From an optimization exercise on the open Yosys and OpenROAD flow, aimed at small area, a short achievable clock period and few clock cycles; shortcuts taken in it are not production practice.
Function was checked by simulation only, so behaviour that the tests miss may differ from the original.
Some runs may be left out. An edit can pass the tests and still lose a function that they never use.

### flow/design.v
module CHIP (	clk,
				rst_n,
				mem_read_D,
				mem_write_D,
				mem_addr_D,
				mem_wdata_D,
				mem_rdata_D,
				mem_ready_D,
				mem_read_I,
				mem_write_I,
				mem_addr_I,
				mem_wdata_I,
				mem_rdata_I,
				mem_ready_I,
				DCACHE_addr,
				DCACHE_wdata,
				DCACHE_wen,
				DCACHE_stall
			);
input			clk, rst_n;
output			mem_read_D;
output			mem_write_D;
output	[31:4]	mem_addr_D;
output	[127:0]	mem_wdata_D;
input	[127:0]	mem_rdata_D;
input			mem_ready_D;
output			mem_read_I;
output			mem_write_I;
output	[31:4]	mem_addr_I;
output	[127:0]	mem_wdata_I;
input	[127:0]	mem_rdata_I;
input			mem_ready_I;
output	[29:0]	DCACHE_addr;
output	[31:0]	DCACHE_wdata;
output			DCACHE_wen;
output			DCACHE_stall;
	RISCV_Pipeline i_RISCV(
		.clk         (clk),
		.rst_n       (rst_n),
		.mem_read_D  (mem_read_D),
		.mem_write_D (mem_write_D),
		.mem_addr_D  (mem_addr_D),
		.mem_wdata_D (mem_wdata_D),
		.mem_rdata_D (mem_rdata_D),
		.mem_ready_D (mem_ready_D),
		.mem_read_I  (mem_read_I),
		.mem_addr_I  (mem_addr_I),
		.mem_rdata_I (mem_rdata_I),
		.mem_ready_I (mem_ready_I),
		.DCACHE_addr (DCACHE_addr),
		.DCACHE_wdata(DCACHE_wdata),
		.DCACHE_wen  (DCACHE_wen),
		.DCACHE_stall(DCACHE_stall)
	);
	assign mem_write_I = 1'b0;
	assign mem_wdata_I = 128'd0;
endmodule
module Icache #(
    parameter SL = 2                   
) (
    input              clk,
    input              rst,
    input      [24:0]  pc_line,        
    input      [1:0]   pc_word,        
    input              no_req,         
    output             hit,            
    output     [31:0]  instr,          
    output reg         mem_read,
    output     [27:0]  mem_addr,
    input      [127:0] mem_rdata,
    input              mem_ready
);
localparam NS = 1 << SL;
localparam TW = 25 - SL;
reg [127:0]  d0 [0:NS-1];
reg [127:0]  d1 [0:NS-1];
reg [TW-1:0] t0 [0:NS-1];
reg [TW-1:0] t1 [0:NS-1];
reg [NS-1:0] v0, v1;
reg [NS-1:0] lru;                      
reg          busy;                     
reg [24:0]   rline;                    
assign mem_addr = {3'b000, rline};
wire [SL-1:0] set = pc_line[SL-1:0];
wire [TW-1:0] tag = pc_line[24:SL];
wire h0 = v0[set] & (t0[set] == tag);
wire h1 = v1[set] & (t1[set] == tag);
wire rmatch = (rline == pc_line);
wire arrive = busy & mem_ready & rmatch;
assign hit = h0 | h1 | arrive;
wire [31:0] w0 = d0[set][pc_word*32 +: 32];
wire [31:0] w1 = d1[set][pc_word*32 +: 32];
wire [31:0] wm = mem_rdata[pc_word*32 +: 32];
assign instr = arrive ? wm : (h1 ? w1 : w0);
wire [24:0]   nline = pc_line + 25'd1;
wire [SL-1:0] nset  = nline[SL-1:0];
wire [TW-1:0] ntag  = nline[24:SL];
wire npresent = (v0[nset] & (t0[nset] == ntag)) |
                (v1[nset] & (t1[nset] == ntag)) |
                ((busy | mem_read) & (rline == nline));
wire idle_next = busy ? mem_ready : ~mem_read;
wire inflight  = (busy | mem_read) & rmatch;
wire demand    = ~(h0 | h1) & ~inflight;
wire prefetch  = hit & ~npresent;
wire issue     = idle_next & ~no_req & (demand | prefetch);
always @(posedge clk) begin
    if (rst) begin
        mem_read <= 1'b0;
        busy     <= 1'b0;
    end else begin
        mem_read <= issue;
        busy     <= mem_read | (busy & ~mem_ready);
    end
end
always @(posedge clk) begin
    if (issue) rline <= demand ? pc_line : nline;
end
wire          fill  = busy & mem_ready;
wire [SL-1:0] fset  = rline[SL-1:0];
wire          fway  = lru[fset];
genvar s;
generate
    for (s = 0; s < NS; s = s + 1) begin : g_set
        always @(posedge clk) begin
            if (fill && fset == s && !fway) begin
                d0[s] <= mem_rdata;
                t0[s] <= rline[24:SL];
            end
            if (fill && fset == s && fway) begin
                d1[s] <= mem_rdata;
                t1[s] <= rline[24:SL];
            end
        end
        always @(posedge clk) begin
            if (rst) begin
                v0[s]  <= 1'b0;
                v1[s]  <= 1'b0;
                lru[s] <= 1'b0;
            end else if (fill && fset == s) begin
                if (!fway) v0[s] <= 1'b1;
                else       v1[s] <= 1'b1;
                lru[s] <= ~fway;
            end else if (set == s && (h0 | h1)) begin
                lru[s] <= h0;
            end
        end
    end
endgenerate
endmodule
module Dcache #(
    parameter SL = 2                   
) (
    input              clk,
    input              rst,
    input      [31:0]  ex_addr,        
    input              ex_enter,       
    input              m_valid,
    input              m_load,
    input              m_store,
    input      [31:0]  m_addr,
    input      [31:0]  m_wdata,        
    output             m_stall,        
    output             m_fill,         
    output     [31:0]  m_rdata,        
    output reg         m_miss,         
    output reg         mem_read,
    output reg         mem_write,
    output     [27:0]  mem_addr,
    output reg [127:0] mem_wdata,
    input      [127:0] mem_rdata,
    input              mem_ready
);
localparam NS = 1 << SL;
localparam TW = 28 - SL;
function [31:0] bswap(input [31:0] v);
    bswap = {v[7:0], v[15:8], v[23:16], v[31:24]};
endfunction
reg [127:0]  d0 [0:NS-1];
reg [127:0]  d1 [0:NS-1];
reg [TW-1:0] t0 [0:NS-1];
reg [TW-1:0] t1 [0:NS-1];
reg [NS-1:0] v0, v1, y0, y1;           
reg [NS-1:0] lru;                      
reg          m_way;                    
reg          busy;                     
reg          rd;                       
reg          wpend;                    
reg [27:0]   waddr;
wire [SL-1:0] eset = ex_addr[SL+3:4];
wire [TW-1:0] etag = ex_addr[31:SL+4];
wire eh0 = v0[eset] & (t0[eset] == etag);
wire eh1 = v1[eset] & (t1[eset] == etag);
wire ehit = eh0 | eh1;
wire eway = ehit ? eh1 : lru[eset];
wire [SL-1:0] mset  = m_addr[SL+3:4];
wire [1:0]    mword = m_addr[3:2];
wire [127:0]  mline = m_way ? d1[mset] : d0[mset];
wire [TW-1:0] mvtag = m_way ? t1[mset] : t0[mset];
wire          mvdirty = m_way ? y1[mset] : y0[mset];
wire   fill = busy & rd & mem_ready;
assign m_fill  = fill & m_load;
assign m_stall = m_valid & (m_load | m_store) & m_miss & ~(m_load & fill);
assign m_rdata = bswap(fill ? mem_rdata[mword*32 +: 32] : mline[mword*32 +: 32]);
wire   st_hit = m_valid & m_store & ~m_miss;
wire   ld_hit = m_valid & m_load & ~m_miss;
always @(posedge clk) begin
    if (rst) begin
        m_miss <= 1'b0;
    end else if (!m_stall) begin
        m_miss <= ex_enter & ~ehit;
    end else if (fill) begin
        m_miss <= 1'b0;
    end
end
always @(posedge clk) begin
    if (!m_stall) m_way <= eway;
end
wire idle_next = busy ? mem_ready : ~(mem_read | mem_write);
wire need_mem  = m_valid & (m_load | m_store) & m_miss & ~mem_read & ~(busy & rd);
wire need_ex   = ex_enter & ~ehit & ~m_stall;
wire do_write  = idle_next & wpend;
wire do_read   = idle_next & ~wpend & (need_mem | need_ex);
assign mem_addr = mem_write ? waddr : m_addr[31:4];
always @(posedge clk) begin
    if (rst) begin
        mem_read  <= 1'b0;
        mem_write <= 1'b0;
        busy      <= 1'b0;
        rd        <= 1'b0;
        wpend     <= 1'b0;
    end else begin
        mem_read  <= do_read;
        mem_write <= do_write;
        busy      <= mem_read | mem_write | (busy & ~mem_ready);
        if (mem_read)       rd <= 1'b1;
        else if (mem_ready) rd <= 1'b0;
        if (do_write)                  wpend <= 1'b0;
        else if (mem_read && mvdirty)  wpend <= 1'b1;
    end
end
always @(posedge clk) begin
    if (mem_read && mvdirty) begin
        mem_wdata <= mline;
        waddr     <= {mvtag, mset};
    end
end
wire [127:0] wbus = fill ? mem_rdata : {4{bswap(m_wdata)}};
genvar s, k;
generate
    for (s = 0; s < NS; s = s + 1) begin : g_set
        wire fs = fill & (mset == s);
        wire ss = st_hit & (mset == s);
        for (k = 0; k < 4; k = k + 1) begin : g_word
            always @(posedge clk) begin
                if ((fs | (ss & mword == k)) & !m_way) d0[s][k*32 +: 32] <= wbus[k*32 +: 32];
                if ((fs | (ss & mword == k)) &  m_way) d1[s][k*32 +: 32] <= wbus[k*32 +: 32];
            end
        end
        always @(posedge clk) begin
            if (fs & !m_way) t0[s] <= m_addr[31:SL+4];
            if (fs &  m_way) t1[s] <= m_addr[31:SL+4];
        end
        always @(posedge clk) begin
            if (rst) begin
                v0[s] <= 1'b0; v1[s] <= 1'b0;
                y0[s] <= 1'b0; y1[s] <= 1'b0;
                lru[s] <= 1'b0;
            end else begin
                if (fs) begin
                    if (!m_way) begin v0[s] <= 1'b1; y0[s] <= 1'b0; end
                    else        begin v1[s] <= 1'b1; y1[s] <= 1'b0; end
                    lru[s] <= ~m_way;
                end else if (ss) begin
                    if (!m_way) y0[s] <= 1'b1;
                    else        y1[s] <= 1'b1;
                    lru[s] <= ~m_way;
                end else if (ld_hit & (mset == s)) begin
                    lru[s] <= ~m_way;
                end
            end
        end
    end
endgenerate
endmodule
module RISCV_Pipeline (
    input          clk,
    input          rst_n,
    output         mem_read_D,
    output         mem_write_D,
    output [31:4]  mem_addr_D,
    output [127:0] mem_wdata_D,
    input  [127:0] mem_rdata_D,
    input          mem_ready_D,
    output         mem_read_I,
    output [31:4]  mem_addr_I,
    input  [127:0] mem_rdata_I,
    input          mem_ready_I,
    output [29:0]  DCACHE_addr,
    output [31:0]  DCACHE_wdata,
    output         DCACHE_wen,
    output         DCACHE_stall
);
function [31:0] bswap(input [31:0] v);
    bswap = {v[7:0], v[15:8], v[23:16], v[31:24]};
endfunction
wire rst = ~rst_n;
reg  [26:0] PC;
reg         ID_valid;
reg  [31:0] ID_instr;
reg  [26:0] ID_PC;
reg         EX_valid;
reg  [31:0] EX_a, EX_b;
reg  [11:0] EX_imm;
reg  [26:0] EX_alt;           
reg  [4:0]  EX_rd;
reg         EX_we, EX_load, EX_store, EX_useimm, EX_sub, EX_sra;
reg  [2:0]  EX_f3;
reg         EX_link, EX_jalr, EX_branch, EX_bne, EX_pred;
reg         MEM_valid;
reg  [31:0] MEM_res, MEM_b;
reg  [4:0]  MEM_rd;
reg         MEM_we, MEM_load, MEM_store;
reg  [31:0] rf [1:31];
wire        m_stall, m_fill, m_miss;
wire [31:0] m_rdata;
wire        ex_redir;
wire [26:0] ex_tgt;
wire        id_redir;
wire [26:0] id_tgt;
wire        ld_stall;
wire        front_hold = m_stall | (m_fill & EX_valid & (EX_load | EX_store));
wire        ic_hit;
wire [31:0] ic_instr;
Icache #(.SL(2)) I_cache (
    .clk      (clk),
    .rst      (rst),
    .pc_line  (PC[26:2]),
    .pc_word  (PC[1:0]),
    .no_req   (ex_redir | id_redir),
    .hit      (ic_hit),
    .instr    (ic_instr),
    .mem_read (mem_read_I),
    .mem_addr (mem_addr_I),
    .mem_rdata(mem_rdata_I),
    .mem_ready(mem_ready_I)
);
wire [26:0] next_PC = ex_redir ? ex_tgt :
                      id_redir ? id_tgt :
                      ic_hit   ? PC + 27'd1 : PC;
always @(posedge clk) begin
    if (rst)                        PC <= 27'd0;
    else if (!front_hold && !ld_stall) PC <= next_PC;
end
always @(posedge clk) begin
    if (rst) ID_valid <= 1'b0;
    else if (!front_hold && !ld_stall) ID_valid <= ic_hit & ~ex_redir & ~id_redir;
end
always @(posedge clk) begin
    if (!front_hold && !ld_stall) begin
        ID_instr <= bswap(ic_instr);
        ID_PC    <= PC;
    end
end
wire [31:0] ins = ID_instr;
wire [4:0]  rs1 = ins[19:15];
wire [4:0]  rs2 = ins[24:20];
wire [4:0]  rd  = ins[11:7];
wire [2:0]  f3  = ins[14:12];
wire i_ctl  = ins[6];                         
wire i_R    = ~ins[6] &  ins[5] &  ins[4];
wire i_I    = ~ins[6] & ~ins[5] &  ins[4];
wire i_L    = ~ins[6] & ~ins[5] & ~ins[4];
wire i_S    = ~ins[6] &  ins[5] & ~ins[4];
wire i_B    =  ins[6] & ~ins[2];
wire i_JAL  =  ins[6] &  ins[2] &  ins[3];
wire i_JALR =  ins[6] &  ins[2] & ~ins[3];
wire use1 = ~i_JAL;
wire use2 = i_R | i_S | i_B;
wire wr   = (i_R | i_I | i_L | i_JAL | i_JALR) & (rd != 5'd0);
wire [31:0] ex_res;
wire [31:0] mem_res = MEM_load ? m_rdata : MEM_res;
wire ex_fw1  = EX_valid  & EX_we  & (EX_rd  == rs1);
wire ex_fw2  = EX_valid  & EX_we  & (EX_rd  == rs2);
wire mem_fw1 = MEM_valid & MEM_we & (MEM_rd == rs1);
wire mem_fw2 = MEM_valid & MEM_we & (MEM_rd == rs2);
wire [31:0] rf1 = (rs1 == 5'd0) ? 32'd0 : rf[rs1];
wire [31:0] rf2 = (rs2 == 5'd0) ? 32'd0 : rf[rs2];
wire [31:0] op1 = ex_fw1 ? ex_res : mem_fw1 ? mem_res : rf1;
wire [31:0] op2 = ex_fw2 ? ex_res : mem_fw2 ? mem_res : rf2;
assign ld_stall = ID_valid & EX_valid & EX_load & EX_we &
                  ((use1 & (EX_rd == rs1)) | (use2 & (EX_rd == rs2)));
wire [11:0] imm12 = i_S ? {ins[31:25], ins[11:7]} : ins[31:20];
wire [26:0] immJ  = {{9{ins[31]}}, ins[19:12], ins[20], ins[30:22]};      
wire [26:0] immB  = {{17{ins[31]}}, ins[7], ins[30:25], ins[11:9]};       
assign id_tgt   = ID_PC + (i_JAL ? immJ : immB);
wire   pred     = i_B & ins[31];               
assign id_redir = ID_valid & ~ld_stall & ~ex_redir & (i_JAL | pred);
wire [26:0] id_pc1 = ID_PC + 27'd1;
wire id_adv = ID_valid & ~ld_stall & ~ex_redir;
always @(posedge clk) begin
    if (rst) EX_valid <= 1'b0;
    else if (!front_hold) EX_valid <= id_adv;
end
always @(posedge clk) begin
    if (!front_hold) begin
        EX_a      <= op1;
        EX_b      <= op2;
        EX_imm    <= imm12;
        EX_alt    <= (i_B & ~pred) ? id_tgt : id_pc1;
        EX_rd     <= rd;
        EX_we     <= wr;
        EX_load   <= i_L;
        EX_store  <= i_S;
        EX_useimm <= ~i_R;
        EX_sub    <= i_R & ((f3 == 3'b000) & ins[30] | (f3 == 3'b010)) | i_I & (f3 == 3'b010);
        EX_f3     <= (i_R | i_I) ? f3 : 3'b000;
        EX_sra    <= ins[30];
        EX_link   <= i_JAL | i_JALR;
        EX_jalr   <= i_JALR;
        EX_branch <= i_B;
        EX_bne    <= f3[0];
        EX_pred   <= pred;
    end
end
wire [31:0] bop = EX_useimm ? {{20{EX_imm[11]}}, EX_imm} : EX_b;
wire [31:0] sum = EX_a + (EX_sub ? ~bop : bop) + {31'd0, EX_sub};
wire        slt = (EX_a[31] ^ bop[31]) ? EX_a[31] : sum[31];
wire [4:0]  shamt = bop[4:0];
wire        left  = ~EX_f3[2];
reg  [31:0] shin;
integer j;
always @(*) for (j = 0; j < 32; j = j + 1) shin[j] = left ? EX_a[31-j] : EX_a[j];
wire        fillb = EX_sra & EX_a[31] & ~left;
wire [31:0] shr = $signed({fillb, shin}) >>> shamt;
reg  [31:0] shout;
always @(*) for (j = 0; j < 32; j = j + 1) shout[j] = left ? shr[31-j] : shr[j];
reg [31:0] alu;
always @(*) begin
    case (EX_f3)
        3'b000:  alu = sum;
        3'b010:  alu = {31'd0, slt};
        3'b100:  alu = EX_a ^ bop;
        3'b110:  alu = EX_a | bop;
        3'b111:  alu = EX_a & bop;
        default: alu = shout;           
    endcase
end
assign ex_res = EX_link ? {3'b000, EX_alt, 2'b00} : alu;
wire taken = (EX_a == EX_b) ^ EX_bne;
assign ex_redir = EX_valid & (EX_jalr | (EX_branch & (taken ^ EX_pred)));
assign ex_tgt   = EX_jalr ? sum[28:2] : EX_alt;
Dcache #(.SL(2)) D_cache (
    .clk      (clk),
    .rst      (rst),
    .ex_addr  (sum),
    .ex_enter (EX_valid & (EX_load | EX_store) & ~front_hold),
    .m_valid  (MEM_valid),
    .m_load   (MEM_load),
    .m_store  (MEM_store),
    .m_addr   (MEM_res),
    .m_wdata  (MEM_b),
    .m_stall  (m_stall),
    .m_fill   (m_fill),
    .m_rdata  (m_rdata),
    .m_miss   (m_miss),
    .mem_read (mem_read_D),
    .mem_write(mem_write_D),
    .mem_addr (mem_addr_D),
    .mem_wdata(mem_wdata_D),
    .mem_rdata(mem_rdata_D),
    .mem_ready(mem_ready_D)
);
always @(posedge clk) begin
    if (rst) MEM_valid <= 1'b0;
    else if (!m_stall) MEM_valid <= EX_valid & ~front_hold;
end
always @(posedge clk) begin
    if (!m_stall) begin
        MEM_res   <= ex_res;
        MEM_b     <= EX_b;
        MEM_rd    <= EX_rd;
        MEM_we    <= EX_we;
        MEM_load  <= EX_load;
        MEM_store <= EX_store;
    end
end
genvar r;
generate
    for (r = 1; r < 32; r = r + 1) begin : g_rf
        always @(posedge clk) begin
            if (MEM_valid && MEM_we && MEM_rd == r) rf[r] <= mem_res;
        end
    end
endgenerate
assign DCACHE_addr  = MEM_res[31:2];
assign DCACHE_wdata = bswap(MEM_b);
assign DCACHE_wen   = MEM_valid & MEM_store;
assign DCACHE_stall = m_miss;
endmodule
### flow/run.sh
#!/bin/bash
# synth_recipe.tcl (not shown) runs the flow's synth.tcl, then flattens the netlist and writes it again
# the make line also repeats each setting of config.mk as NAME=value (left out here)
make -C /OpenROAD-flow-scripts/flow DESIGN_CONFIG=/design/flow/config.mk WORK_HOME=/design/flow/orfs CLKGATE_MAP_FILE= SYNTH_SCRIPT=/design/flow/synth_recipe.tcl finish
### flow/config.mk
export PLATFORM = sky130hd
export DESIGN_NAME = CHIP
export DESIGN_NICKNAME = CHIP
export VERILOG_FILES = /design/flow/design.v
export SDC_FILE = /design/flow/constraint.sdc
export NUM_CORES = 8
export LEC_CHECK = 0
export CAP_MARGIN = 60
export CORE_MARGIN = 2
export CORE_UTILIZATION = 30
export SLEW_MARGIN = 60
### flow/constraint.sdc
create_clock -name core_clock -period 11.0 [get_ports {clk}]
set_input_delay 2.2000 -clock core_clock [delete_from_list [all_inputs] [get_ports {clk}]]
set_output_delay 2.2000 -clock core_clock [all_outputs]
set_load 0.01 [all_outputs]
Figure 1. Final layout (run 1).
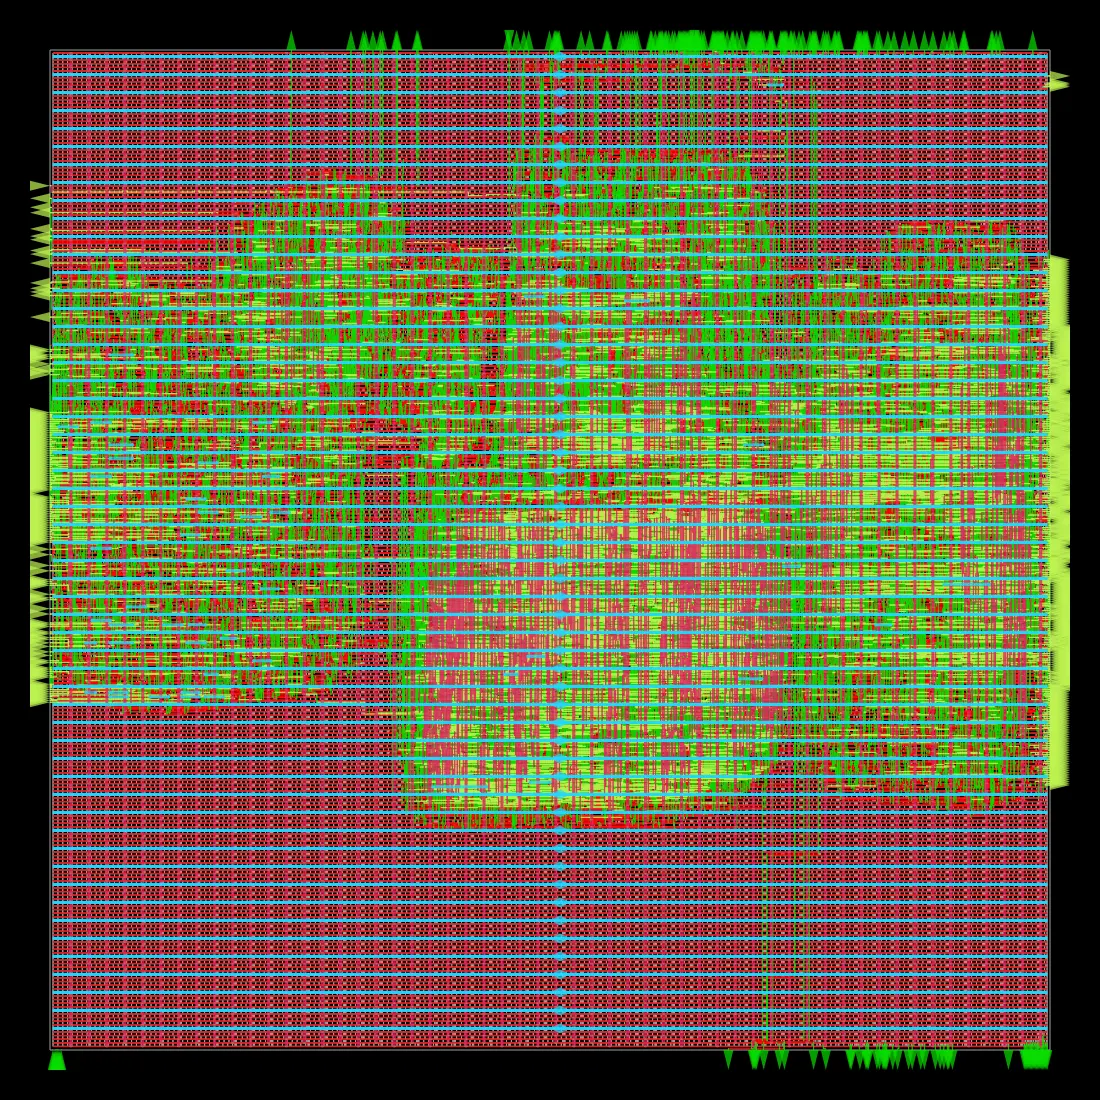
Cell Count, Final, Fillers Out: 20100
Die Area: 0.571 mm2
final WL: 641000 um

Figure 2. The metal 3 layer (run 1).
Drawn at 1 px/um.
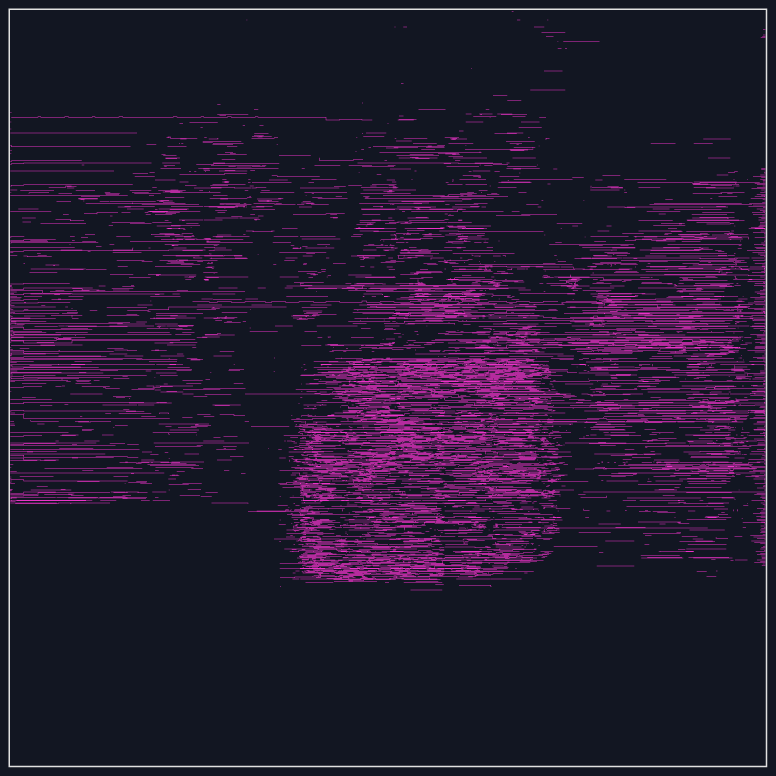
- main direction: horizontal
- wire length on this layer: 93.4 mm
DR vias: 118000
met3 usage: 7.77%

Figure 3. Layout detail (run 1).
Window x 358 to 398, y 358 to 398 um. Cells in grey, sequential cells in the stronger grey; small squares are vias.
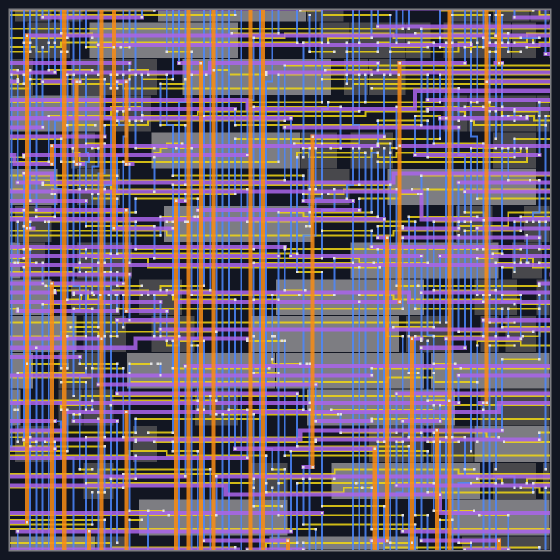
- met3: purple
- met4: orange
- met1: yellow
- met2: blue
- most frequent: edfxtp_1 (17), a221oi_1 (10), a22o_1 (9)
- netlist names of flops here include: `i_RISCV.rf` (17)
- sequential cells in the window: 17
- cells with their middle in the window: 68

==> results.txt, run 1 <==
largest net degree at the start of global routing 107; drt pass-1 iters 13; overall fraction of global-route tracks in use 21.4%; Max Fanout on Critical Path 29; met3 wire length 93400 um; Max-Cap Viols 0; crit path cell chain mux2i_2 -> buf_4 -> xnor2_1 -> ha_1 -> or4_1 -> o2bb2ai_1 -> a2111o_1 -> or2_4 -> buf_4 -> mux2i_1 -> xor2_1 -> a2111o_1 -> nor4_1 -> nand4_1 -> o211ai_1 -> o31ai_1; Post-Place Cells 19400; EDFF count, synth 3800; Final ANT Viol Nets 0; Compound-Gate Fraction of Synth Area 11.1%; clk_buf instances 465; max reg flops 992; fmax 0.158 GHz; H-tree depth 5; nets 12700; Clock Tree Buf Depth 4; post-synth top area share 67.3%; area of the multi-input gates 0.0519 mm2; clock-pin slew on the worst setup and hold paths 0.06 ns; synth unique cells 86; Mapped Area 0.170 mm2; Yosys top cell by area edfxtp_1; area post-placement 0.188 mm2; Slew Limit Fails 0; Setup crit start i_RISCV.EX_b[4]$_DFFE_PN_; Synth Area in Simple Gates 6.89%; layout buffering overhead excluding clock cells 5.54%; io pins 640; sequential area share after synthesis 68.1%; Avg WL per Cell 31.8 um; post-synthesis async set-or-reset flop share 0%; initial antenna violation count 97; post-cts resize count 0; Buffers excl. clock 1063; #FFs+latches synth 3870; CTS Sinks 3870; #MultiIn Comb 6763; initial drt markers 20100; most instantiated cells after synthesis 3800 x edfxtp_1, 1439 x nand2_1, 644 x clkbuf_1; min-delay worst type reg -> reg; Worst Tran Pin Value 0.736 ns; DIE WIDTH 756 um; final setup margin 4.69 ns; Regs by FF count i_RISCV.rf x992, i_RISCV.D_cache.d0 x512, i_RISCV.D_cache.d1 x512; dpl ws 4.78 ns; worst hold start i_RISCV.D_cache.y0[3]$_SDFFE_PN0P_; TritonCTS Buffers 384; Crit path buffers/inverters 2; Port Buf Inserts 499; Ant. Diodes 36; Inverters 176; mux share of post-synthesis cell area 7.80%; fin crit period 6.31 ns; Top class by area registers; largest family of logic cells by synthesized area compound AO/OA/AOI/OAI gates; R2R Setup Slk 4.69 ns; total gr overflow 0; Synth Area per Inst 14.6 um2; CTS tree done; Tapcells 7506; most common cell after layout, fill and taps aside edfxtp_1; layout cells sized above 1 15.3%; setup TNS 0 ns; Post-Layout Inst Area 0.201 mm2; Synth area leaders edfxtp_1 67%, mux4_2 5.0%, nand2_1 3.2%; nature of the critical path endpoint flop; Startpoint Class flop; FP Rows 276; reg-to-reg startpoint i_RISCV.EX_b[4]$_DFFE_PN_; worst skew pair latency 1.07 ns; most flop-heavy register i_RISCV.rf; critical path depth in cells 16; status finished clean; hold_buf cts 0; routability congestion estimate 0.963; Largest stage delay, worst path 0.65 ns; GRT met2 Usage 31.4%; CP endpoint i_RISCV.D_cache.m_miss$_SDFFE_PN0P_; skew final 0.132 ns; top_reg_cell synth edfxtp_1
Testbench counts for the RTL of run 1, summed over its fixed seeds: cycles 304,478.
Figure 4. Register map, names as in the netlist (run 1).
Drawn at 1 px/um. Other sequential cells in the stronger grey, the rest of the logic in the fainter grey.
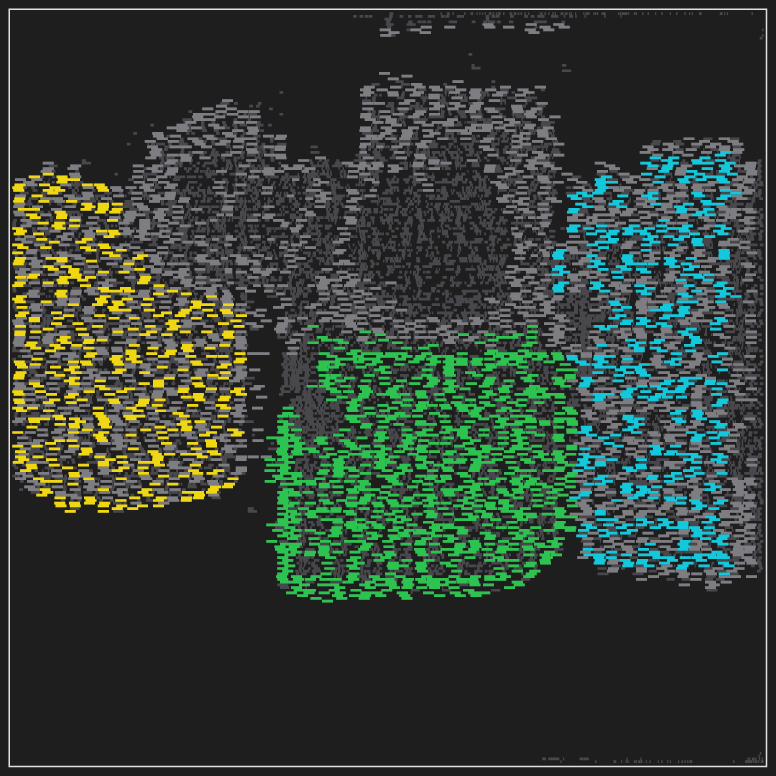

==> run 2: changes to the inputs <==
--- a/flow/design.v
+++ b/flow/design.v
@@ -147,12 +147,12 @@
     end
 endgenerate
 endmodule
-module Dcache #(
-    parameter SL = 2                   
-) (
+module Dcache (
     input              clk,
     input              rst,
-    input      [31:0]  ex_addr,        
+    input      [31:0]  ex_base,        
+    input      [11:0]  ex_off,
+    input      [27:0]  ex_line,        
     input              ex_enter,       
     input              m_valid,
     input              m_load,
@@ -165,44 +165,34 @@
     output reg         m_miss,         
     output reg         mem_read,
     output reg         mem_write,
-    output     [27:0]  mem_addr,
+    output reg [27:0]  mem_addr,
     output reg [127:0] mem_wdata,
     input      [127:0] mem_rdata,
     input              mem_ready
 );
-localparam NS = 1 << SL;
-localparam TW = 28 - SL;
 function [31:0] bswap(input [31:0] v);
     bswap = {v[7:0], v[15:8], v[23:16], v[31:24]};
 endfunction
-reg [127:0]  d0 [0:NS-1];
-reg [127:0]  d1 [0:NS-1];
-reg [TW-1:0] t0 [0:NS-1];
-reg [TW-1:0] t1 [0:NS-1];
-reg [NS-1:0] v0, v1, y0, y1;           
-reg [NS-1:0] lru;                      
-reg          m_way;                    
+reg [127:0]  d;
+reg [27:0]   t;
+reg          v, y;                     
 reg          busy;                     
 reg          rd;                       
 reg          wpend;                    
 reg [27:0]   waddr;
-wire [SL-1:0] eset = ex_addr[SL+3:4];
-wire [TW-1:0] etag = ex_addr[31:SL+4];
-wire eh0 = v0[eset] & (t0[eset] == etag);
-wire eh1 = v1[eset] & (t1[eset] == etag);
-wire ehit = eh0 | eh1;
-wire eway = ehit ? eh1 : lru[eset];
-wire [SL-1:0] mset  = m_addr[SL+3:4];
-wire [1:0]    mword = m_addr[3:2];
-wire [127:0]  mline = m_way ? d1[mset] : d0[mset];
-wire [TW-1:0] mvtag = m_way ? t1[mset] : t0[mset];
-wire          mvdirty = m_way ? y1[mset] : y0[mset];
+wire [31:0] ea = ex_base;
+wire [31:0] eb = {{20{ex_off[11]}}, ex_off};
+wire [4:0]  lo = {1'b0, ea[3:0]} + {1'b0, eb[3:0]};
+wire [31:0] eg = ea & eb;
+wire [31:0] ep = ea ^ eb;
+wire [31:4] cin = {eg[30:4] | (ep[30:4] & ~t[26:0]), lo[4]};
+wire ehit = v & (&(ep[31:4] ^ t ^ ~cin));
+wire [1:0] mword = m_addr[3:2];
 wire   fill = busy & rd & mem_ready;
 assign m_fill  = fill & m_load;
 assign m_stall = m_valid & (m_load | m_store) & m_miss & ~(m_load & fill);
-assign m_rdata = bswap(fill ? mem_rdata[mword*32 +: 32] : mline[mword*32 +: 32]);
+assign m_rdata = bswap(fill ? mem_rdata[mword*32 +: 32] : d[mword*32 +: 32]);
 wire   st_hit = m_valid & m_store & ~m_miss;
-wire   ld_hit = m_valid & m_load & ~m_miss;
 always @(posedge clk) begin
     if (rst) begin
         m_miss <= 1'b0;
@@ -212,15 +202,16 @@
         m_miss <= 1'b0;
     end
 end
-always @(posedge clk) begin
-    if (!m_stall) m_way <= eway;
-end
 wire idle_next = busy ? mem_ready : ~(mem_read | mem_write);
 wire need_mem  = m_valid & (m_load | m_store) & m_miss & ~mem_read & ~(busy & rd);
 wire need_ex   = ex_enter & ~ehit & ~m_stall;
 wire do_write  = idle_next & wpend;
 wire do_read   = idle_next & ~wpend & (need_mem | need_ex);
-assign mem_addr = mem_write ? waddr : m_addr[31:4];
+always @(posedge clk) begin
+    if (do_write)      mem_addr <= waddr;
+    else if (need_mem) mem_addr <= m_addr[31:4];
+    else               mem_addr <= ex_line;
+end
 always @(posedge clk) begin
     if (rst) begin
         mem_read  <= 1'b0;
@@ -234,53 +225,39 @@
         busy      <= mem_read | mem_write | (busy & ~mem_ready);
         if (mem_read)       rd <= 1'b1;
         else if (mem_ready) rd <= 1'b0;
-        if (do_write)                  wpend <= 1'b0;
-        else if (mem_read && mvdirty)  wpend <= 1'b1;
+        if (do_write)           wpend <= 1'b0;
+        else if (mem_read && y) wpend <= 1'b1;
     end
 end
 always @(posedge clk) begin
-    if (mem_read && mvdirty) begin
-        mem_wdata <= mline;
-        waddr     <= {mvtag, mset};
+    if (mem_read && y) begin
+        mem_wdata <= d;
+        waddr     <= t;
     end
 end
 wire [127:0] wbus = fill ? mem_rdata : {4{bswap(m_wdata)}};
-genvar s, k;
+genvar k;
 generate
-    for (s = 0; s < NS; s = s + 1) begin : g_set
-        wire fs = fill & (mset == s);
-        wire ss = st_hit & (mset == s);
-        for (k = 0; k < 4; k = k + 1) begin : g_word
-            always @(posedge clk) begin
-                if ((fs | (ss & mword == k)) & !m_way) d0[s][k*32 +: 32] <= wbus[k*32 +: 32];
-                if ((fs | (ss & mword == k)) &  m_way) d1[s][k*32 +: 32] <= wbus[k*32 +: 32];
-            end
-        end
+    for (k = 0; k < 4; k = k + 1) begin : g_word
         always @(posedge clk) begin
-            if (fs & !m_way) t0[s] <= m_addr[31:SL+4];
-            if (fs &  m_way) t1[s] <= m_addr[31:SL+4];
-        end
-        always @(posedge clk) begin
-            if (rst) begin
-                v0[s] <= 1'b0; v1[s] <= 1'b0;
-                y0[s] <= 1'b0; y1[s] <= 1'b0;
-                lru[s] <= 1'b0;
-            end else begin
-                if (fs) begin
-                    if (!m_way) begin v0[s] <= 1'b1; y0[s] <= 1'b0; end
-                    else        begin v1[s] <= 1'b1; y1[s] <= 1'b0; end
-                    lru[s] <= ~m_way;
-                end else if (ss) begin
-                    if (!m_way) y0[s] <= 1'b1;
-                    else        y1[s] <= 1'b1;
-                    lru[s] <= ~m_way;
-                end else if (ld_hit & (mset == s)) begin
-                    lru[s] <= ~m_way;
-                end
-            end
+            if (fill | (st_hit & mword == k)) d[k*32 +: 32] <= wbus[k*32 +: 32];
         end
     end
 endgenerate
+always @(posedge clk) begin
+    if (fill) t <= m_addr[31:4];
+end
+always @(posedge clk) begin
+    if (rst) begin
+        v <= 1'b0;
+        y <= 1'b0;
+    end else if (fill) begin
+        v <= 1'b1;
+        y <= 1'b0;
+    end else if (st_hit) begin
+        y <= 1'b1;
+    end
+end
 endmodule
 module RISCV_Pipeline (
     input          clk,
@@ -319,7 +296,7 @@
 reg         MEM_valid;
 reg  [31:0] MEM_res, MEM_b;
 reg  [4:0]  MEM_rd;
-reg         MEM_we, MEM_load, MEM_store;
+reg         MEM_we, MEM_load, MEM_store, MEM_st;
 reg  [31:0] rf [1:31];
 wire        m_stall, m_fill, m_miss;
 wire [31:0] m_rdata;
@@ -331,7 +308,7 @@
 wire        front_hold = m_stall | (m_fill & EX_valid & (EX_load | EX_store));
 wire        ic_hit;
 wire [31:0] ic_instr;
-Icache #(.SL(2)) I_cache (
+Icache #(.SL(1)) I_cache (
     .clk      (clk),
     .rst      (rst),
     .pc_line  (PC[26:2]),
@@ -383,8 +360,16 @@
 wire ex_fw2  = EX_valid  & EX_we  & (EX_rd  == rs2);
 wire mem_fw1 = MEM_valid & MEM_we & (MEM_rd == rs1);
 wire mem_fw2 = MEM_valid & MEM_we & (MEM_rd == rs2);
-wire [31:0] rf1 = (rs1 == 5'd0) ? 32'd0 : rf[rs1];
-wire [31:0] rf2 = (rs2 == 5'd0) ? 32'd0 : rf[rs2];
+reg  [31:0] rf1, rf2;
+integer q;
+always @(*) begin
+    rf1 = 32'd0;
+    rf2 = 32'd0;
+    for (q = 1; q < 32; q = q + 1) begin
+        rf1 = rf1 | ({32{rs1 == q}} & rf[q]);
+        rf2 = rf2 | ({32{rs2 == q}} & rf[q]);
+    end
+end
 wire [31:0] op1 = ex_fw1 ? ex_res : mem_fw1 ? mem_res : rf1;
 wire [31:0] op2 = ex_fw2 ? ex_res : mem_fw2 ? mem_res : rf2;
 assign ld_stall = ID_valid & EX_valid & EX_load & EX_we &
@@ -449,10 +434,12 @@
 wire taken = (EX_a == EX_b) ^ EX_bne;
 assign ex_redir = EX_valid & (EX_jalr | (EX_branch & (taken ^ EX_pred)));
 assign ex_tgt   = EX_jalr ? sum[28:2] : EX_alt;
-Dcache #(.SL(2)) D_cache (
+Dcache D_cache (
     .clk      (clk),
     .rst      (rst),
-    .ex_addr  (sum),
+    .ex_base  (EX_a),
+    .ex_off   (EX_imm),
+    .ex_line  (sum[31:4]),
     .ex_enter (EX_valid & (EX_load | EX_store) & ~front_hold),
     .m_valid  (MEM_valid),
     .m_load   (MEM_load),
@@ -475,6 +462,10 @@
     else if (!m_stall) MEM_valid <= EX_valid & ~front_hold;
 end
 always @(posedge clk) begin
+    if (rst) MEM_st <= 1'b0;
+    else if (!m_stall) MEM_st <= EX_valid & ~front_hold & EX_store;
+end
+always @(posedge clk) begin
     if (!m_stall) begin
         MEM_res   <= ex_res;
         MEM_b     <= EX_b;
@@ -494,6 +485,6 @@
 endgenerate
 assign DCACHE_addr  = MEM_res[31:2];
 assign DCACHE_wdata = bswap(MEM_b);
-assign DCACHE_wen   = MEM_valid & MEM_store;
+assign DCACHE_wen   = MEM_st;
 assign DCACHE_stall = m_miss;
 endmodule
--- a/flow/config.mk
+++ b/flow/config.mk
@@ -7,5 +7,6 @@
 export LEC_CHECK = 0
 export CAP_MARGIN = 60
 export CORE_MARGIN = 2
-export CORE_UTILIZATION = 30
+export CORE_UTILIZATION = 50
+export SETUP_SLACK_MARGIN = 5
 export SLEW_MARGIN = 60
Figure 5. Register map, names as in the netlist (run 2).
Drawn at 1 px/um. Other sequential cells in the stronger grey, the rest of the logic in the fainter grey.
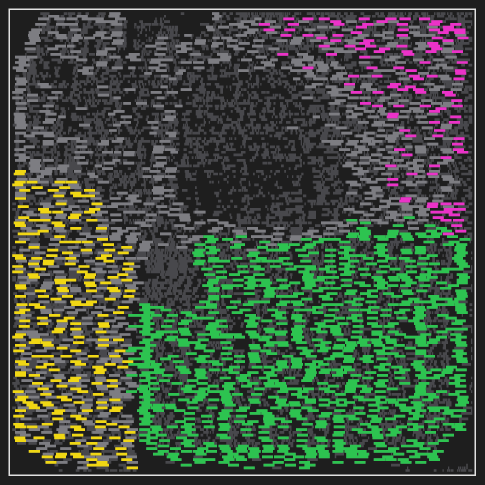
- `i_RISCV.rf`: green (placed flops 992)
- `i_RISCV.I_cache.d1`: yellow (placed flops 240)
- `i_RISCV.D_cache.mem_wdata`: magenta (placed flops 128; where upper right)
register area: 0.0662 mm2
sequential cell area share: 52.9%
Final Util: 59.2%

Figure 6. The metal 3 layer (run 2).
Drawn at 1.5 px/um.
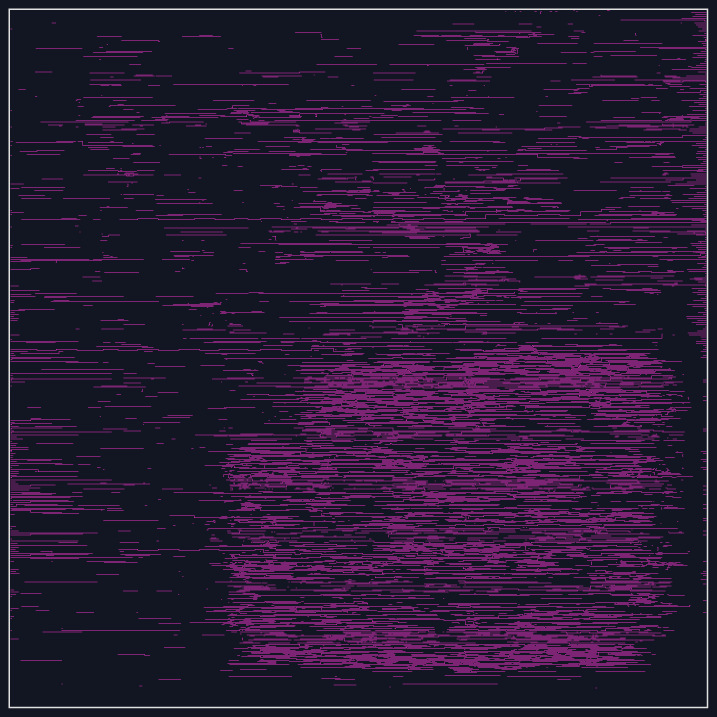
- share of all routed wire: 15%
- main direction: horizontal
- nets with wire on the layer: 1494
- longest straight run: 170 um
met3 usage: 13.8%
final WL: 446000 um

Figure 7. Gate-type map (run 2).
Drawn at 1.5 px/um.
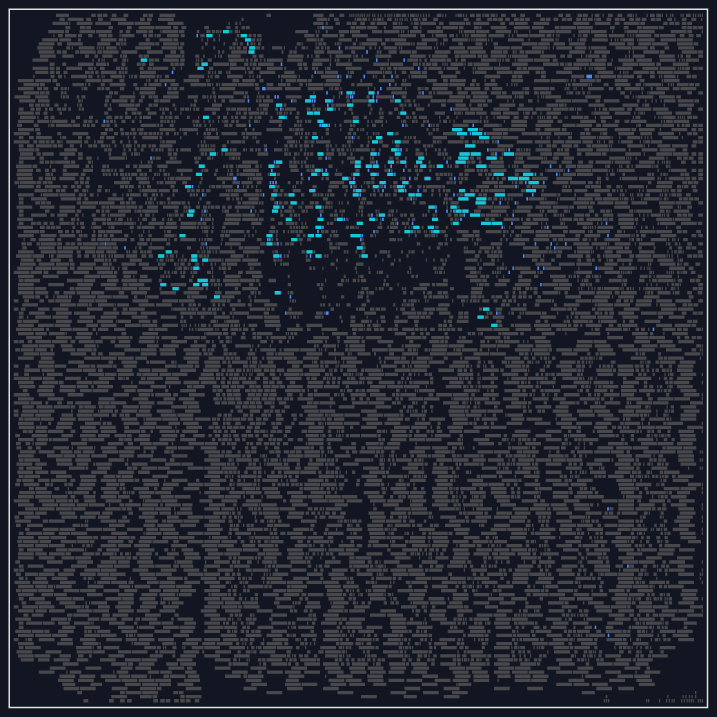
- adder and majority cells: cyan (cells 155; where top centre)
- inverters: blue (cells 165; where top centre)
Cell Count, Final, Fillers Out: 11700
fraction of area in multi-input gates: 30.5%

==> run 2 against run 1 <==
Register-to-register slack gained 0.93 ns. Critical path depth shrank 4. Still clean. Area after synthesis shrank 37%. Critical path type is now in -> reg. Critical endpoint is now i_RISCV.EX_a[14]$_DFFE_PN_. Via count shrank 31%.
==> results.txt, run 2 <==
DIE WIDTH 465 um (was 756 um); post-synth top area share 61.0% (was 67.3%); nature of the critical path endpoint flop (unchanged); Die Area 0.216 mm2 (was 0.571 mm2); GR Util met1 53.7% (was 28.0%); #FFs+latches synth 2230 (was 3870); total gr overflow 0 (unchanged); #MultiIn Comb 5114 (was 6763); Avg WL per Cell 38.2 um (was 31.8 um); most instantiated cells after synthesis 2155 x edfxtp_1, 1014 x nand2_1, 862 x a22oi_1 (was 3800 x edfxtp_1, 1439 x nand2_1, 644 x clkbuf_1); min-delay worst type reg -> reg (unchanged); routability congestion estimate 1.02 (was 0.963); Post-Layout Inst Area 0.125 mm2 (was 0.201 mm2); Startpoint Class input pin (was flop); synth unique cells 100 (was 86); fin crit period 5.94 ns (was 6.31 ns); Ant. Diodes 25 (was 36); Inverters 165 (was 176); reg-to-reg startpoint i_RISCV.EX_useimm$_DFFE_PN_ (was i_RISCV.EX_b[4]$_DFFE_PN_); TritonCTS Buffers 229 (was 384); hold_buf cts 0 (unchanged); Compound-Gate Fraction of Synth Area 12.3% (was 11.1%); Setup crit start mem_ready_D (was i_RISCV.EX_b[4]$_DFFE_PN_); most flop-heavy register i_RISCV.rf (unchanged); FP Rows 169 (was 276); Tapcells 2821 (was 7506); Regs by FF count i_RISCV.rf x992, i_RISCV.I_cache.d0 x240, i_RISCV.I_cache.d1 x240 (was i_RISCV.rf x992, i_RISCV.D_cache.d0 x512, i_RISCV.D_cache.d1 x512); status finished clean (unchanged); critical path depth in cells 12 (was 16); Yosys top cell by area edfxtp_1 (unchanged); setup TNS 0 ns (unchanged); worst skew pair latency 0.94 ns (was 1.07 ns); drt pass-1 iters 10 (was 13); Crit path buffers/inverters 6 (was 2); clk_buf instances 286 (was 465); Max-Cap Viols 0 (unchanged); Synth area leaders edfxtp_1 61%, a22oi_1 6.1%, mux4_2 4.5% (was edfxtp_1 67%, mux4_2 5.0%, nand2_1 3.2%); Post-Place Cells 11200 (was 19400); dpl ws 4.29 ns (was 4.78 ns); most frequent CP cell buf_16; met3 wire length 66300 um (was 93400 um); nets 9046 (was 12700); most common cell after layout, fill and taps aside edfxtp_1 (unchanged); Port Buf Inserts 499 (unchanged); H-tree depth 4 (was 5); initial antenna violation count 39 (was 97); first-pass GRT wire length 607000 um (was 876000 um); CTS tree done (unchanged); io pins 640 (unchanged); layout cells sized above 1 14.7% (was 15.3%); sequential area share after synthesis 62.4% (was 68.1%); Max Fanout on Critical Path 75 (was 29); top_reg_cell synth edfxtp_1 (unchanged); largest family of logic cells by synthesized area compound AO/OA/AOI/OAI gates (unchanged); Worst Tran Pin Value 0.732 ns (was 0.736 ns); final setup margin 5.06 ns (was 4.69 ns); mux share of post-synthesis cell area 7.12% (was 7.80%); max reg flops 992 (unchanged); Final ANT Viol Nets 0 (unchanged); crit path cell chain clkdlybuf4s50_1 -> nand3_4 -> buf_16 -> inv_8 -> buf_16 -> buf_16 -> mux4_2 -> mux2i_1 -> a21oi_2 -> buf_4 -> o22ai_1 -> mux2i_1 (was mux2i_2 -> buf_4 -> xnor2_1 -> ha_1 -> or4_1 -> o2bb2ai_1 -> a2111o_1 -> or2_4 -> buf_4 -> mux2i_1 -> xor2_1 -> a2111o_1 -> nor4_1 -> nand4_1 -> o211ai_1 -> o31ai_1); Synth Area in Simple Gates 8.98% (was 6.89%); Slew Limit Fails 0 (unchanged); largest net degree at the start of global routing 76 (was 107); CTS Sinks 2230 (was 3870); clock-pin slew on the worst setup and hold paths 0.06 ns (about the same); Largest stage delay, worst path 0.55 ns (was 0.65 ns); Top class by area registers (unchanged); area post-placement 0.117 mm2 (was 0.188 mm2); post-synthesis async set-or-reset flop share 0% (unchanged); DR vias 81000 (was 118000); Buffers excl. clock 891 (was 1063); skew final 0.0915 ns (was 0.132 ns); Mapped Area 0.106 mm2 (was 0.170 mm2); Clock Tree Buf Depth 3 (was 4); Synth Area per Inst 13.2 um2 (was 14.6 um2); CP endpoint i_RISCV.EX_a[14]$_DFFE_PN_ (was i_RISCV.D_cache.m_miss$_SDFFE_PN0P_); layout buffering overhead excluding clock cells 7.32% (was 5.54%); worst hold start i_RISCV.D_cache.d[14]$_DFFE_PP_ (was i_RISCV.D_cache.y0[3]$_SDFFE_PN0P_); initial drt markers 14500 (was 20100)
Testbench counts for the RTL of run 2, summed over its fixed seeds: cycles 420,124.
Figure 8. Final layout (run 2).
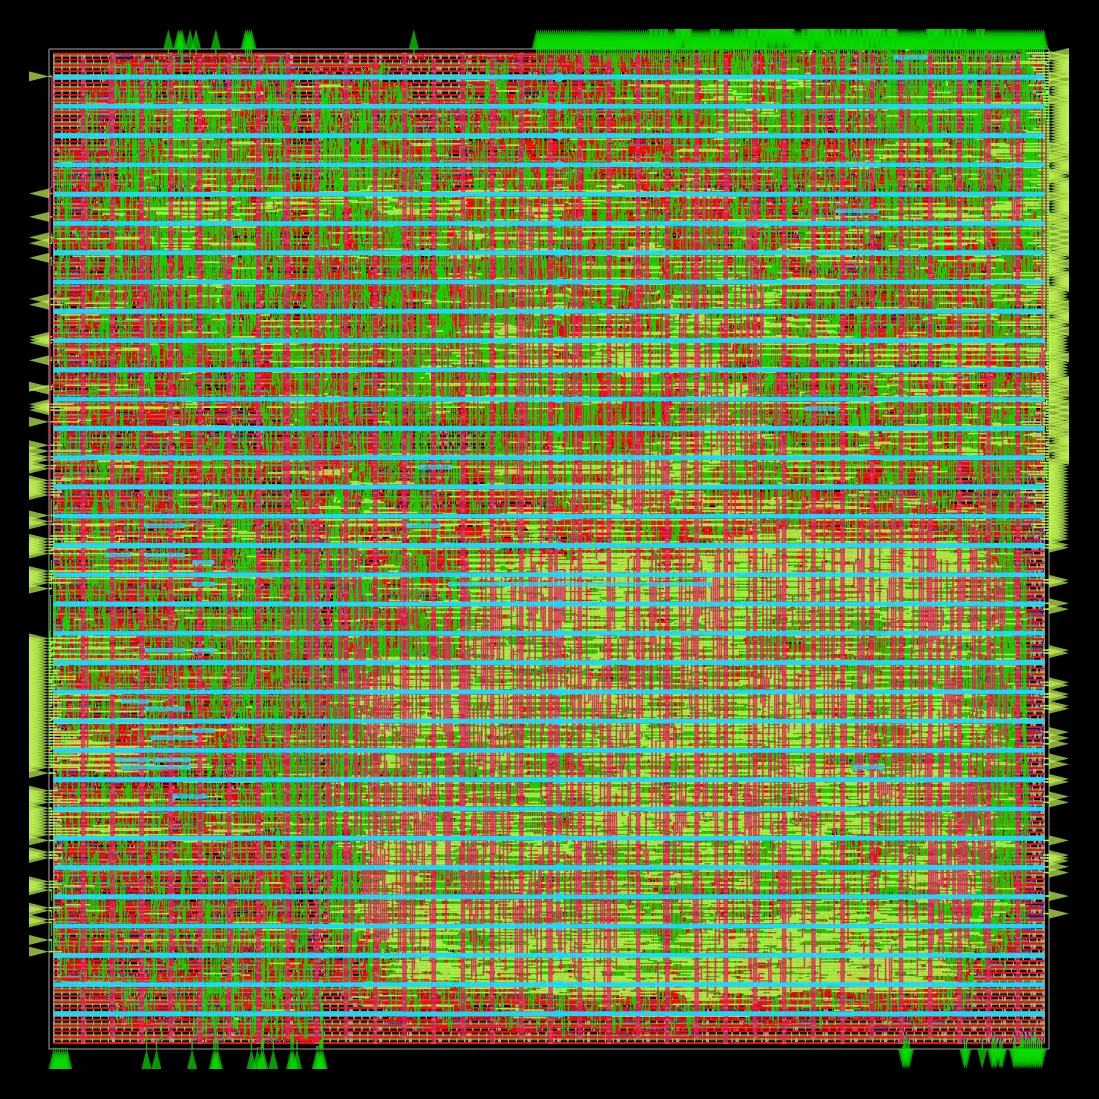

==> run 3: changes to the inputs <==
--- a/flow/design.v
+++ b/flow/design.v
@@ -191,7 +191,7 @@
 wire   fill = busy & rd & mem_ready;
 assign m_fill  = fill & m_load;
 assign m_stall = m_valid & (m_load | m_store) & m_miss & ~(m_load & fill);
-assign m_rdata = bswap(fill ? mem_rdata[mword*32 +: 32] : d[mword*32 +: 32]);
+assign m_rdata = bswap(m_miss ? mem_rdata[mword*32 +: 32] : d[mword*32 +: 32]);
 wire   st_hit = m_valid & m_store & ~m_miss;
 always @(posedge clk) begin
     if (rst) begin
@@ -235,7 +235,7 @@
         waddr     <= t;
     end
 end
-wire [127:0] wbus = fill ? mem_rdata : {4{bswap(m_wdata)}};
+wire [127:0] wbus = m_miss ? mem_rdata : {4{bswap(m_wdata)}};
 genvar k;
 generate
     for (k = 0; k < 4; k = k + 1) begin : g_word
==> flow/flow/run.sh (new file) <==
#!/bin/bash
# Layout flow: the standard ORFS flow (standard.sh), with the standard
# synthesis unchanged and a larger setup margin for ORFS's timing repair in
# the later steps. Each step's full output goes to its own log in this folder.
set -uo pipefail
bash standard.sh synth > synth.log 2>&1 || exit 1
bash standard.sh SETUP_SLACK_MARGIN=7 finish > layout.log 2>&1 || exit 1
==> flow/standard.sh (new file) <==
#!/bin/bash
# synth_recipe.tcl (not shown) runs the flow's synth.tcl, then flattens the netlist and writes it again
# the make line also repeats each setting of config.mk as NAME=value (left out here)
make -C /OpenROAD-flow-scripts/flow DESIGN_CONFIG=/design/flow/config.mk WORK_HOME=/design/flow/orfs CLKGATE_MAP_FILE= SYNTH_SCRIPT=/design/flow/synth_recipe.tcl "${@:-finish}"
--- a/flow/config.mk
+++ b/flow/config.mk
@@ -7,6 +7,5 @@
 export LEC_CHECK = 0
 export CAP_MARGIN = 60
 export CORE_MARGIN = 2
-export CORE_UTILIZATION = 50
-export SETUP_SLACK_MARGIN = 5
+export CORE_UTILIZATION = 45
 export SLEW_MARGIN = 60
removed: flow/run.sh
Figure 9. Final layout (run 3).
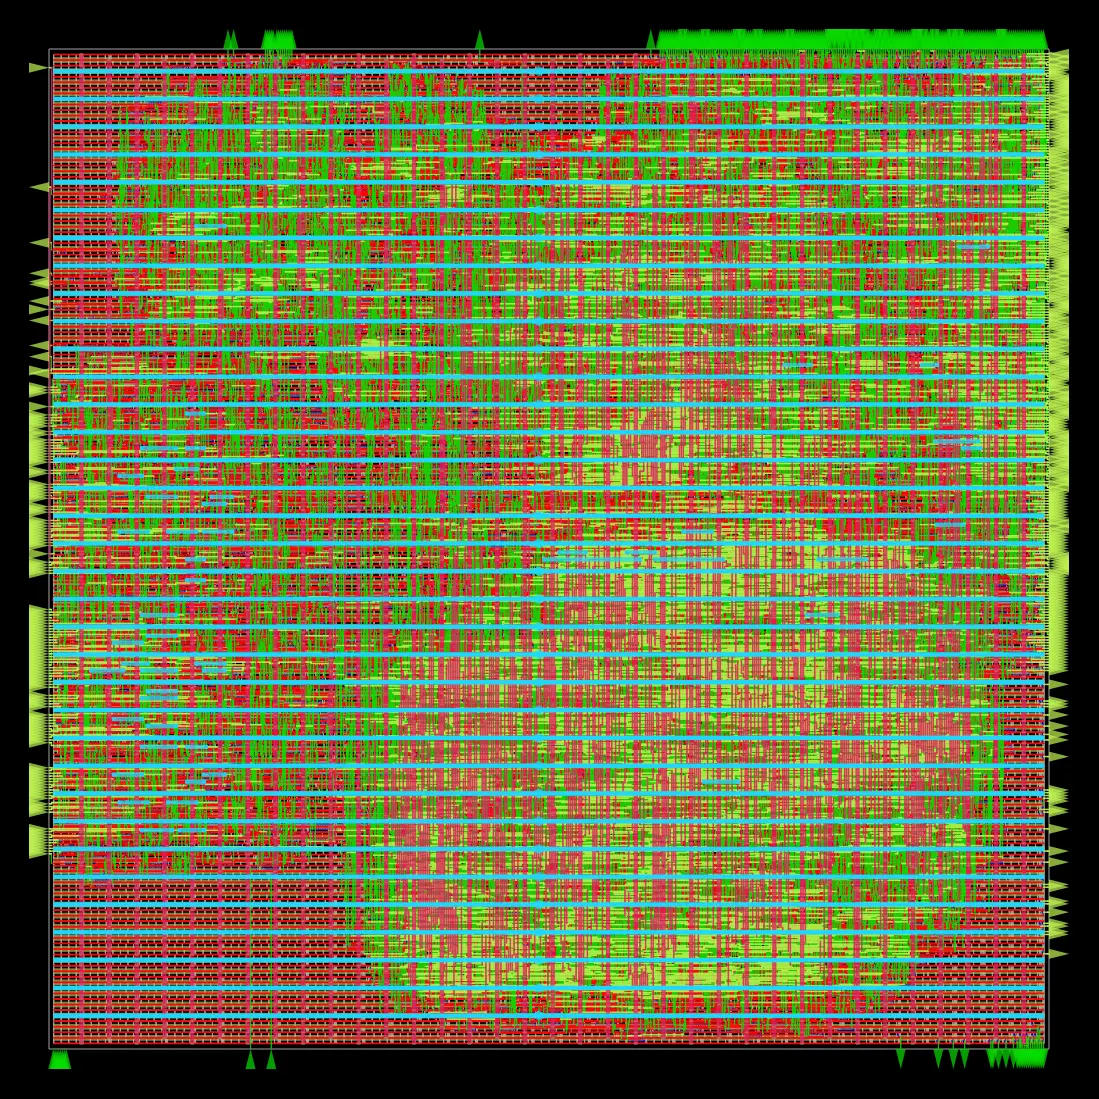
final WL: 462000 um
FP Rows: 178
Die Area: 0.240 mm2
DIE HEIGHT: 490 um
DIE WIDTH: 490 um

Figure 10. The metal 3 layer (run 3).
Drawn at 1.5 px/um.
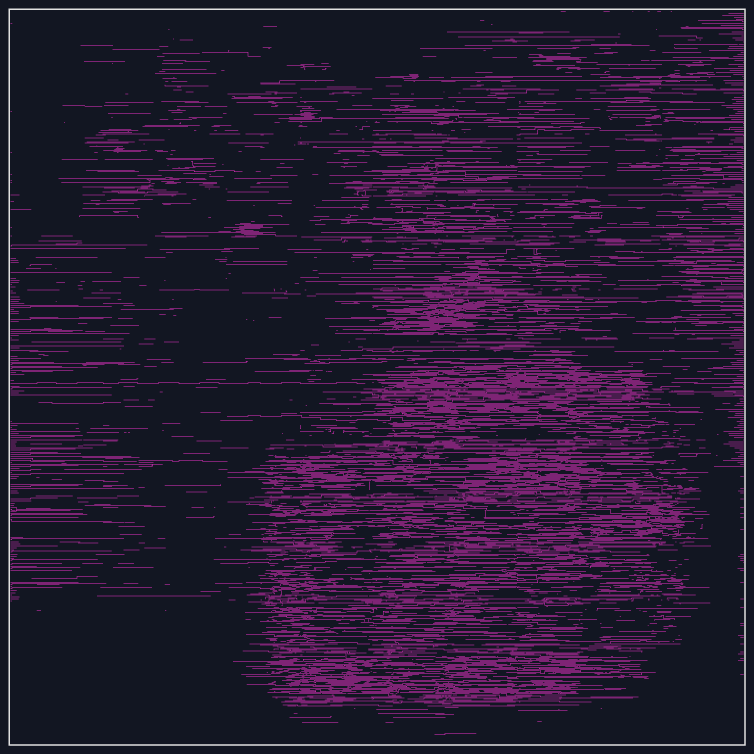
met3 usage: 13.2%
DR vias: 83000

==> run 3 against run 2 <==
Worst hold slack got worse by 0.022 ns. Utilization is 4.1 points lower. Critical path depth is 4 higher. Critical endpoint is now i_RISCV.EX_b[30]$_DFFE_PN_. Highest routed layer unchanged. Sequential share of layout area fell by 1.6 points. Register-to-register slack improved by 1.3 ns.
==> results.txt, run 3 <==
status finished clean (unchanged); min-delay worst type reg -> reg (unchanged); fraction of area in multi-input gates 30.7% (was 30.5%); synth unique cells 92 (was 100); Clock Tree Buf Depth 3 (unchanged); skew final 0.115 ns (was 0.0915 ns); clk_buf instances 285 (was 286); initial antenna violation count 80 (was 39); CTS tree done (unchanged); largest net degree at the start of global routing 66 (was 76); first-pass GRT wire length 627000 um (was 607000 um); routability congestion estimate 1.01 (was 1.02); post-cts resize count 434 (was 0); Startpoint Class flop (was input pin); grt peak-use layer met2 (unchanged); Compound-Gate Fraction of Synth Area 12.6% (was 12.3%); Worst R2R End i_RISCV.EX_b[30]$_DFFE_PN_ (was i_RISCV.MEM_res[28]$_DFFE_PN_); Setup crit start i_RISCV.EX_useimm$_DFFE_PN_ (was mem_ready_D); TritonCTS Buffers 229 (unchanged); Max Fanout on Critical Path 8 (was 75); area post-placement 0.118 mm2 (was 0.117 mm2); post-synthesis async set-or-reset flop share 0% (unchanged); critical path depth in cells 16 (was 12); Post-Layout Inst Area 0.129 mm2 (was 0.125 mm2); top_reg_cell synth edfxtp_1 (unchanged); register area 0.0663 mm2 (was 0.0662 mm2); nature of the critical path endpoint flop (unchanged); CTS Sinks 2230 (unchanged); layout cells sized above 1 18.8% (was 14.7%); final setup margin 6.87 ns (was 5.06 ns); Slew Limit Fails 0 (unchanged); Final ANT Viol Nets 0 (unchanged); most common cell after layout, fill and taps aside edfxtp_1 (unchanged); WS Path Type reg -> reg (was in -> reg); post-synth top area share 61.0% (about the same); Crit path buffers/inverters 3 (was 6); #MultiIn Comb 5074 (was 5114); Ant. Diodes 32 (was 25); most instantiated cells after synthesis 2155 x edfxtp_1, 915 x nand2_1, 850 x a22oi_1 (was 2155 x edfxtp_1, 1014 x nand2_1, 862 x a22oi_1); largest family of logic cells by synthesized area compound AO/OA/AOI/OAI gates (unchanged); Top class by area registers (unchanged); clock-pin slew on the worst setup and hold paths 0.06 ns (about the same); nets 9219 (was 9046); crit path cell chain buf_12 -> buf_6 -> and2_4 -> buf_4 -> a21oi_4 -> xnor2_2 -> ha_4 -> o21ai_0 -> a21boi_1 -> o211ai_1 -> a31oi_4 -> or4b_4 -> o31ai_4 -> nand2_1 -> a311o_2 -> a21oi_2 (was clkdlybuf4s50_1 -> nand3_4 -> buf_16 -> inv_8 -> buf_16 -> buf_16 -> mux4_2 -> mux2i_1 -> a21oi_2 -> buf_4 -> o22ai_1 -> mux2i_1); mux share of post-synthesis cell area 7.53% (was 7.12%); GR Util met1 48.8% (was 53.7%); GRT met2 Usage 53.6% (was 58.1%); H-tree depth 4 (unchanged); dpl ws 5.14 ns (was 4.29 ns); Largest stage delay, worst path 0.58 ns (was 0.55 ns); Synth Area per Inst 13.3 um2 (was 13.2 um2); io pins 640 (unchanged); R2R Setup Slk 6.87 ns (was 5.62 ns); Mapped Area 0.106 mm2 (about the same); setup TNS 0 ns (unchanged); Max-Cap Viols 0 (unchanged); Yosys top cell by area edfxtp_1 (unchanged); Vias/cell 6.81 (was 6.94); layout buffering overhead excluding clock cells 8.51% (was 7.32%); Final Util 55.1% (was 59.2%); Post-Place Cells 11500 (was 11200); hold_buf cts 0 (unchanged); R2R cell count 16 (unchanged); reg-to-reg startpoint i_RISCV.EX_useimm$_DFFE_PN_ (unchanged); Avg WL per Cell 37.9 um (was 38.2 um); initial drt markers 15100 (was 14500); worst skew pair latency 0.98 ns (was 0.94 ns); overall fraction of global-route tracks in use 37.5% (was 40.3%); sequential area share after synthesis 62.4% (about the same); most flop-heavy register i_RISCV.rf (unchanged); Inverters 170 (was 165); Worst Tran Pin Value 0.717 ns (was 0.732 ns); Cell Count, Final, Fillers Out 12200 (was 11700); area of the multi-input gates 0.0397 mm2 (was 0.0382 mm2); max reg flops 992 (unchanged); CP endpoint i_RISCV.EX_b[30]$_DFFE_PN_ (was i_RISCV.EX_a[14]$_DFFE_PN_); Synth area leaders edfxtp_1 61%, a22oi_1 6.0%, mux4_2 4.4% (was edfxtp_1 61%, a22oi_1 6.1%, mux4_2 4.5%); fin crit period 4.13 ns (was 5.94 ns); area grow syn2layout 21.8% (was 18.0%); Port Buf Inserts 499 (unchanged); Buffers excl. clock 1099 (was 891); Tapcells 3150 (was 2821); Synth Area in Simple Gates 8.43% (was 8.98%); #FFs+latches synth 2230 (unchanged); total gr overflow 0 (unchanged); fmax 0.242 GHz (was 0.168 GHz); worst hold start i_RISCV.D_cache.d[76]$_DFFE_PP_ (was i_RISCV.D_cache.d[14]$_DFFE_PP_); EDFF count, synth 2155 (unchanged); Regs by FF count i_RISCV.rf x992, i_RISCV.I_cache.d0 x240, i_RISCV.I_cache.d1 x240 (unchanged); drt pass-1 iters 13 (was 10); sequential cell area share 51.3% (was 52.9%); met3 wire length 71000 um (was 66300 um)
Testbench counts for the RTL of run 3, summed over its fixed seeds: cycles 420,124.
Figure 11. Layout detail (run 3).
Window x 225 to 265, y 225 to 265 um. Cells in grey, sequential cells in the stronger grey; small squares are vias.
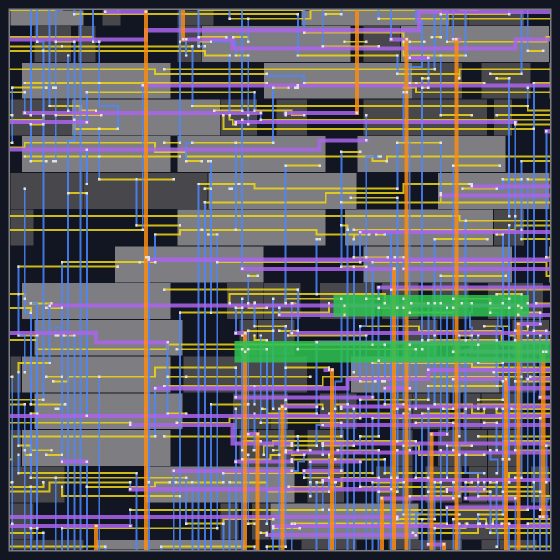

Figure 12. Gate-type map (run 3).
Drawn at 1.5 px/um.
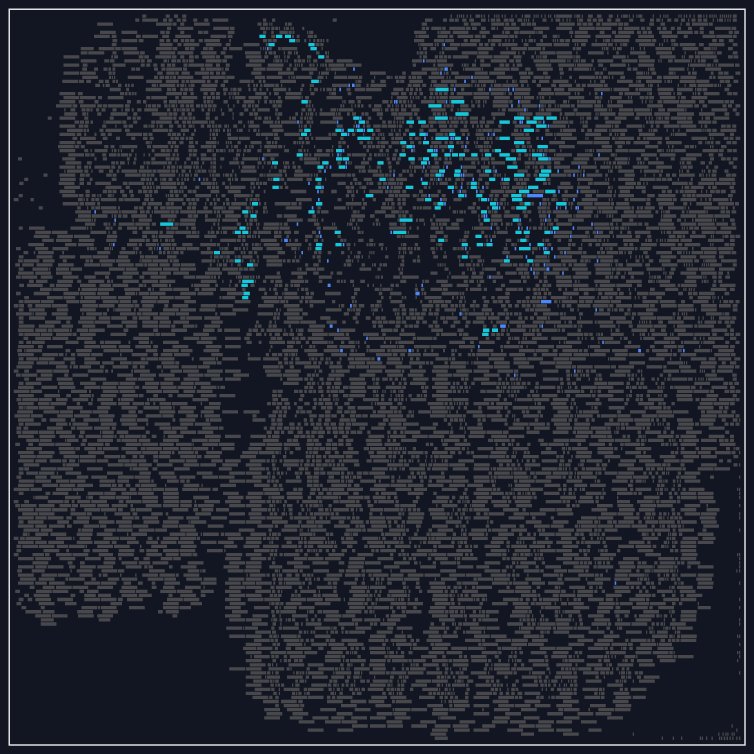

## Run 4: files that changed since run 3, shown whole
==> flow/design.v <==
module CHIP (	clk,
				rst_n,
				mem_read_D,
				mem_write_D,
				mem_addr_D,
				mem_wdata_D,
				mem_rdata_D,
				mem_ready_D,
				mem_read_I,
				mem_write_I,
				mem_addr_I,
				mem_wdata_I,
				mem_rdata_I,
				mem_ready_I,
				DCACHE_addr,
				DCACHE_wdata,
				DCACHE_wen,
				DCACHE_stall
			);
input			clk, rst_n;
output			mem_read_D;
output			mem_write_D;
output	[31:4]	mem_addr_D;
output	[127:0]	mem_wdata_D;
input	[127:0]	mem_rdata_D;
input			mem_ready_D;
output			mem_read_I;
output			mem_write_I;
output	[31:4]	mem_addr_I;
output	[127:0]	mem_wdata_I;
input	[127:0]	mem_rdata_I;
input			mem_ready_I;
output	[29:0]	DCACHE_addr;
output	[31:0]	DCACHE_wdata;
output			DCACHE_wen;
output			DCACHE_stall;
	RISCV_Pipeline i_RISCV(
		.clk         (clk),
		.rst_n       (rst_n),
		.mem_read_D  (mem_read_D),
		.mem_write_D (mem_write_D),
		.mem_addr_D  (mem_addr_D),
		.mem_wdata_D (mem_wdata_D),
		.mem_rdata_D (mem_rdata_D),
		.mem_ready_D (mem_ready_D),
		.mem_read_I  (mem_read_I),
		.mem_addr_I  (mem_addr_I),
		.mem_rdata_I (mem_rdata_I),
		.mem_ready_I (mem_ready_I),
		.DCACHE_addr (DCACHE_addr),
		.DCACHE_wdata(DCACHE_wdata),
		.DCACHE_wen  (DCACHE_wen),
		.DCACHE_stall(DCACHE_stall)
	);
	assign mem_write_I = 1'b0;
	assign mem_wdata_I = 128'd0;
endmodule
module Icache #(
    parameter SL = 2                   
) (
    input              clk,
    input              rst,
    input      [24:0]  pc_line,        
    input      [1:0]   pc_word,        
    input              no_req,         
    output             hit,            
    output     [31:0]  instr,          
    output reg         mem_read,
    output     [27:0]  mem_addr,
    input      [127:0] mem_rdata,
    input              mem_ready
);
localparam NS = 1 << SL;
localparam TW = 25 - SL;
reg [127:0]  d0 [0:NS-1];
reg [127:0]  d1 [0:NS-1];
reg [TW-1:0] t0 [0:NS-1];
reg [TW-1:0] t1 [0:NS-1];
reg [NS-1:0] v0, v1;
reg [NS-1:0] lru;                      
reg [3:0]    s0 [0:NS-1];              
reg [3:0]    s1 [0:NS-1];
function stopw(input [31:0] w);        
    reg [31:0] i;
    begin
        i = {w[7:0], w[15:8], w[23:16], w[31:24]};
        stopw = i[6] & ((~i[2] & i[31]) | (i[2] & ~i[3] & (i[11:7] == 5'd0)));
    end
endfunction
wire [3:0] mstop = {stopw(mem_rdata[127:96]), stopw(mem_rdata[95:64]),
                    stopw(mem_rdata[63:32]),  stopw(mem_rdata[31:0])};
reg          busy;                     
reg [24:0]   rline;                    
assign mem_addr = {3'b000, rline};
wire [SL-1:0] set = pc_line[SL-1:0];
wire [TW-1:0] tag = pc_line[24:SL];
wire h0 = v0[set] & (t0[set] == tag);
wire h1 = v1[set] & (t1[set] == tag);
wire rmatch = (rline == pc_line);
wire arrive = busy & mem_ready & rmatch;
assign hit = h0 | h1 | arrive;
wire [31:0] w0 = d0[set][pc_word*32 +: 32];
wire [31:0] w1 = d1[set][pc_word*32 +: 32];
wire [31:0] wm = mem_rdata[pc_word*32 +: 32];
assign instr = arrive ? wm : (h1 ? w1 : w0);
wire [24:0]   nline = pc_line + 25'd1;
wire [SL-1:0] nset  = nline[SL-1:0];
wire [TW-1:0] ntag  = nline[24:SL];
wire npresent = (v0[nset] & (t0[nset] == ntag)) |
                (v1[nset] & (t1[nset] == ntag)) |
                ((busy | mem_read) & (rline == nline));
wire idle_next = busy ? mem_ready : ~mem_read;
wire inflight  = (busy | mem_read) & rmatch;
wire demand    = ~(h0 | h1) & ~inflight;
wire [3:0] lstop = arrive ? mstop : (h1 ? s1[set] : s0[set]);
wire [3:0] wmask = {1'b1, pc_word != 2'd3, pc_word[1] == 1'b0, pc_word == 2'd0};
wire prefetch  = hit & ~npresent & ~|(lstop & wmask);
wire issue     = idle_next & ~no_req & (demand | prefetch);
always @(posedge clk) begin
    if (rst) begin
        mem_read <= 1'b0;
        busy     <= 1'b0;
    end else begin
        mem_read <= issue;
        busy     <= mem_read | (busy & ~mem_ready);
    end
end
always @(posedge clk) begin
    if (issue) rline <= demand ? pc_line : nline;
end
wire          fill  = busy & mem_ready;
wire [SL-1:0] fset  = rline[SL-1:0];
wire          fway  = lru[fset];
genvar s;
generate
    for (s = 0; s < NS; s = s + 1) begin : g_set
        always @(posedge clk) begin
            if (fill && fset == s && !fway) begin
                d0[s] <= mem_rdata;
                t0[s] <= rline[24:SL];
                s0[s] <= mstop;
            end
            if (fill && fset == s && fway) begin
                d1[s] <= mem_rdata;
                t1[s] <= rline[24:SL];
                s1[s] <= mstop;
            end
        end
        always @(posedge clk) begin
            if (rst) begin
                v0[s]  <= 1'b0;
                v1[s]  <= 1'b0;
                lru[s] <= 1'b0;
            end else if (fill && fset == s) begin
                if (!fway) v0[s] <= 1'b1;
                else       v1[s] <= 1'b1;
                lru[s] <= ~fway;
            end else if (set == s && (h0 | h1)) begin
                lru[s] <= h0;
            end
        end
    end
endgenerate
endmodule
module Dcache (
    input              clk,
    input              rst,
    input      [31:0]  ex_base,        
    input      [31:0]  ex_off,
    input      [27:0]  ex_line,        
    input              ex_enter,       
    input              m_valid,
    input              m_load,
    input              m_store,
    input      [31:0]  m_addr,
    input      [31:0]  m_wdata,        
    output             m_stall,        
    output             m_fill,         
    output             m_stdone,       
    output     [31:0]  m_rdata,        
    output reg         m_miss,         
    output reg         mem_read,
    output reg         mem_write,
    output reg [27:0]  mem_addr,
    output reg [127:0] mem_wdata,
    input      [127:0] mem_rdata,
    input              mem_ready
);
function [31:0] bswap(input [31:0] v);
    bswap = {v[7:0], v[15:8], v[23:16], v[31:24]};
endfunction
reg [127:0]  d;
reg [27:0]   t;
reg          v, y;                     
reg          busy;                     
reg          rd;                       
reg          wpend;                    
reg [27:0]   waddr;
wire [31:0] ea = ex_base;
wire [31:0] eb = ex_off;
wire [4:0]  lo = {1'b0, ea[3:0]} + {1'b0, eb[3:0]};
wire [27:0] et  = m_miss ? m_addr[31:4] : t;
wire        ev  = m_miss | v;
wire [31:0] eg = ea & eb;
wire [31:0] ep = ea ^ eb;
wire [31:4] cin = {eg[30:4] | (ep[30:4] & ~et[26:0]), lo[4]};
wire ehit = ev & (&(ep[31:4] ^ et ^ ~cin));
wire [1:0] mword = m_addr[3:2];
wire   fill = busy & rd & mem_ready;
assign m_fill  = fill;
assign m_stall = m_valid & (m_load | m_store) & m_miss & ~fill;
assign m_rdata = bswap(m_miss ? mem_rdata[mword*32 +: 32] : d[mword*32 +: 32]);
wire   st_hit = m_valid & m_store & ~m_miss;
assign m_stdone = m_valid & m_store & (~m_miss | fill);
always @(posedge clk) begin
    if (rst) begin
        m_miss <= 1'b0;
    end else if (!m_stall) begin
        m_miss <= ex_enter & ~ehit;
    end else if (fill) begin
        m_miss <= 1'b0;
    end
end
wire idle_next = busy ? mem_ready : ~(mem_read | mem_write);
wire need_mem  = m_valid & (m_load | m_store) & m_miss & ~mem_read & ~(busy & rd);
wire need_ex   = ex_enter & ~ehit & ~m_stall;
wire do_write  = idle_next & wpend;
wire do_read   = idle_next & ~wpend & (need_mem | need_ex);
always @(posedge clk) begin
    if (do_write)      mem_addr <= waddr;
    else if (need_mem) mem_addr <= m_addr[31:4];
    else               mem_addr <= ex_line;
end
always @(posedge clk) begin
    if (rst) begin
        mem_read  <= 1'b0;
        mem_write <= 1'b0;
        busy      <= 1'b0;
        rd        <= 1'b0;
        wpend     <= 1'b0;
    end else begin
        mem_read  <= do_read;
        mem_write <= do_write;
        busy      <= mem_read | mem_write | (busy & ~mem_ready);
        if (mem_read)       rd <= 1'b1;
        else if (mem_ready) rd <= 1'b0;
        if (do_write)           wpend <= 1'b0;
        else if (mem_read && y) wpend <= 1'b1;
    end
end
always @(posedge clk) begin
    if (mem_read && y) begin
        mem_wdata <= d;
        waddr     <= t;
    end
end
genvar k;
generate
    for (k = 0; k < 4; k = k + 1) begin : g_word
        wire [31:0] wbus = (m_miss & ~(m_store & mword == k)) ? mem_rdata[k*32 +: 32] : bswap(m_wdata);
        always @(posedge clk) begin
            if (fill | (st_hit & mword == k)) d[k*32 +: 32] <= wbus;
        end
    end
endgenerate
always @(posedge clk) begin
    if (fill) t <= m_addr[31:4];
end
always @(posedge clk) begin
    if (rst) begin
        v <= 1'b0;
        y <= 1'b0;
    end else if (fill) begin
        v <= 1'b1;
        y <= m_store;
    end else if (st_hit) begin
        y <= 1'b1;
    end
end
endmodule
module RISCV_Pipeline (
    input          clk,
    input          rst_n,
    output         mem_read_D,
    output         mem_write_D,
    output [31:4]  mem_addr_D,
    output [127:0] mem_wdata_D,
    input  [127:0] mem_rdata_D,
    input          mem_ready_D,
    output         mem_read_I,
    output [31:4]  mem_addr_I,
    input  [127:0] mem_rdata_I,
    input          mem_ready_I,
    output [29:0]  DCACHE_addr,
    output [31:0]  DCACHE_wdata,
    output         DCACHE_wen,
    output         DCACHE_stall
);
function [31:0] bswap(input [31:0] v);
    bswap = {v[7:0], v[15:8], v[23:16], v[31:24]};
endfunction
wire rst = ~rst_n;
reg  [26:0] PC;
reg         ID_valid;
reg  [31:0] ID_instr;
reg  [26:0] ID_PC;
reg         EX_valid;
reg  [31:0] EX_a, EX_b;        
reg  [31:0] EX_sd;             
reg  [26:0] EX_alt;           
reg  [4:0]  EX_rd;
reg         EX_we, EX_load, EX_store, EX_sub, EX_sra, EX_left;
reg         EX_radd, EX_rslt, EX_rxor, EX_ror, EX_rand, EX_rsh, EX_rlink;    
reg         EX_jalr, EX_branch, EX_bne, EX_pred;
reg         MEM_valid;
reg  [31:0] MEM_res, MEM_b;
reg  [4:0]  MEM_rd;
reg         MEM_we, MEM_load, MEM_store;
reg         SP_wen;
reg  [29:0] SP_addr;
reg  [31:0] SP_data;
reg  [31:0] rf [1:31];
wire        m_stall, m_fill, m_miss, m_stdone;
wire [31:0] m_rdata;
wire        ex_redir;
wire [26:0] ex_tgt;
wire        id_redir;
wire [26:0] id_tgt;
wire        ld_stall;
wire        front_hold = m_stall;
wire        ic_hit;
wire [31:0] ic_instr;
Icache #(.SL(1)) I_cache (
    .clk      (clk),
    .rst      (rst),
    .pc_line  (PC[26:2]),
    .pc_word  (PC[1:0]),
    .no_req   (ex_redir | id_redir),
    .hit      (ic_hit),
    .instr    (ic_instr),
    .mem_read (mem_read_I),
    .mem_addr (mem_addr_I),
    .mem_rdata(mem_rdata_I),
    .mem_ready(mem_ready_I)
);
wire [26:0] next_PC = ex_redir ? ex_tgt :
                      id_redir ? id_tgt :
                      ic_hit   ? PC + 27'd1 : PC;
always @(posedge clk) begin
    if (rst)                        PC <= 27'd0;
    else if (!front_hold && !ld_stall) PC <= next_PC;
end
always @(posedge clk) begin
    if (rst) ID_valid <= 1'b0;
    else if (!front_hold && !ld_stall) ID_valid <= ic_hit & ~ex_redir & ~id_redir;
end
always @(posedge clk) begin
    if (!front_hold && !ld_stall) begin
        ID_instr <= bswap(ic_instr);
        ID_PC    <= PC;
    end
end
wire [31:0] ins = ID_instr;
wire [4:0]  rs1 = ins[19:15];
wire [4:0]  rs2 = ins[24:20];
wire [4:0]  rd  = ins[11:7];
wire [2:0]  f3  = ins[14:12];
wire i_ctl  = ins[6];                         
wire i_R    = ~ins[6] &  ins[5] &  ins[4];
wire i_I    = ~ins[6] & ~ins[5] &  ins[4];
wire i_L    = ~ins[6] & ~ins[5] & ~ins[4];
wire i_S    = ~ins[6] &  ins[5] & ~ins[4];
wire i_B    =  ins[6] & ~ins[2];
wire i_JAL  =  ins[6] &  ins[2] &  ins[3];
wire i_JALR =  ins[6] &  ins[2] & ~ins[3];
wire use1 = ~i_JAL;
wire use2 = i_R | i_S | i_B;
wire wr   = (i_R | i_I | i_L | i_JAL | i_JALR) & (rd != 5'd0);
wire [31:0] ex_res;
wire [31:0] mem_res = MEM_load ? m_rdata : MEM_res;
wire ex_fw1  = EX_valid  & EX_we  & (EX_rd  == rs1);
wire ex_fw2  = EX_valid  & EX_we  & (EX_rd  == rs2);
wire mem_fw1 = MEM_valid & MEM_we & (MEM_rd == rs1);
wire mem_fw2 = MEM_valid & MEM_we & (MEM_rd == rs2);
wire [31:0] rf1 = (rs1 == 5'd0) ? 32'd0 : rf[rs1];
wire [31:0] rf2 = (rs2 == 5'd0) ? 32'd0 : rf[rs2];
wire [31:0] op1 = ex_fw1 ? ex_res : mem_fw1 ? mem_res : rf1;
wire [31:0] op2 = ex_fw2 ? ex_res : mem_fw2 ? mem_res : rf2;
assign ld_stall = ID_valid & EX_valid & EX_load & EX_we &
                  ((use1 & (EX_rd == rs1)) | (use2 & (EX_rd == rs2)));
wire [11:0] imm12 = i_S ? {ins[31:25], ins[11:7]} : ins[31:20];
wire [26:0] immJ  = {{9{ins[31]}}, ins[19:12], ins[20], ins[30:22]};      
wire [26:0] immB  = {{17{ins[31]}}, ins[7], ins[30:25], ins[11:9]};       
assign id_tgt   = ID_PC + (i_JAL ? immJ : immB);
wire   pred     = i_B & ins[31];               
assign id_redir = ID_valid & ~ld_stall & ~ex_redir & (i_JAL | pred);
wire [26:0] id_pc1 = ID_PC + 27'd1;
wire id_adv = ID_valid & ~ld_stall & ~ex_redir;
always @(posedge clk) begin
    if (rst) EX_valid <= 1'b0;
    else if (!front_hold) EX_valid <= id_adv;
end
wire        sub_op = (i_R & (f3 == 3'b000) & ins[30]) | ((i_R | i_I) & (f3 == 3'b010));
wire [31:0] bsel   = (i_R | i_B) ? op2 : {{20{imm12[11]}}, imm12};
wire        arith  = i_R | i_I;
always @(posedge clk) begin
    if (!front_hold) begin
        EX_a      <= op1;
        EX_b      <= bsel ^ {32{sub_op}};
        EX_sd     <= op2;
        EX_alt    <= (i_B & ~pred) ? id_tgt : id_pc1;
        EX_rd     <= rd;
        EX_we     <= wr;
        EX_load   <= i_L;
        EX_store  <= i_S;
        EX_sub    <= sub_op;
        EX_sra    <= ins[30];
        EX_left   <= ~f3[2];
        EX_radd   <= ~(i_JAL | i_JALR) & ~(arith & (f3 != 3'b000));
        EX_rslt   <= arith & (f3 == 3'b010);
        EX_rxor   <= arith & (f3 == 3'b100);
        EX_ror    <= arith & (f3 == 3'b110);
        EX_rand   <= arith & (f3 == 3'b111);
        EX_rsh    <= arith & (f3[1:0] == 2'b01);
        EX_rlink  <= i_JAL | i_JALR;
        EX_jalr   <= i_JALR;
        EX_branch <= i_B;
        EX_bne    <= f3[0];
        EX_pred   <= pred;
    end
end
function [31:0] ks_add(input [31:0] a, input [31:0] b, input cin);
    reg [31:0] g, p, gg, pp, gn, pn;
    reg [32:0] c;
    integer i, d;
    begin
        g = a & b;
        p = a ^ b;
        gg = g;
        pp = p;
        gg[0] = g[0] | (p[0] & cin);
        for (d = 1; d < 32; d = d * 2) begin
            gn = gg;
            pn = pp;
            for (i = d; i < 32; i = i + 1) begin
                gn[i] = gg[i] | (pp[i] & gg[i-d]);
                pn[i] = pp[i] & pp[i-d];
            end
            gg = gn;
            pp = pn;
        end
        ks_add = p ^ {gg[30:0], cin};
    end
endfunction
wire [31:0] sum = ks_add(EX_a, EX_b, EX_sub);
wire        slt = (EX_a[31] == EX_b[31]) ? EX_a[31] : sum[31];
wire [4:0]  shamt = EX_b[4:0];
wire        left  = EX_left;
reg  [31:0] shin;
integer j;
always @(*) for (j = 0; j < 32; j = j + 1) shin[j] = left ? EX_a[31-j] : EX_a[j];
wire        fillb = EX_sra & EX_a[31] & ~left;
wire [31:0] shr = $signed({fillb, shin}) >>> shamt;
reg  [31:0] shout;
always @(*) for (j = 0; j < 32; j = j + 1) shout[j] = left ? shr[31-j] : shr[j];
assign ex_res = ({32{EX_radd}}  & sum) |
                ({32{EX_rslt}}  & {31'd0, slt}) |
                ({32{EX_rxor}}  & (EX_a ^ EX_b)) |
                ({32{EX_ror}}   & (EX_a | EX_b)) |
                ({32{EX_rand}}  & (EX_a & EX_b)) |
                ({32{EX_rsh}}   & shout) |
                ({32{EX_rlink}} & {3'b000, EX_alt, 2'b00});
wire taken = (EX_a == EX_b) ^ EX_bne;
assign ex_redir = EX_valid & (EX_jalr | (EX_branch & (taken ^ EX_pred)));
assign ex_tgt   = EX_jalr ? sum[28:2] : EX_alt;
Dcache D_cache (
    .clk      (clk),
    .rst      (rst),
    .ex_base  (EX_a),
    .ex_off   (EX_b),
    .ex_line  (sum[31:4]),
    .ex_enter (EX_valid & (EX_load | EX_store) & ~front_hold),
    .m_valid  (MEM_valid),
    .m_load   (MEM_load),
    .m_store  (MEM_store),
    .m_addr   (MEM_res),
    .m_wdata  (MEM_b),
    .m_stall  (m_stall),
    .m_fill   (m_fill),
    .m_stdone (m_stdone),
    .m_rdata  (m_rdata),
    .m_miss   (m_miss),
    .mem_read (mem_read_D),
    .mem_write(mem_write_D),
    .mem_addr (mem_addr_D),
    .mem_wdata(mem_wdata_D),
    .mem_rdata(mem_rdata_D),
    .mem_ready(mem_ready_D)
);
always @(posedge clk) begin
    if (rst) MEM_valid <= 1'b0;
    else if (!m_stall) MEM_valid <= EX_valid & ~front_hold;
end
always @(posedge clk) begin
    if (rst) SP_wen <= 1'b0;
    else     SP_wen <= m_stdone;
end
always @(posedge clk) begin
    SP_addr <= MEM_res[31:2];
    SP_data <= bswap(MEM_b);
end
always @(posedge clk) begin
    if (!m_stall) begin
        MEM_res   <= ex_res;
        MEM_b     <= EX_sd;
        MEM_rd    <= EX_rd;
        MEM_we    <= EX_we;
        MEM_load  <= EX_load;
        MEM_store <= EX_store;
    end
end
genvar r;
generate
    for (r = 1; r < 32; r = r + 1) begin : g_rf
        always @(posedge clk) begin
            if (MEM_valid && MEM_we && MEM_rd == r) rf[r] <= mem_res;
        end
    end
endgenerate
assign DCACHE_addr  = SP_addr;
assign DCACHE_wdata = SP_data;
assign DCACHE_wen   = SP_wen;
assign DCACHE_stall = 1'b0;
endmodule
==> flow/flow/run.sh <==
#!/bin/bash
# Layout flow: the standard ORFS flow (standard.sh), with the standard
# synthesis unchanged, port buffers of buf_2 cells and a larger setup margin
# for ORFS's timing repair in the later steps. Each step's full output goes
# to its own log in this folder (and ORFS's per-step logs under orfs/logs).
set -uo pipefail
bash standard.sh synth > synth.log 2>&1 || exit 1
bash standard.sh SETUP_SLACK_MARGIN=7 "BUFFER_PORTS_ARGS=-buffer_cell sky130_fd_sc_hd__buf_2" finish > layout.log 2>&1 || exit 1
==> flow/config.mk <==
export PLATFORM = sky130hd
export DESIGN_NAME = CHIP
export DESIGN_NICKNAME = CHIP
export VERILOG_FILES = /design/flow/design.v
export SDC_FILE = /design/flow/constraint.sdc
export NUM_CORES = 8
export LEC_CHECK = 0
export CAP_MARGIN = 60
export CORE_MARGIN = 2
export CORE_UTILIZATION = 50
export CTS_CLUSTER_DIAMETER = 80
export CTS_CLUSTER_SIZE = 20
export SLEW_MARGIN = 60
Figure 13. Gate-type map (run 4).
Drawn at 1.5 px/um.
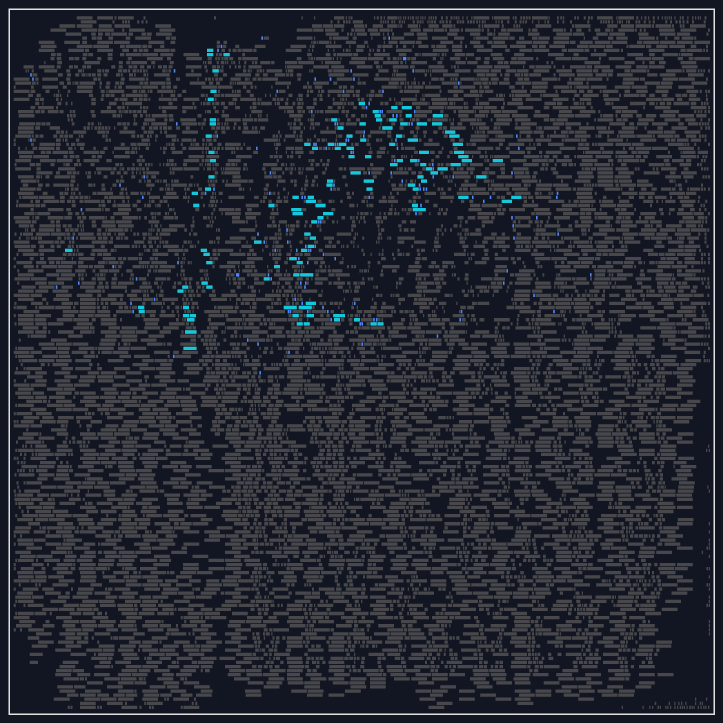
Cell Count, Final, Fillers Out: 11300
most common cell after layout, fill and taps aside: edfxtp_1

Figure 14. Register map, names as in the netlist (run 4).
Drawn at 1 px/um. Other sequential cells in the stronger grey, the rest of the logic in the fainter grey.
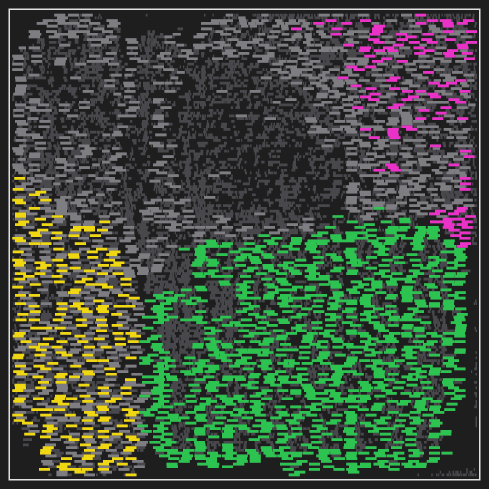
- `i_RISCV.D_cache.mem_wdata`: magenta (placed flops 128; where upper right)
- `i_RISCV.rf`: green (placed flops 992)
- `i_RISCV.I_cache.d1`: yellow (placed flops 240)
- not coloured: 972
Final Util: 57.6%
sequential cell area share: 55.5%
register area: 0.0687 mm2

==> run 4 against run 3 <==
Still clean. Non-clock buffer count decreased by 121. Synthesized cell count decreased by 3.9%. Clock-buffer cell count decreased by 108. Worst setup slack improved by 0.088 ns. Sequential cell count increased by 102. First-iteration DRC count decreased by 5.0%. Critical path type unchanged. Highest routed layer unchanged.
==> results.txt, run 4 <==
Synth Area in Simple Gates 6.41% (was 8.43%); most flop-heavy register i_RISCV.rf (unchanged); Mapped Area 0.108 mm2 (was 0.106 mm2); worst skew pair latency 0.88 ns (was 0.98 ns); Buffers excl. clock 978 (was 1099); Avg WL per Cell 39.8 um (was 37.9 um); Inverters 145 (was 170); R2R cell count 12 (was 16); worst hold start i_RISCV.EX_sd[25]$_DFFE_PN_ (was i_RISCV.D_cache.d[76]$_DFFE_PP_); top_reg_cell synth edfxtp_1 (unchanged); Slew Limit Fails 0 (unchanged); EDFF count, synth 2195 (was 2155); met3 wire length 63900 um (was 71000 um); Synth Area per Inst 14.1 um2 (was 13.3 um2); post-cts resize count 103 (was 434); CTS Sinks 2332 (was 2230); sequential area share after synthesis 63.5% (was 62.4%); overall fraction of global-route tracks in use 39.9% (was 37.5%); post-synth top area share 61.0% (about the same); fmax 0.247 GHz (was 0.242 GHz); Yosys top cell by area edfxtp_1 (unchanged); Worst Tran Pin Value 0.711 ns (was 0.717 ns); Max Fanout on Critical Path 17 (was 8); routability congestion estimate 1.02 (was 1.01); fin crit period 4.04 ns (was 4.13 ns); reg-to-reg startpoint i_RISCV.EX_b[0]$_DFFE_PN_ (was i_RISCV.EX_useimm$_DFFE_PN_); Largest stage delay, worst path 0.67 ns (was 0.58 ns); nets 8689 (was 9219); layout cells sized above 1 23.9% (was 18.8%); Ant. Diodes 44 (was 32); clk_buf instances 177 (was 285); Final ANT Viol Nets 0 (unchanged); first-pass GRT wire length 608000 um (was 627000 um); Top class by area registers (unchanged); CP endpoint i_RISCV.EX_b[27]$_DFFE_PN_ (was i_RISCV.EX_b[30]$_DFFE_PN_); most instantiated cells after synthesis 2195 x edfxtp_1, 620 x a22oi_1, 415 x nand2_1 (was 2155 x edfxtp_1, 915 x nand2_1, 850 x a22oi_1); #FFs+latches synth 2332 (was 2230); synth unique cells 96 (was 92); Crit path buffers/inverters 2 (was 3); Post-Place Cells 10900 (was 11500); area grow syn2layout 14.5% (was 21.8%); area post-placement 0.117 mm2 (was 0.118 mm2); DIE WIDTH 469 um (was 490 um); CTS tree done (unchanged); min-delay worst type reg -> reg (unchanged); area of the multi-input gates 0.0386 mm2 (was 0.0397 mm2); status finished clean (unchanged); Clock Tree Buf Depth 3 (unchanged); largest family of logic cells by synthesized area compound AO/OA/AOI/OAI gates (unchanged); grt peak-use layer met2 (unchanged); Compound-Gate Fraction of Synth Area 12.8% (was 12.6%); DR vias 80500 (was 83000); TritonCTS Buffers 145 (was 229); nature of the critical path endpoint flop (unchanged); crit path cell chain buf_4 -> bufbuf_16 -> mux4_1 -> mux2_2 -> mux2i_1 -> mux2i_1 -> a2111oi_0 -> o21ai_1 -> a21oi_4 -> a21oi_2 -> a21oi_2 -> xnor2_1 (was buf_12 -> buf_6 -> and2_4 -> buf_4 -> a21oi_4 -> xnor2_2 -> ha_4 -> o21ai_0 -> a21boi_1 -> o211ai_1 -> a31oi_4 -> or4b_4 -> o31ai_4 -> nand2_1 -> a311o_2 -> a21oi_2); Post-Layout Inst Area 0.124 mm2 (was 0.129 mm2); met3 usage 12.4% (was 13.2%)
Testbench counts for the RTL of run 4, summed over its fixed seeds: cycles 410,704.
Figure 15. Layout detail (run 4).
Window x 214 to 254, y 214 to 254 um. Cells in grey, sequential cells in the stronger grey; small squares are vias.
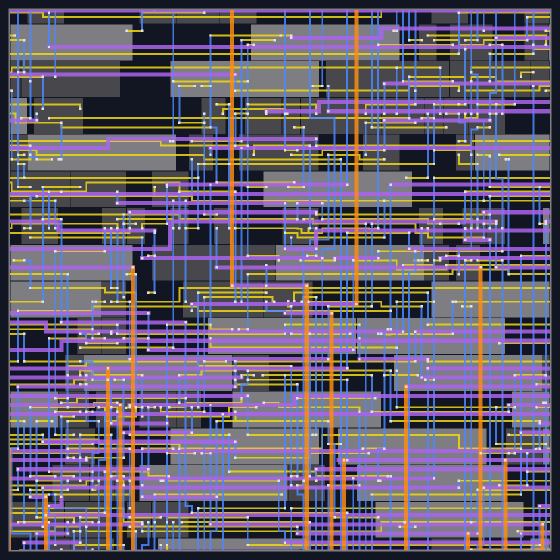
- met4: orange
- met1: yellow
- met3: purple
- met2: blue
- sequential cells in the window: 20
- cells with their middle in the window: 77
- most frequent: edfxtp_1 (20), a21oi_1 (8)
- netlist names of flops here include: `i_RISCV.rf` (15), `i_RISCV.EX_a` (3)

Figure 16. Final layout (run 4).
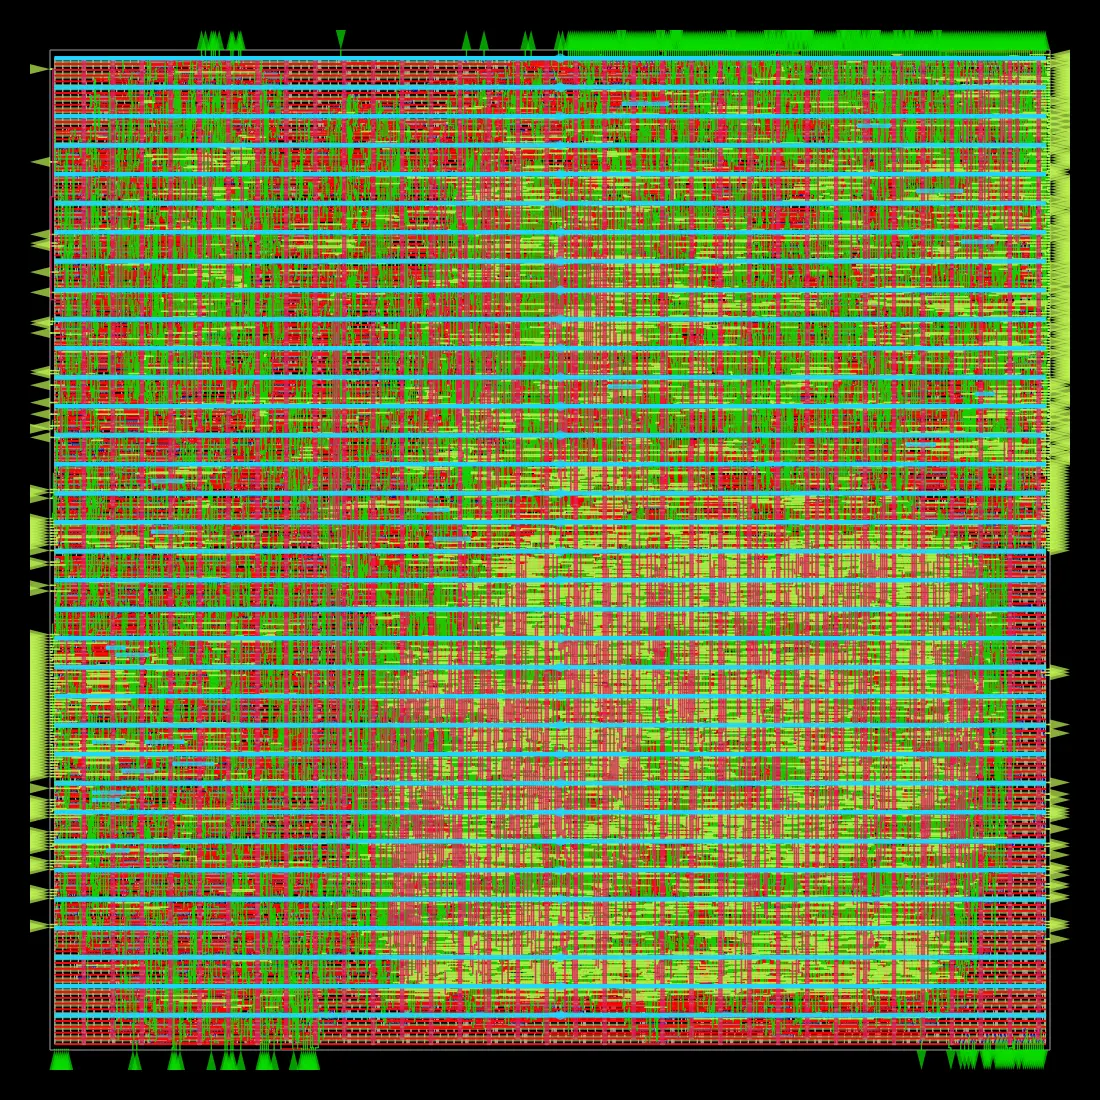

==> run 5: changes to the inputs <==
--- a/flow/design.v
+++ b/flow/design.v
@@ -94,15 +94,27 @@
 assign mem_addr = {3'b000, rline};
 wire [SL-1:0] set = pc_line[SL-1:0];
 wire [TW-1:0] tag = pc_line[24:SL];
-wire h0 = v0[set] & (t0[set] == tag);
-wire h1 = v1[set] & (t1[set] == tag);
+reg [NS-1:0] hs0, hs1;                 
+reg [31:0]   wsel;                     
+reg [3:0]    ssel;
+integer q;
+always @(*) begin
+    wsel = 32'd0;
+    ssel = 4'd0;
+    for (q = 0; q < NS; q = q + 1) begin
+        hs0[q] = v0[q] & (t0[q] == tag) & (set == q);
+        hs1[q] = v1[q] & (t1[q] == tag) & (set == q);
+        wsel = wsel | ({32{hs0[q]}} & d0[q][pc_word*32 +: 32]) | ({32{hs1[q]}} & d1[q][pc_word*32 +: 32]);
+        ssel = ssel | ({4{hs0[q]}} & s0[q]) | ({4{hs1[q]}} & s1[q]);
+    end
+end
+wire h0 = |hs0;
+wire h1 = |hs1;
 wire rmatch = (rline == pc_line);
 wire arrive = busy & mem_ready & rmatch;
 assign hit = h0 | h1 | arrive;
-wire [31:0] w0 = d0[set][pc_word*32 +: 32];
-wire [31:0] w1 = d1[set][pc_word*32 +: 32];
 wire [31:0] wm = mem_rdata[pc_word*32 +: 32];
-assign instr = arrive ? wm : (h1 ? w1 : w0);
+assign instr = arrive ? wm : wsel;
 wire [24:0]   nline = pc_line + 25'd1;
 wire [SL-1:0] nset  = nline[SL-1:0];
 wire [TW-1:0] ntag  = nline[24:SL];
@@ -112,7 +124,7 @@
 wire idle_next = busy ? mem_ready : ~mem_read;
 wire inflight  = (busy | mem_read) & rmatch;
 wire demand    = ~(h0 | h1) & ~inflight;
-wire [3:0] lstop = arrive ? mstop : (h1 ? s1[set] : s0[set]);
+wire [3:0] lstop = arrive ? mstop : ssel;
 wire [3:0] wmask = {1'b1, pc_word != 2'd3, pc_word[1] == 1'b0, pc_word == 2'd0};
 wire prefetch  = hit & ~npresent & ~|(lstop & wmask);
 wire issue     = idle_next & ~no_req & (demand | prefetch);
@@ -126,7 +138,7 @@
     end
 end
 always @(posedge clk) begin
-    if (issue) rline <= demand ? pc_line : nline;
+    if (idle_next) rline <= demand ? pc_line : nline;
 end
 wire          fill  = busy & mem_ready;
 wire [SL-1:0] fset  = rline[SL-1:0];
@@ -406,7 +418,7 @@
 always @(posedge clk) begin
     if (!front_hold) begin
         EX_a      <= op1;
-        EX_b      <= bsel ^ {32{sub_op}};
+        EX_b      <= bsel;
         EX_sd     <= op2;
         EX_alt    <= (i_B & ~pred) ? id_tgt : id_pc1;
         EX_rd     <= rd;
@@ -434,8 +446,8 @@
     reg [32:0] c;
     integer i, d;
     begin
-        g = a & b;
-        p = a ^ b;
+        g = a & (b ^ {32{cin}});
+        p = a ^ b ^ {32{cin}};
         gg = g;
         pp = p;
         gg[0] = g[0] | (p[0] & cin);
@@ -453,7 +465,7 @@
     end
 endfunction
 wire [31:0] sum = ks_add(EX_a, EX_b, EX_sub);
-wire        slt = (EX_a[31] == EX_b[31]) ? EX_a[31] : sum[31];
+wire        slt = (EX_a[31] != EX_b[31]) ? EX_a[31] : sum[31];
 wire [4:0]  shamt = EX_b[4:0];
 wire        left  = EX_left;
 reg  [31:0] shin;
Figure 17. Final layout (run 5).
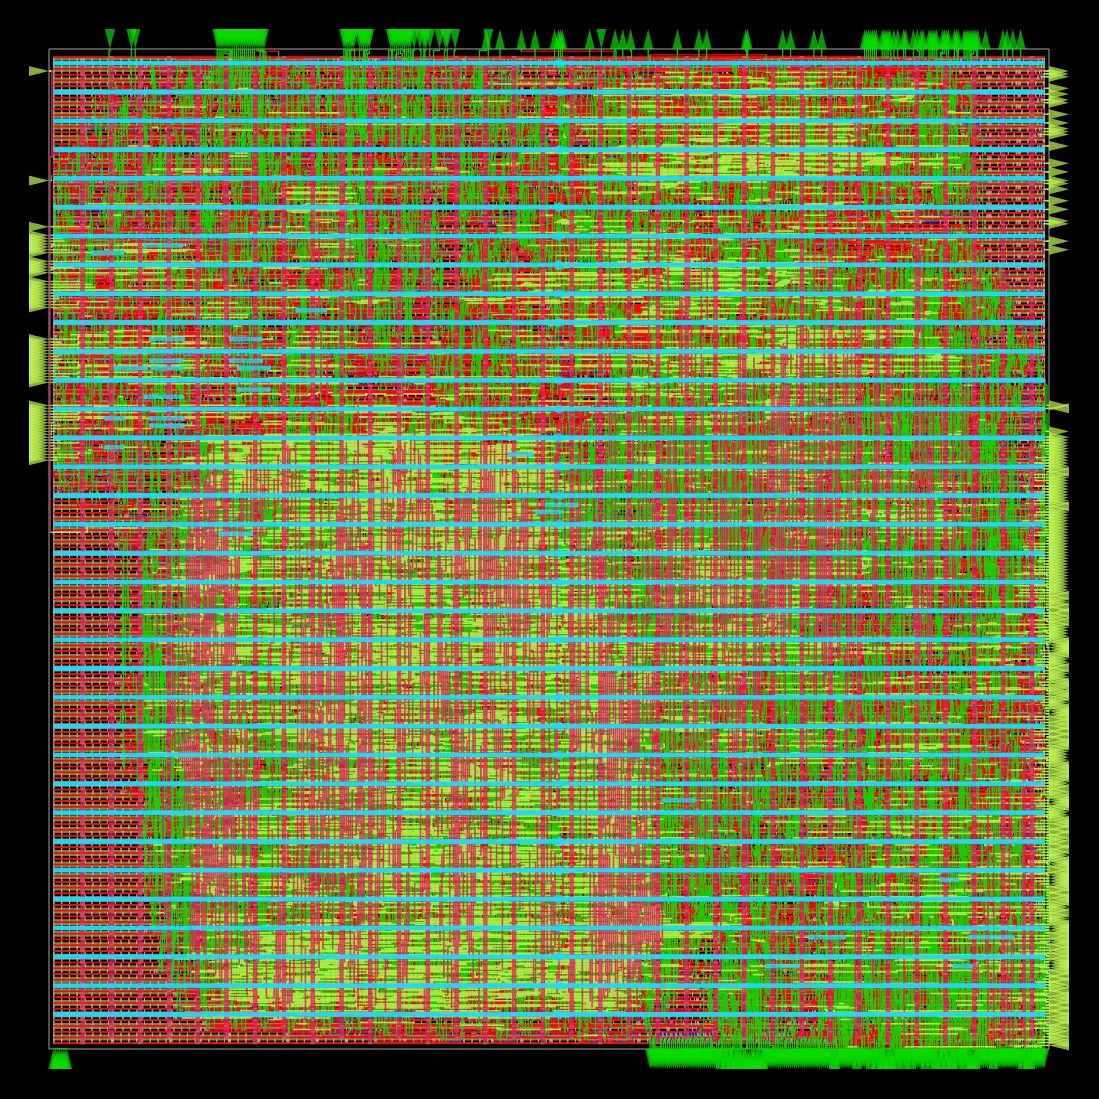
final WL: 460000 um
io pins: 640
Die Area: 0.223 mm2

Figure 18. The metal 3 layer (run 5).
Drawn at 1.5 px/um.
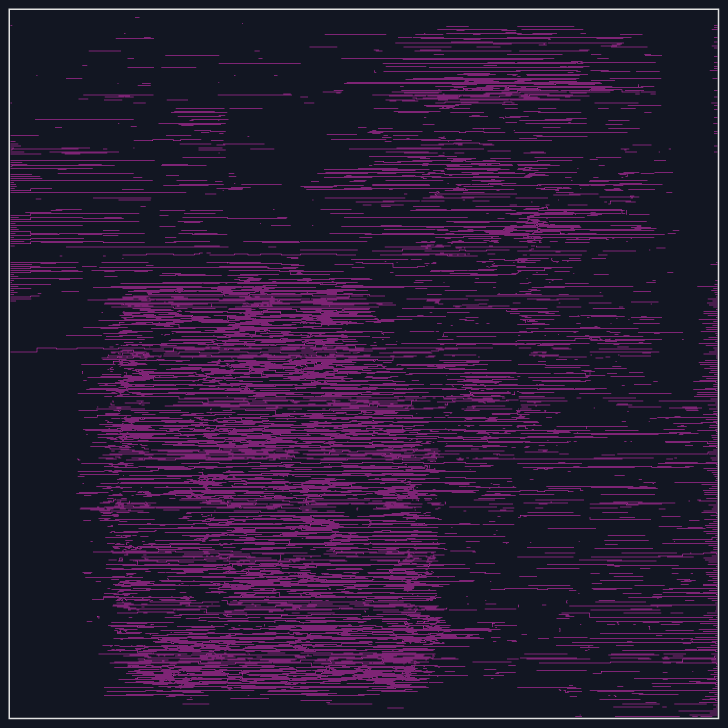
- nets with wire on the layer: 1578
- longest straight run: 219 um
- wire length on this layer: 69.8 mm
DR vias: 82300
met3 usage: 14.5%

Figure 19. Layout detail (run 5).
Window x 216 to 256, y 216 to 256 um. Cells in grey, sequential cells in the stronger grey; small squares are vias.
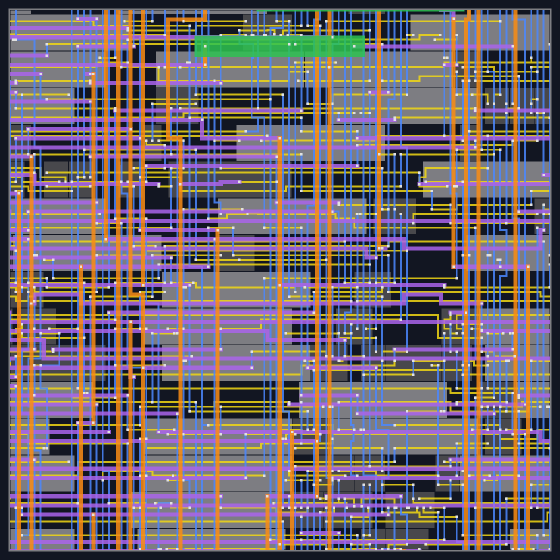
- met5: green
- met3: purple
- met1: yellow
- met2: blue
- met4: orange
- sequential cells in the window: 23
- netlist names of flops here include: `i_RISCV.rf` (23)
- most frequent: edfxtp_1 (23), a22oi_1 (9), o21ai_0 (5)
- cells with their middle in the window: 58

==> run 5 against run 4 <==
Utilization decreased by 0.19 points. Via count increased by 2.2%. Worst hold slack improved by 0.0010 ns. Global-route usage increased by 0.35 points. Area after synthesis increased by 1.2%. Sequential share of layout area decreased by 0.48 points. Maximum frequency decreased by 1.2%. Critical path depth decreased by 2. Worst setup slack got worse by 0.051 ns. Clock skew decreased by 0.026 ns. Highest routed layer unchanged.
==> results.txt, run 5 <==
drt pass-1 iters 10 (unchanged); Largest stage delay, worst path 0.70 ns (was 0.67 ns); post-synthesis async set-or-reset flop share 0% (unchanged); #MultiIn Comb 4840 (was 4703); Post-Layout Inst Area 0.125 mm2 (was 0.124 mm2); Regs by FF count i_RISCV.rf x992, i_RISCV.I_cache.d0 x240, i_RISCV.I_cache.d1 x240 (unchanged); mux share of post-synthesis cell area 8.61% (was 9.25%); Buffers excl. clock 967 (was 978); Avg WL per Cell 40.3 um (was 39.8 um); fmax 0.244 GHz (was 0.247 GHz); reg-to-reg startpoint i_RISCV.ID_instr[17]$_DFFE_PP_ (was i_RISCV.EX_b[0]$_DFFE_PN_); Worst R2R End i_RISCV.EX_a[12]$_DFFE_PN_ (was i_RISCV.EX_b[27]$_DFFE_PN_); worst hold start i_RISCV.EX_sd[5]$_DFFE_PN_ (was i_RISCV.EX_sd[25]$_DFFE_PN_); Clock Tree Buf Depth 3 (unchanged); crit share post-route 37.2% (was 36.7%); CP endpoint i_RISCV.EX_a[12]$_DFFE_PN_ (was i_RISCV.EX_b[27]$_DFFE_PN_); post-synth top area share 60.2% (was 61.0%); WS Path Type reg -> reg (unchanged); R2R Setup Slk 6.91 ns (was 6.96 ns); grt peak-use layer met2 (unchanged); area grow syn2layout 14.1% (was 14.5%); met3 wire length 69800 um (was 63900 um); initial drt markers 14900 (was 14400); Port Buf Inserts 498 (unchanged); EDFF count, synth 2195 (unchanged); Worst Tran Pin Value 0.702 ns (was 0.711 ns); Compound-Gate Fraction of Synth Area 13.4% (was 12.8%); Synth Area per Inst 13.9 um2 (was 14.1 um2); post-cts resize count 115 (was 103); sequential area share after synthesis 62.8% (was 63.5%); H-tree depth 4 (unchanged); status finished clean (unchanged); most instantiated cells after synthesis 2195 x edfxtp_1, 591 x a22oi_1, 418 x clkbuf_1 (was 2195 x edfxtp_1, 620 x a22oi_1, 415 x nand2_1); DIE WIDTH 472 um (was 469 um); area of the multi-input gates 0.0400 mm2 (was 0.0386 mm2); clk_buf instances 184 (was 177); Crit path buffers/inverters 2 (unchanged); worst skew pair latency 0.87 ns (was 0.88 ns); Post-Place Cells 11100 (was 10900); GR Util met1 53.4% (was 53.5%); hold_buf cts 0 (unchanged); Inverters 164 (was 145); total gr overflow 0 (unchanged); TritonCTS Buffers 146 (was 145); Mapped Area 0.109 mm2 (was 0.108 mm2); synth unique cells 108 (was 96); Max Fanout on Critical Path 17 (unchanged); Synth Area in Simple Gates 6.85% (was 6.41%); CTS tree done (unchanged); max reg flops 992 (unchanged); setup TNS 0 ns (unchanged); Top class by area registers (unchanged); GRT met2 Usage 57.2% (was 58.0%); most common cell after layout, fill and taps aside edfxtp_1 (unchanged); Slew Limit Fails 0 (unchanged); Yosys top cell by area edfxtp_1 (unchanged); top_reg_cell synth edfxtp_1 (unchanged); routability congestion estimate 0.993 (was 1.02); clock-pin slew on the worst setup and hold paths 0.09 ns (about the same); DIE HEIGHT 472 um (was 469 um); fin crit period 4.09 ns (was 4.04 ns); dpl ws 5.77 ns (was 5.62 ns); FP Rows 171 (was 170); Final Util 57.4% (was 57.6%); Startpoint Class flop (unchanged); skew final 0.0386 ns (was 0.0643 ns); Setup crit start i_RISCV.ID_instr[17]$_DFFE_PP_ (was i_RISCV.EX_b[0]$_DFFE_PN_); CTS Sinks 2332 (unchanged); most frequent CP cell buf_4; Max-Cap Viols 0 (unchanged); nets 8834 (was 8689); largest family of logic cells by synthesized area compound AO/OA/AOI/OAI gates (unchanged); #FFs+latches synth 2332 (unchanged); layout buffering overhead excluding clock cells 6.02% (was 6.38%); min-delay worst type reg -> reg (unchanged); Vias/cell 7.21 (was 7.15); Final ANT Viol Nets 0 (unchanged); critical path depth in cells 10 (was 12); Hold Crit Endpoint i_RISCV.MEM_b[5]$_DFFE_PN_ (was i_RISCV.MEM_b[25]$_DFFE_PN_); register area 0.0687 mm2 (about the same); crit path cell chain or3b_2 -> nor2_4 -> buf_4 -> buf_4 -> a222oi_1 -> nand4_1 -> nor3_1 -> nor2_1 -> a21oi_1 -> o21ai_0 (was buf_4 -> bufbuf_16 -> mux4_1 -> mux2_2 -> mux2i_1 -> mux2i_1 -> a2111oi_0 -> o21ai_1 -> a21oi_4 -> a21oi_2 -> a21oi_2 -> xnor2_1); layout cells sized above 1 23.5% (was 23.9%); most flop-heavy register i_RISCV.rf (unchanged); initial antenna violation count 45 (was 50); Ant. Diodes 27 (was 44); sequential cell area share 55.0% (was 55.5%); R2R cell count 10 (was 12); Synth area leaders edfxtp_1 60%, mux4_2 5.3%, a22oi_1 4.1% (was edfxtp_1 61%, mux4_2 4.9%, a22oi_1 4.3%); overall fraction of global-route tracks in use 40.2% (was 39.9%); Highest Signal Layer met5 (unchanged); Tapcells 2854 (was 2838); fraction of area in multi-input gates 32.0% (was 31.2%); Cell Count, Final, Fillers Out 11400 (was 11300); final setup margin 6.91 ns (was 6.96 ns)
Testbench counts for the RTL of run 5, summed over its fixed seeds: cycles 410,704.
Figure 20. Register map, names as in the netlist (run 5).
Drawn at 1 px/um. Other sequential cells in the stronger grey, the rest of the logic in the fainter grey.
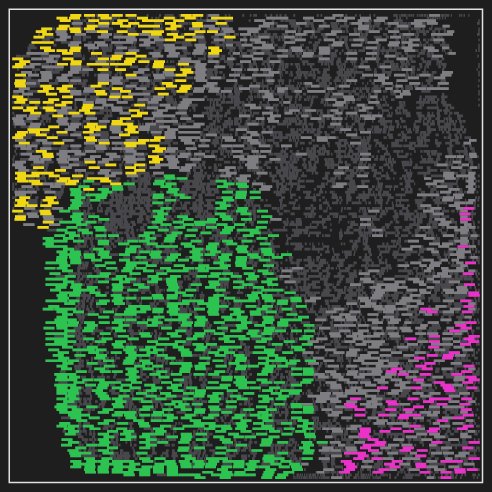

==> run 6: changes to the inputs <==
--- a/flow/design.v
+++ b/flow/design.v
@@ -187,14 +187,13 @@
     input      [31:0]  m_addr,
     input      [31:0]  m_wdata,        
     output             m_stall,        
-    output             m_fill,         
     output             m_stdone,       
     output     [31:0]  m_rdata,        
     output reg         m_miss,         
     output reg         mem_read,
     output reg         mem_write,
     output reg [27:0]  mem_addr,
-    output reg [127:0] mem_wdata,
+    output     [127:0] mem_wdata,
     input      [127:0] mem_rdata,
     input              mem_ready
 );
@@ -206,8 +205,8 @@
 reg          v, y;                     
 reg          busy;                     
 reg          rd;                       
-reg          wpend;                    
-reg [27:0]   waddr;
+reg          pend;                     
+assign mem_wdata = d;
 wire [31:0] ea = ex_base;
 wire [31:0] eb = ex_off;
 wire [4:0]  lo = {1'b0, ea[3:0]} + {1'b0, eb[3:0]};
@@ -218,12 +217,13 @@
 wire [31:4] cin = {eg[30:4] | (ep[30:4] & ~et[26:0]), lo[4]};
 wire ehit = ev & (&(ep[31:4] ^ et ^ ~cin));
 wire [1:0] mword = m_addr[3:2];
-wire   fill = busy & rd & mem_ready;
-assign m_fill  = fill;
-assign m_stall = m_valid & (m_load | m_store) & m_miss & ~fill;
-assign m_rdata = bswap(m_miss ? mem_rdata[mword*32 +: 32] : d[mword*32 +: 32]);
+wire   fill   = busy & rd & mem_ready;    
+wire   fclean = fill & ~y;                 
+wire   fdirty = fill & y;                  
+assign m_stall = m_valid & (m_load | m_store) & m_miss & ~(fill & (m_load | ~y));
+assign m_rdata = bswap((m_miss | pend) ? mem_rdata[mword*32 +: 32] : d[mword*32 +: 32]);
 wire   st_hit = m_valid & m_store & ~m_miss;
-assign m_stdone = m_valid & m_store & (~m_miss | fill);
+assign m_stdone = m_valid & m_store & (~m_miss | fclean);
 always @(posedge clk) begin
     if (rst) begin
         m_miss <= 1'b0;
@@ -236,10 +236,9 @@
 wire idle_next = busy ? mem_ready : ~(mem_read | mem_write);
 wire need_mem  = m_valid & (m_load | m_store) & m_miss & ~mem_read & ~(busy & rd);
 wire need_ex   = ex_enter & ~ehit & ~m_stall;
-wire do_write  = idle_next & wpend;
-wire do_read   = idle_next & ~wpend & (need_mem | need_ex);
+wire do_read   = idle_next & ~fdirty & (need_mem | need_ex);
 always @(posedge clk) begin
-    if (do_write)      mem_addr <= waddr;
+    if (fdirty)        mem_addr <= t;
     else if (need_mem) mem_addr <= m_addr[31:4];
     else               mem_addr <= ex_line;
 end
@@ -249,29 +248,23 @@
         mem_write <= 1'b0;
         busy      <= 1'b0;
         rd        <= 1'b0;
-        wpend     <= 1'b0;
+        pend      <= 1'b0;
     end else begin
         mem_read  <= do_read;
-        mem_write <= do_write;
+        mem_write <= fdirty;
+        pend      <= fdirty;
         busy      <= mem_read | mem_write | (busy & ~mem_ready);
         if (mem_read)       rd <= 1'b1;
         else if (mem_ready) rd <= 1'b0;
-        if (do_write)           wpend <= 1'b0;
-        else if (mem_read && y) wpend <= 1'b1;
-    end
-end
-always @(posedge clk) begin
-    if (mem_read && y) begin
-        mem_wdata <= d;
-        waddr     <= t;
     end
 end
+wire lfill = fclean | pend;                
 genvar k;
 generate
     for (k = 0; k < 4; k = k + 1) begin : g_word
-        wire [31:0] wbus = (m_miss & ~(m_store & mword == k)) ? mem_rdata[k*32 +: 32] : bswap(m_wdata);
+        wire [31:0] wbus = (lfill & ~(m_stdone & mword == k)) ? mem_rdata[k*32 +: 32] : bswap(m_wdata);
         always @(posedge clk) begin
-            if (fill | (st_hit & mword == k)) d[k*32 +: 32] <= wbus;
+            if (lfill | (st_hit & mword == k)) d[k*32 +: 32] <= wbus;
         end
     end
 endgenerate
@@ -284,7 +277,9 @@
         y <= 1'b0;
     end else if (fill) begin
         v <= 1'b1;
-        y <= m_store;
+        if (!y) y <= m_store;
+    end else if (pend) begin
+        y <= st_hit;
     end else if (st_hit) begin
         y <= 1'b1;
     end
@@ -332,7 +327,7 @@
 reg  [29:0] SP_addr;
 reg  [31:0] SP_data;
 reg  [31:0] rf [1:31];
-wire        m_stall, m_fill, m_miss, m_stdone;
+wire        m_stall, m_miss, m_stdone;
 wire [31:0] m_rdata;
 wire        ex_redir;
 wire [26:0] ex_tgt;
@@ -498,7 +493,6 @@
     .m_addr   (MEM_res),
     .m_wdata  (MEM_b),
     .m_stall  (m_stall),
-    .m_fill   (m_fill),
     .m_stdone (m_stdone),
     .m_rdata  (m_rdata),
     .m_miss   (m_miss),
Figure 21. Register map, names as in the netlist (run 6).
Drawn at 1 px/um. Other sequential cells in the stronger grey, the rest of the logic in the fainter grey.
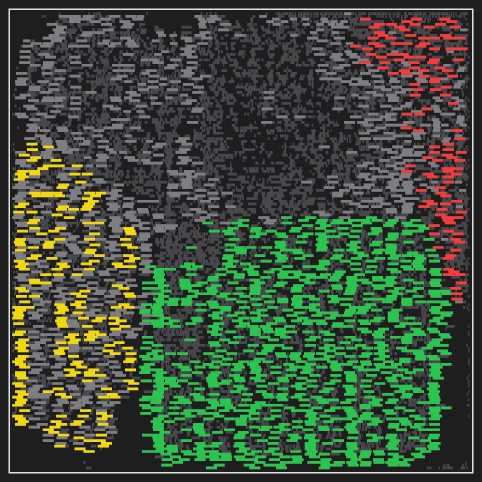
- `i_RISCV.D_cache.d`: red (placed flops 128)
- `i_RISCV.I_cache.d1`: yellow (placed flops 240)
- `i_RISCV.rf`: green (placed flops 992)
- not coloured: 815
register area: 0.0640 mm2
Final Util: 57.3%
sequential cell area share: 53.4%

Figure 22. Final layout (run 6).
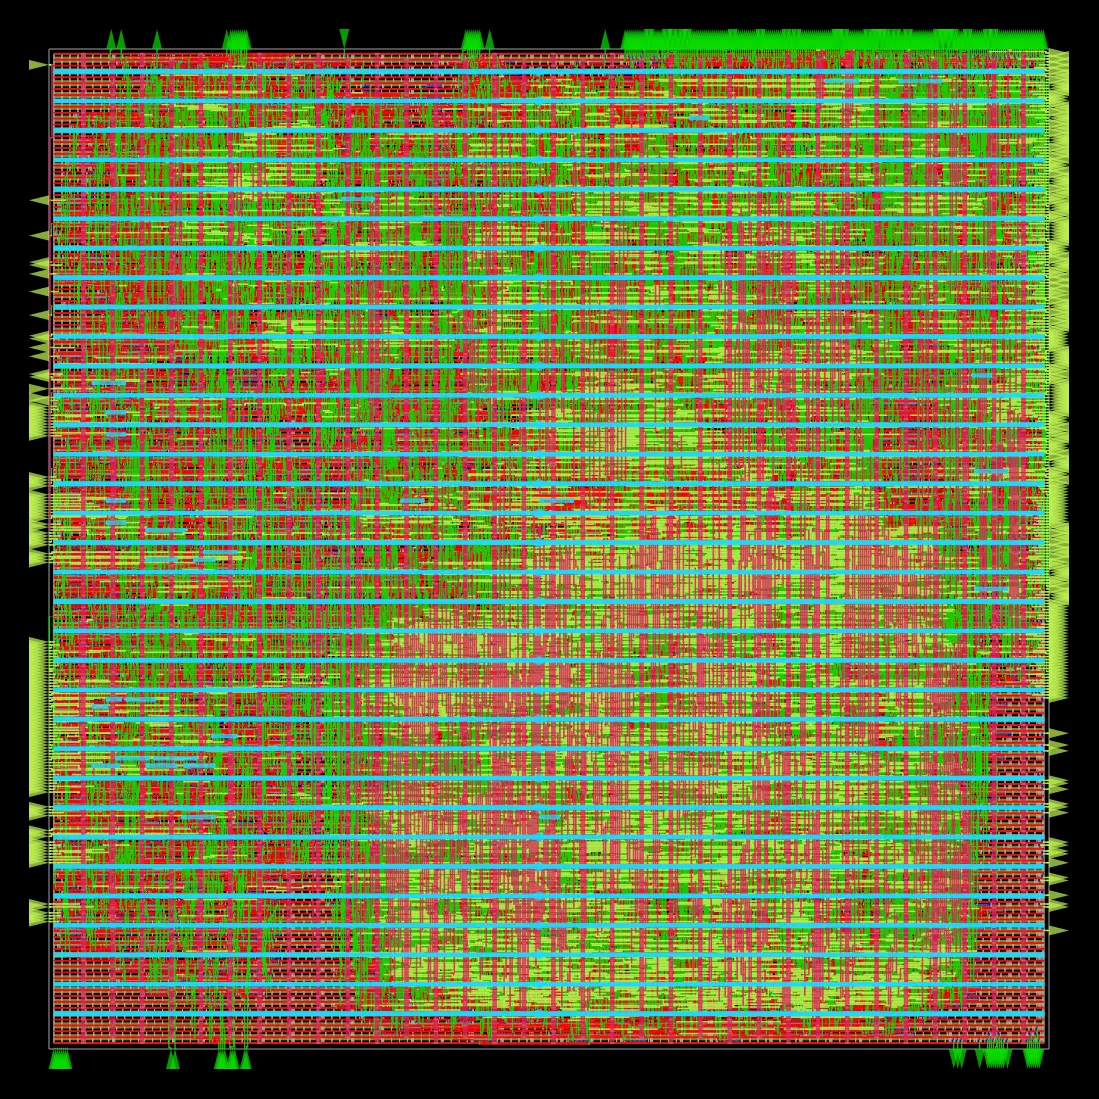
FP Rows: 168
final WL: 451000 um
Cell Count, Final, Fillers Out: 11300

==> run 6 against run 5 <==
Global-route usage increased by 1.1 points. Worst hold slack got worse by 0.0038 ns. Die area decreased by 4.1%. Maximum frequency increased by 1.1%. Critical path depth increased by 2. Clock skew increased by 0.024 ns. Sequential share of layout area decreased by 1.6 points. Highest routed layer unchanged.
==> results.txt, run 6 <==
fin crit period 4.05 ns (was 4.09 ns); H-tree depth 4 (unchanged); Mapped Area 0.105 mm2 (was 0.109 mm2); post-synth top area share 58.4% (was 60.2%); initial drt markers 15500 (was 14900); R2R cell count 12 (was 10); fmax 0.247 GHz (was 0.244 GHz); CTS tree done (unchanged); area post-placement 0.114 mm2 (was 0.118 mm2); Highest Signal Layer met5 (unchanged); Max Fanout on Critical Path 20 (was 17); Yosys top cell by area edfxtp_1 (unchanged); DIE WIDTH 462 um (was 472 um); Post-Place Cells 11000 (was 11100); skew final 0.0626 ns (was 0.0386 ns); Avg WL per Cell 39.8 um (was 40.3 um); Port Buf Inserts 498 (unchanged); #FFs+latches synth 2175 (was 2332); Clock Tree Buf Depth 3 (unchanged); dpl ws 5.86 ns (was 5.77 ns); status finished clean (unchanged); layout cells sized above 1 23.1% (was 23.5%); met3 usage 14.2% (was 14.5%); CP endpoint i_RISCV.EX_b[21]$_DFFE_PN_ (was i_RISCV.EX_a[12]$_DFFE_PN_); R2R Setup Slk 6.95 ns (was 6.91 ns); first-pass GRT wire length 608000 um (was 626000 um); Top class by area registers (unchanged); Vias/cell 7.20 (was 7.21); layout buffering overhead excluding clock cells 5.97% (was 6.02%); clock-pin slew on the worst setup and hold paths 0.09 ns (about the same); min-delay worst type reg -> reg (unchanged); largest family of logic cells by synthesized area compound AO/OA/AOI/OAI gates (unchanged); Buffers excl. clock 922 (was 967); Regs by FF count i_RISCV.rf x992, i_RISCV.I_cache.d0 x240, i_RISCV.I_cache.d1 x240 (unchanged); Synth Area per Inst 13.3 um2 (was 13.9 um2); Largest stage delay, worst path 0.61 ns (was 0.70 ns); most common cell after layout, fill and taps aside edfxtp_1 (unchanged); TritonCTS Buffers 137 (was 146); Post-Layout Inst Area 0.120 mm2 (was 0.125 mm2); Ant. Diodes 42 (was 27); Compound-Gate Fraction of Synth Area 13.5% (was 13.4%); Crit path buffers/inverters 3 (was 2); post-synthesis async set-or-reset flop share 0% (unchanged); reg-to-reg startpoint i_RISCV.ID_instr[23]$_DFFE_PP_ (was i_RISCV.ID_instr[17]$_DFFE_PP_); io pins 640 (unchanged); Seq cells 2175 (was 2332); Tapcells 2805 (was 2854); DR vias 81600 (was 82300); core area 0.209 mm2 (was 0.217 mm2); worst skew pair latency 0.88 ns (was 0.87 ns); nature of the critical path endpoint flop (unchanged); clk_buf instances 164 (was 184); met3 wire length 69700 um (was 69800 um); setup TNS 0 ns (unchanged); Inverters 255 (was 164); hold_buf cts 0 (unchanged); Synth Area in Simple Gates 7.52% (was 6.85%); grt peak-use layer met2 (unchanged); final setup margin 6.95 ns (was 6.91 ns); overall fraction of global-route tracks in use 41.3% (was 40.2%); GRT met2 Usage 58.6% (was 57.2%); total gr overflow 0 (unchanged); mux share of post-synthesis cell area 8.93% (was 8.61%); post-cts resize count 88 (was 115); DIE HEIGHT 462 um (was 472 um); Startpoint Class flop (unchanged); WS Path Type reg -> reg (unchanged); largest net degree at the start of global routing 87 (was 81); crit path cell chain buf_4 -> or3b_2 -> nor2_4 -> buf_8 -> buf_4 -> a22oi_1 -> nand4_1 -> nor2_1 -> a21oi_2 -> a211oi_1 -> a21oi_2 -> a21o_1 (was or3b_2 -> nor2_4 -> buf_4 -> buf_4 -> a222oi_1 -> nand4_1 -> nor3_1 -> nor2_1 -> a21oi_1 -> o21ai_0); area of the multi-input gates 0.0398 mm2 (was 0.0400 mm2); Worst Tran Pin Value 0.727 ns (was 0.702 ns); CTS Sinks 2175 (was 2332); area grow syn2layout 14.2% (was 14.1%); Setup crit start i_RISCV.ID_instr[23]$_DFFE_PP_ (was i_RISCV.ID_instr[17]$_DFFE_PP_); max reg flops 992 (unchanged); top_reg_cell synth edfxtp_1 (unchanged); initial antenna violation count 75 (was 45); most instantiated cells after synthesis 2039 x edfxtp_1, 818 x a22oi_1, 471 x nand2_1 (was 2195 x edfxtp_1, 591 x a22oi_1, 418 x clkbuf_1); crit share post-route 36.8% (was 37.2%); most flop-heavy register i_RISCV.rf (unchanged); Synth area leaders edfxtp_1 58%, a22oi_1 5.9%, mux4_2 5.7% (was edfxtp_1 60%, mux4_2 5.3%, a22oi_1 4.1%); Die Area 0.213 mm2 (was 0.223 mm2); EDFF count, synth 2039 (was 2195); #MultiIn Comb 4932 (was 4840); GR Util met1 54.6% (was 53.4%); critical path depth in cells 12 (was 10); Slew Limit Fails 0 (unchanged); Final ANT Viol Nets 0 (unchanged); Hold Crit Endpoint i_RISCV.MEM_b[26]$_DFFE_PN_ (was i_RISCV.MEM_b[5]$_DFFE_PN_); worst hold start i_RISCV.EX_sd[26]$_DFFE_PN_ (was i_RISCV.EX_sd[5]$_DFFE_PN_); Worst R2R End i_RISCV.EX_b[21]$_DFFE_PN_ (was i_RISCV.EX_a[12]$_DFFE_PN_); Max-Cap Viols 0 (unchanged); nets 8806 (was 8834); drt pass-1 iters 11 (was 10)
Testbench counts for the RTL of run 6, summed over its fixed seeds: cycles 412,281.
Figure 23. Gate-type map (run 6).
Drawn at 1.5 px/um.
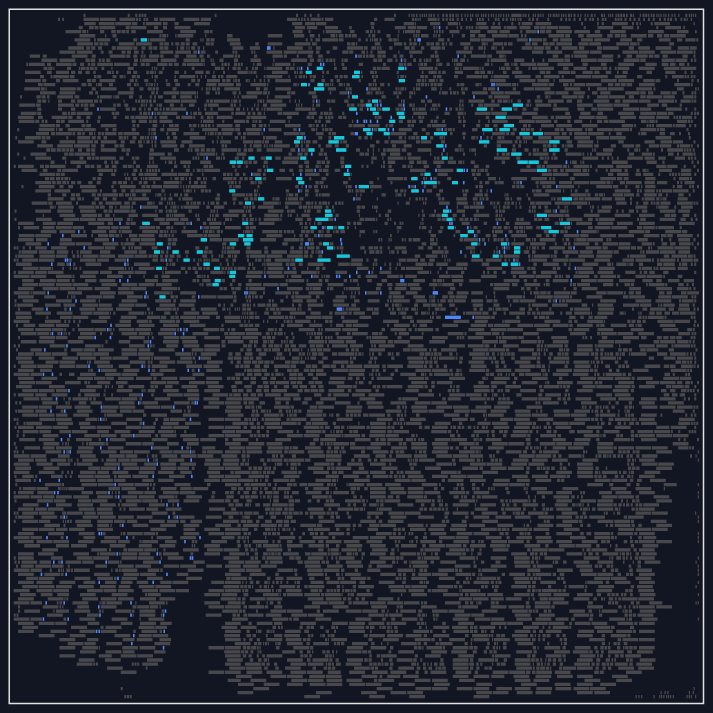
- inverters: blue (cells 255; where spread over the die)
- adder and majority cells: cyan (cells 123; where top centre)
fraction of area in multi-input gates: 33.2%

==> port drivers added, routing unchanged <==
Ports are ideal in the flow. The routed layouts listed here were re-timed in OpenROAD. Step 1 sets driving cells, clkbuf_16 on the clock port and buf_2 on the other inputs (assumed; they add their load-dependent delay and slew). Step 2 adds t to the input delays and takes it off the output delays; t is the mean of the earliest and latest rising clock arrival at the registers after step 1. Input paths then give back, and output paths get back, about the clock's delay inside the block. Slacks: ideal ports / drivers / drivers and shift; pairs: ideal ports / drivers.
| run | t (ns) | slack for setup (ns) | clock arrival spread, ns | worst register clock-pin slew, ns | cell pins on the clock port's net |
|---|---|---|---|---|---|
| run 1 | 1.106 | 4.687 / 4.687 / 4.619 | 0.138 / 0.139 | 0.07 / 0.07 | 1 |
| run 2 | 0.982 | 5.060 / 5.044 / 4.063 | 0.095 / 0.095 | 0.07 / 0.07 | 1 |
| run 3 | 1.005 | 6.871 / 6.871 / 5.983 | 0.127 / 0.128 | 0.07 / 0.07 | 1 |
| run 4 | 0.944 | 6.959 / 6.959 / 6.178 | 0.064 / 0.065 | 0.09 / 0.09 | 1 |
| run 5 | 0.945 | 6.908 / 6.908 / 6.060 | 0.039 / 0.039 | 0.09 / 0.09 | 1 |
| run 6 | 0.931 | 6.953 / 6.953 / 6.075 | 0.066 / 0.067 | 0.09 / 0.09 | 1 |
After both steps every run listed still meets setup and hold. The setup slack of run 2, which loses most, moves by -0.016 ns with the drivers and by -0.997 ns with both steps.
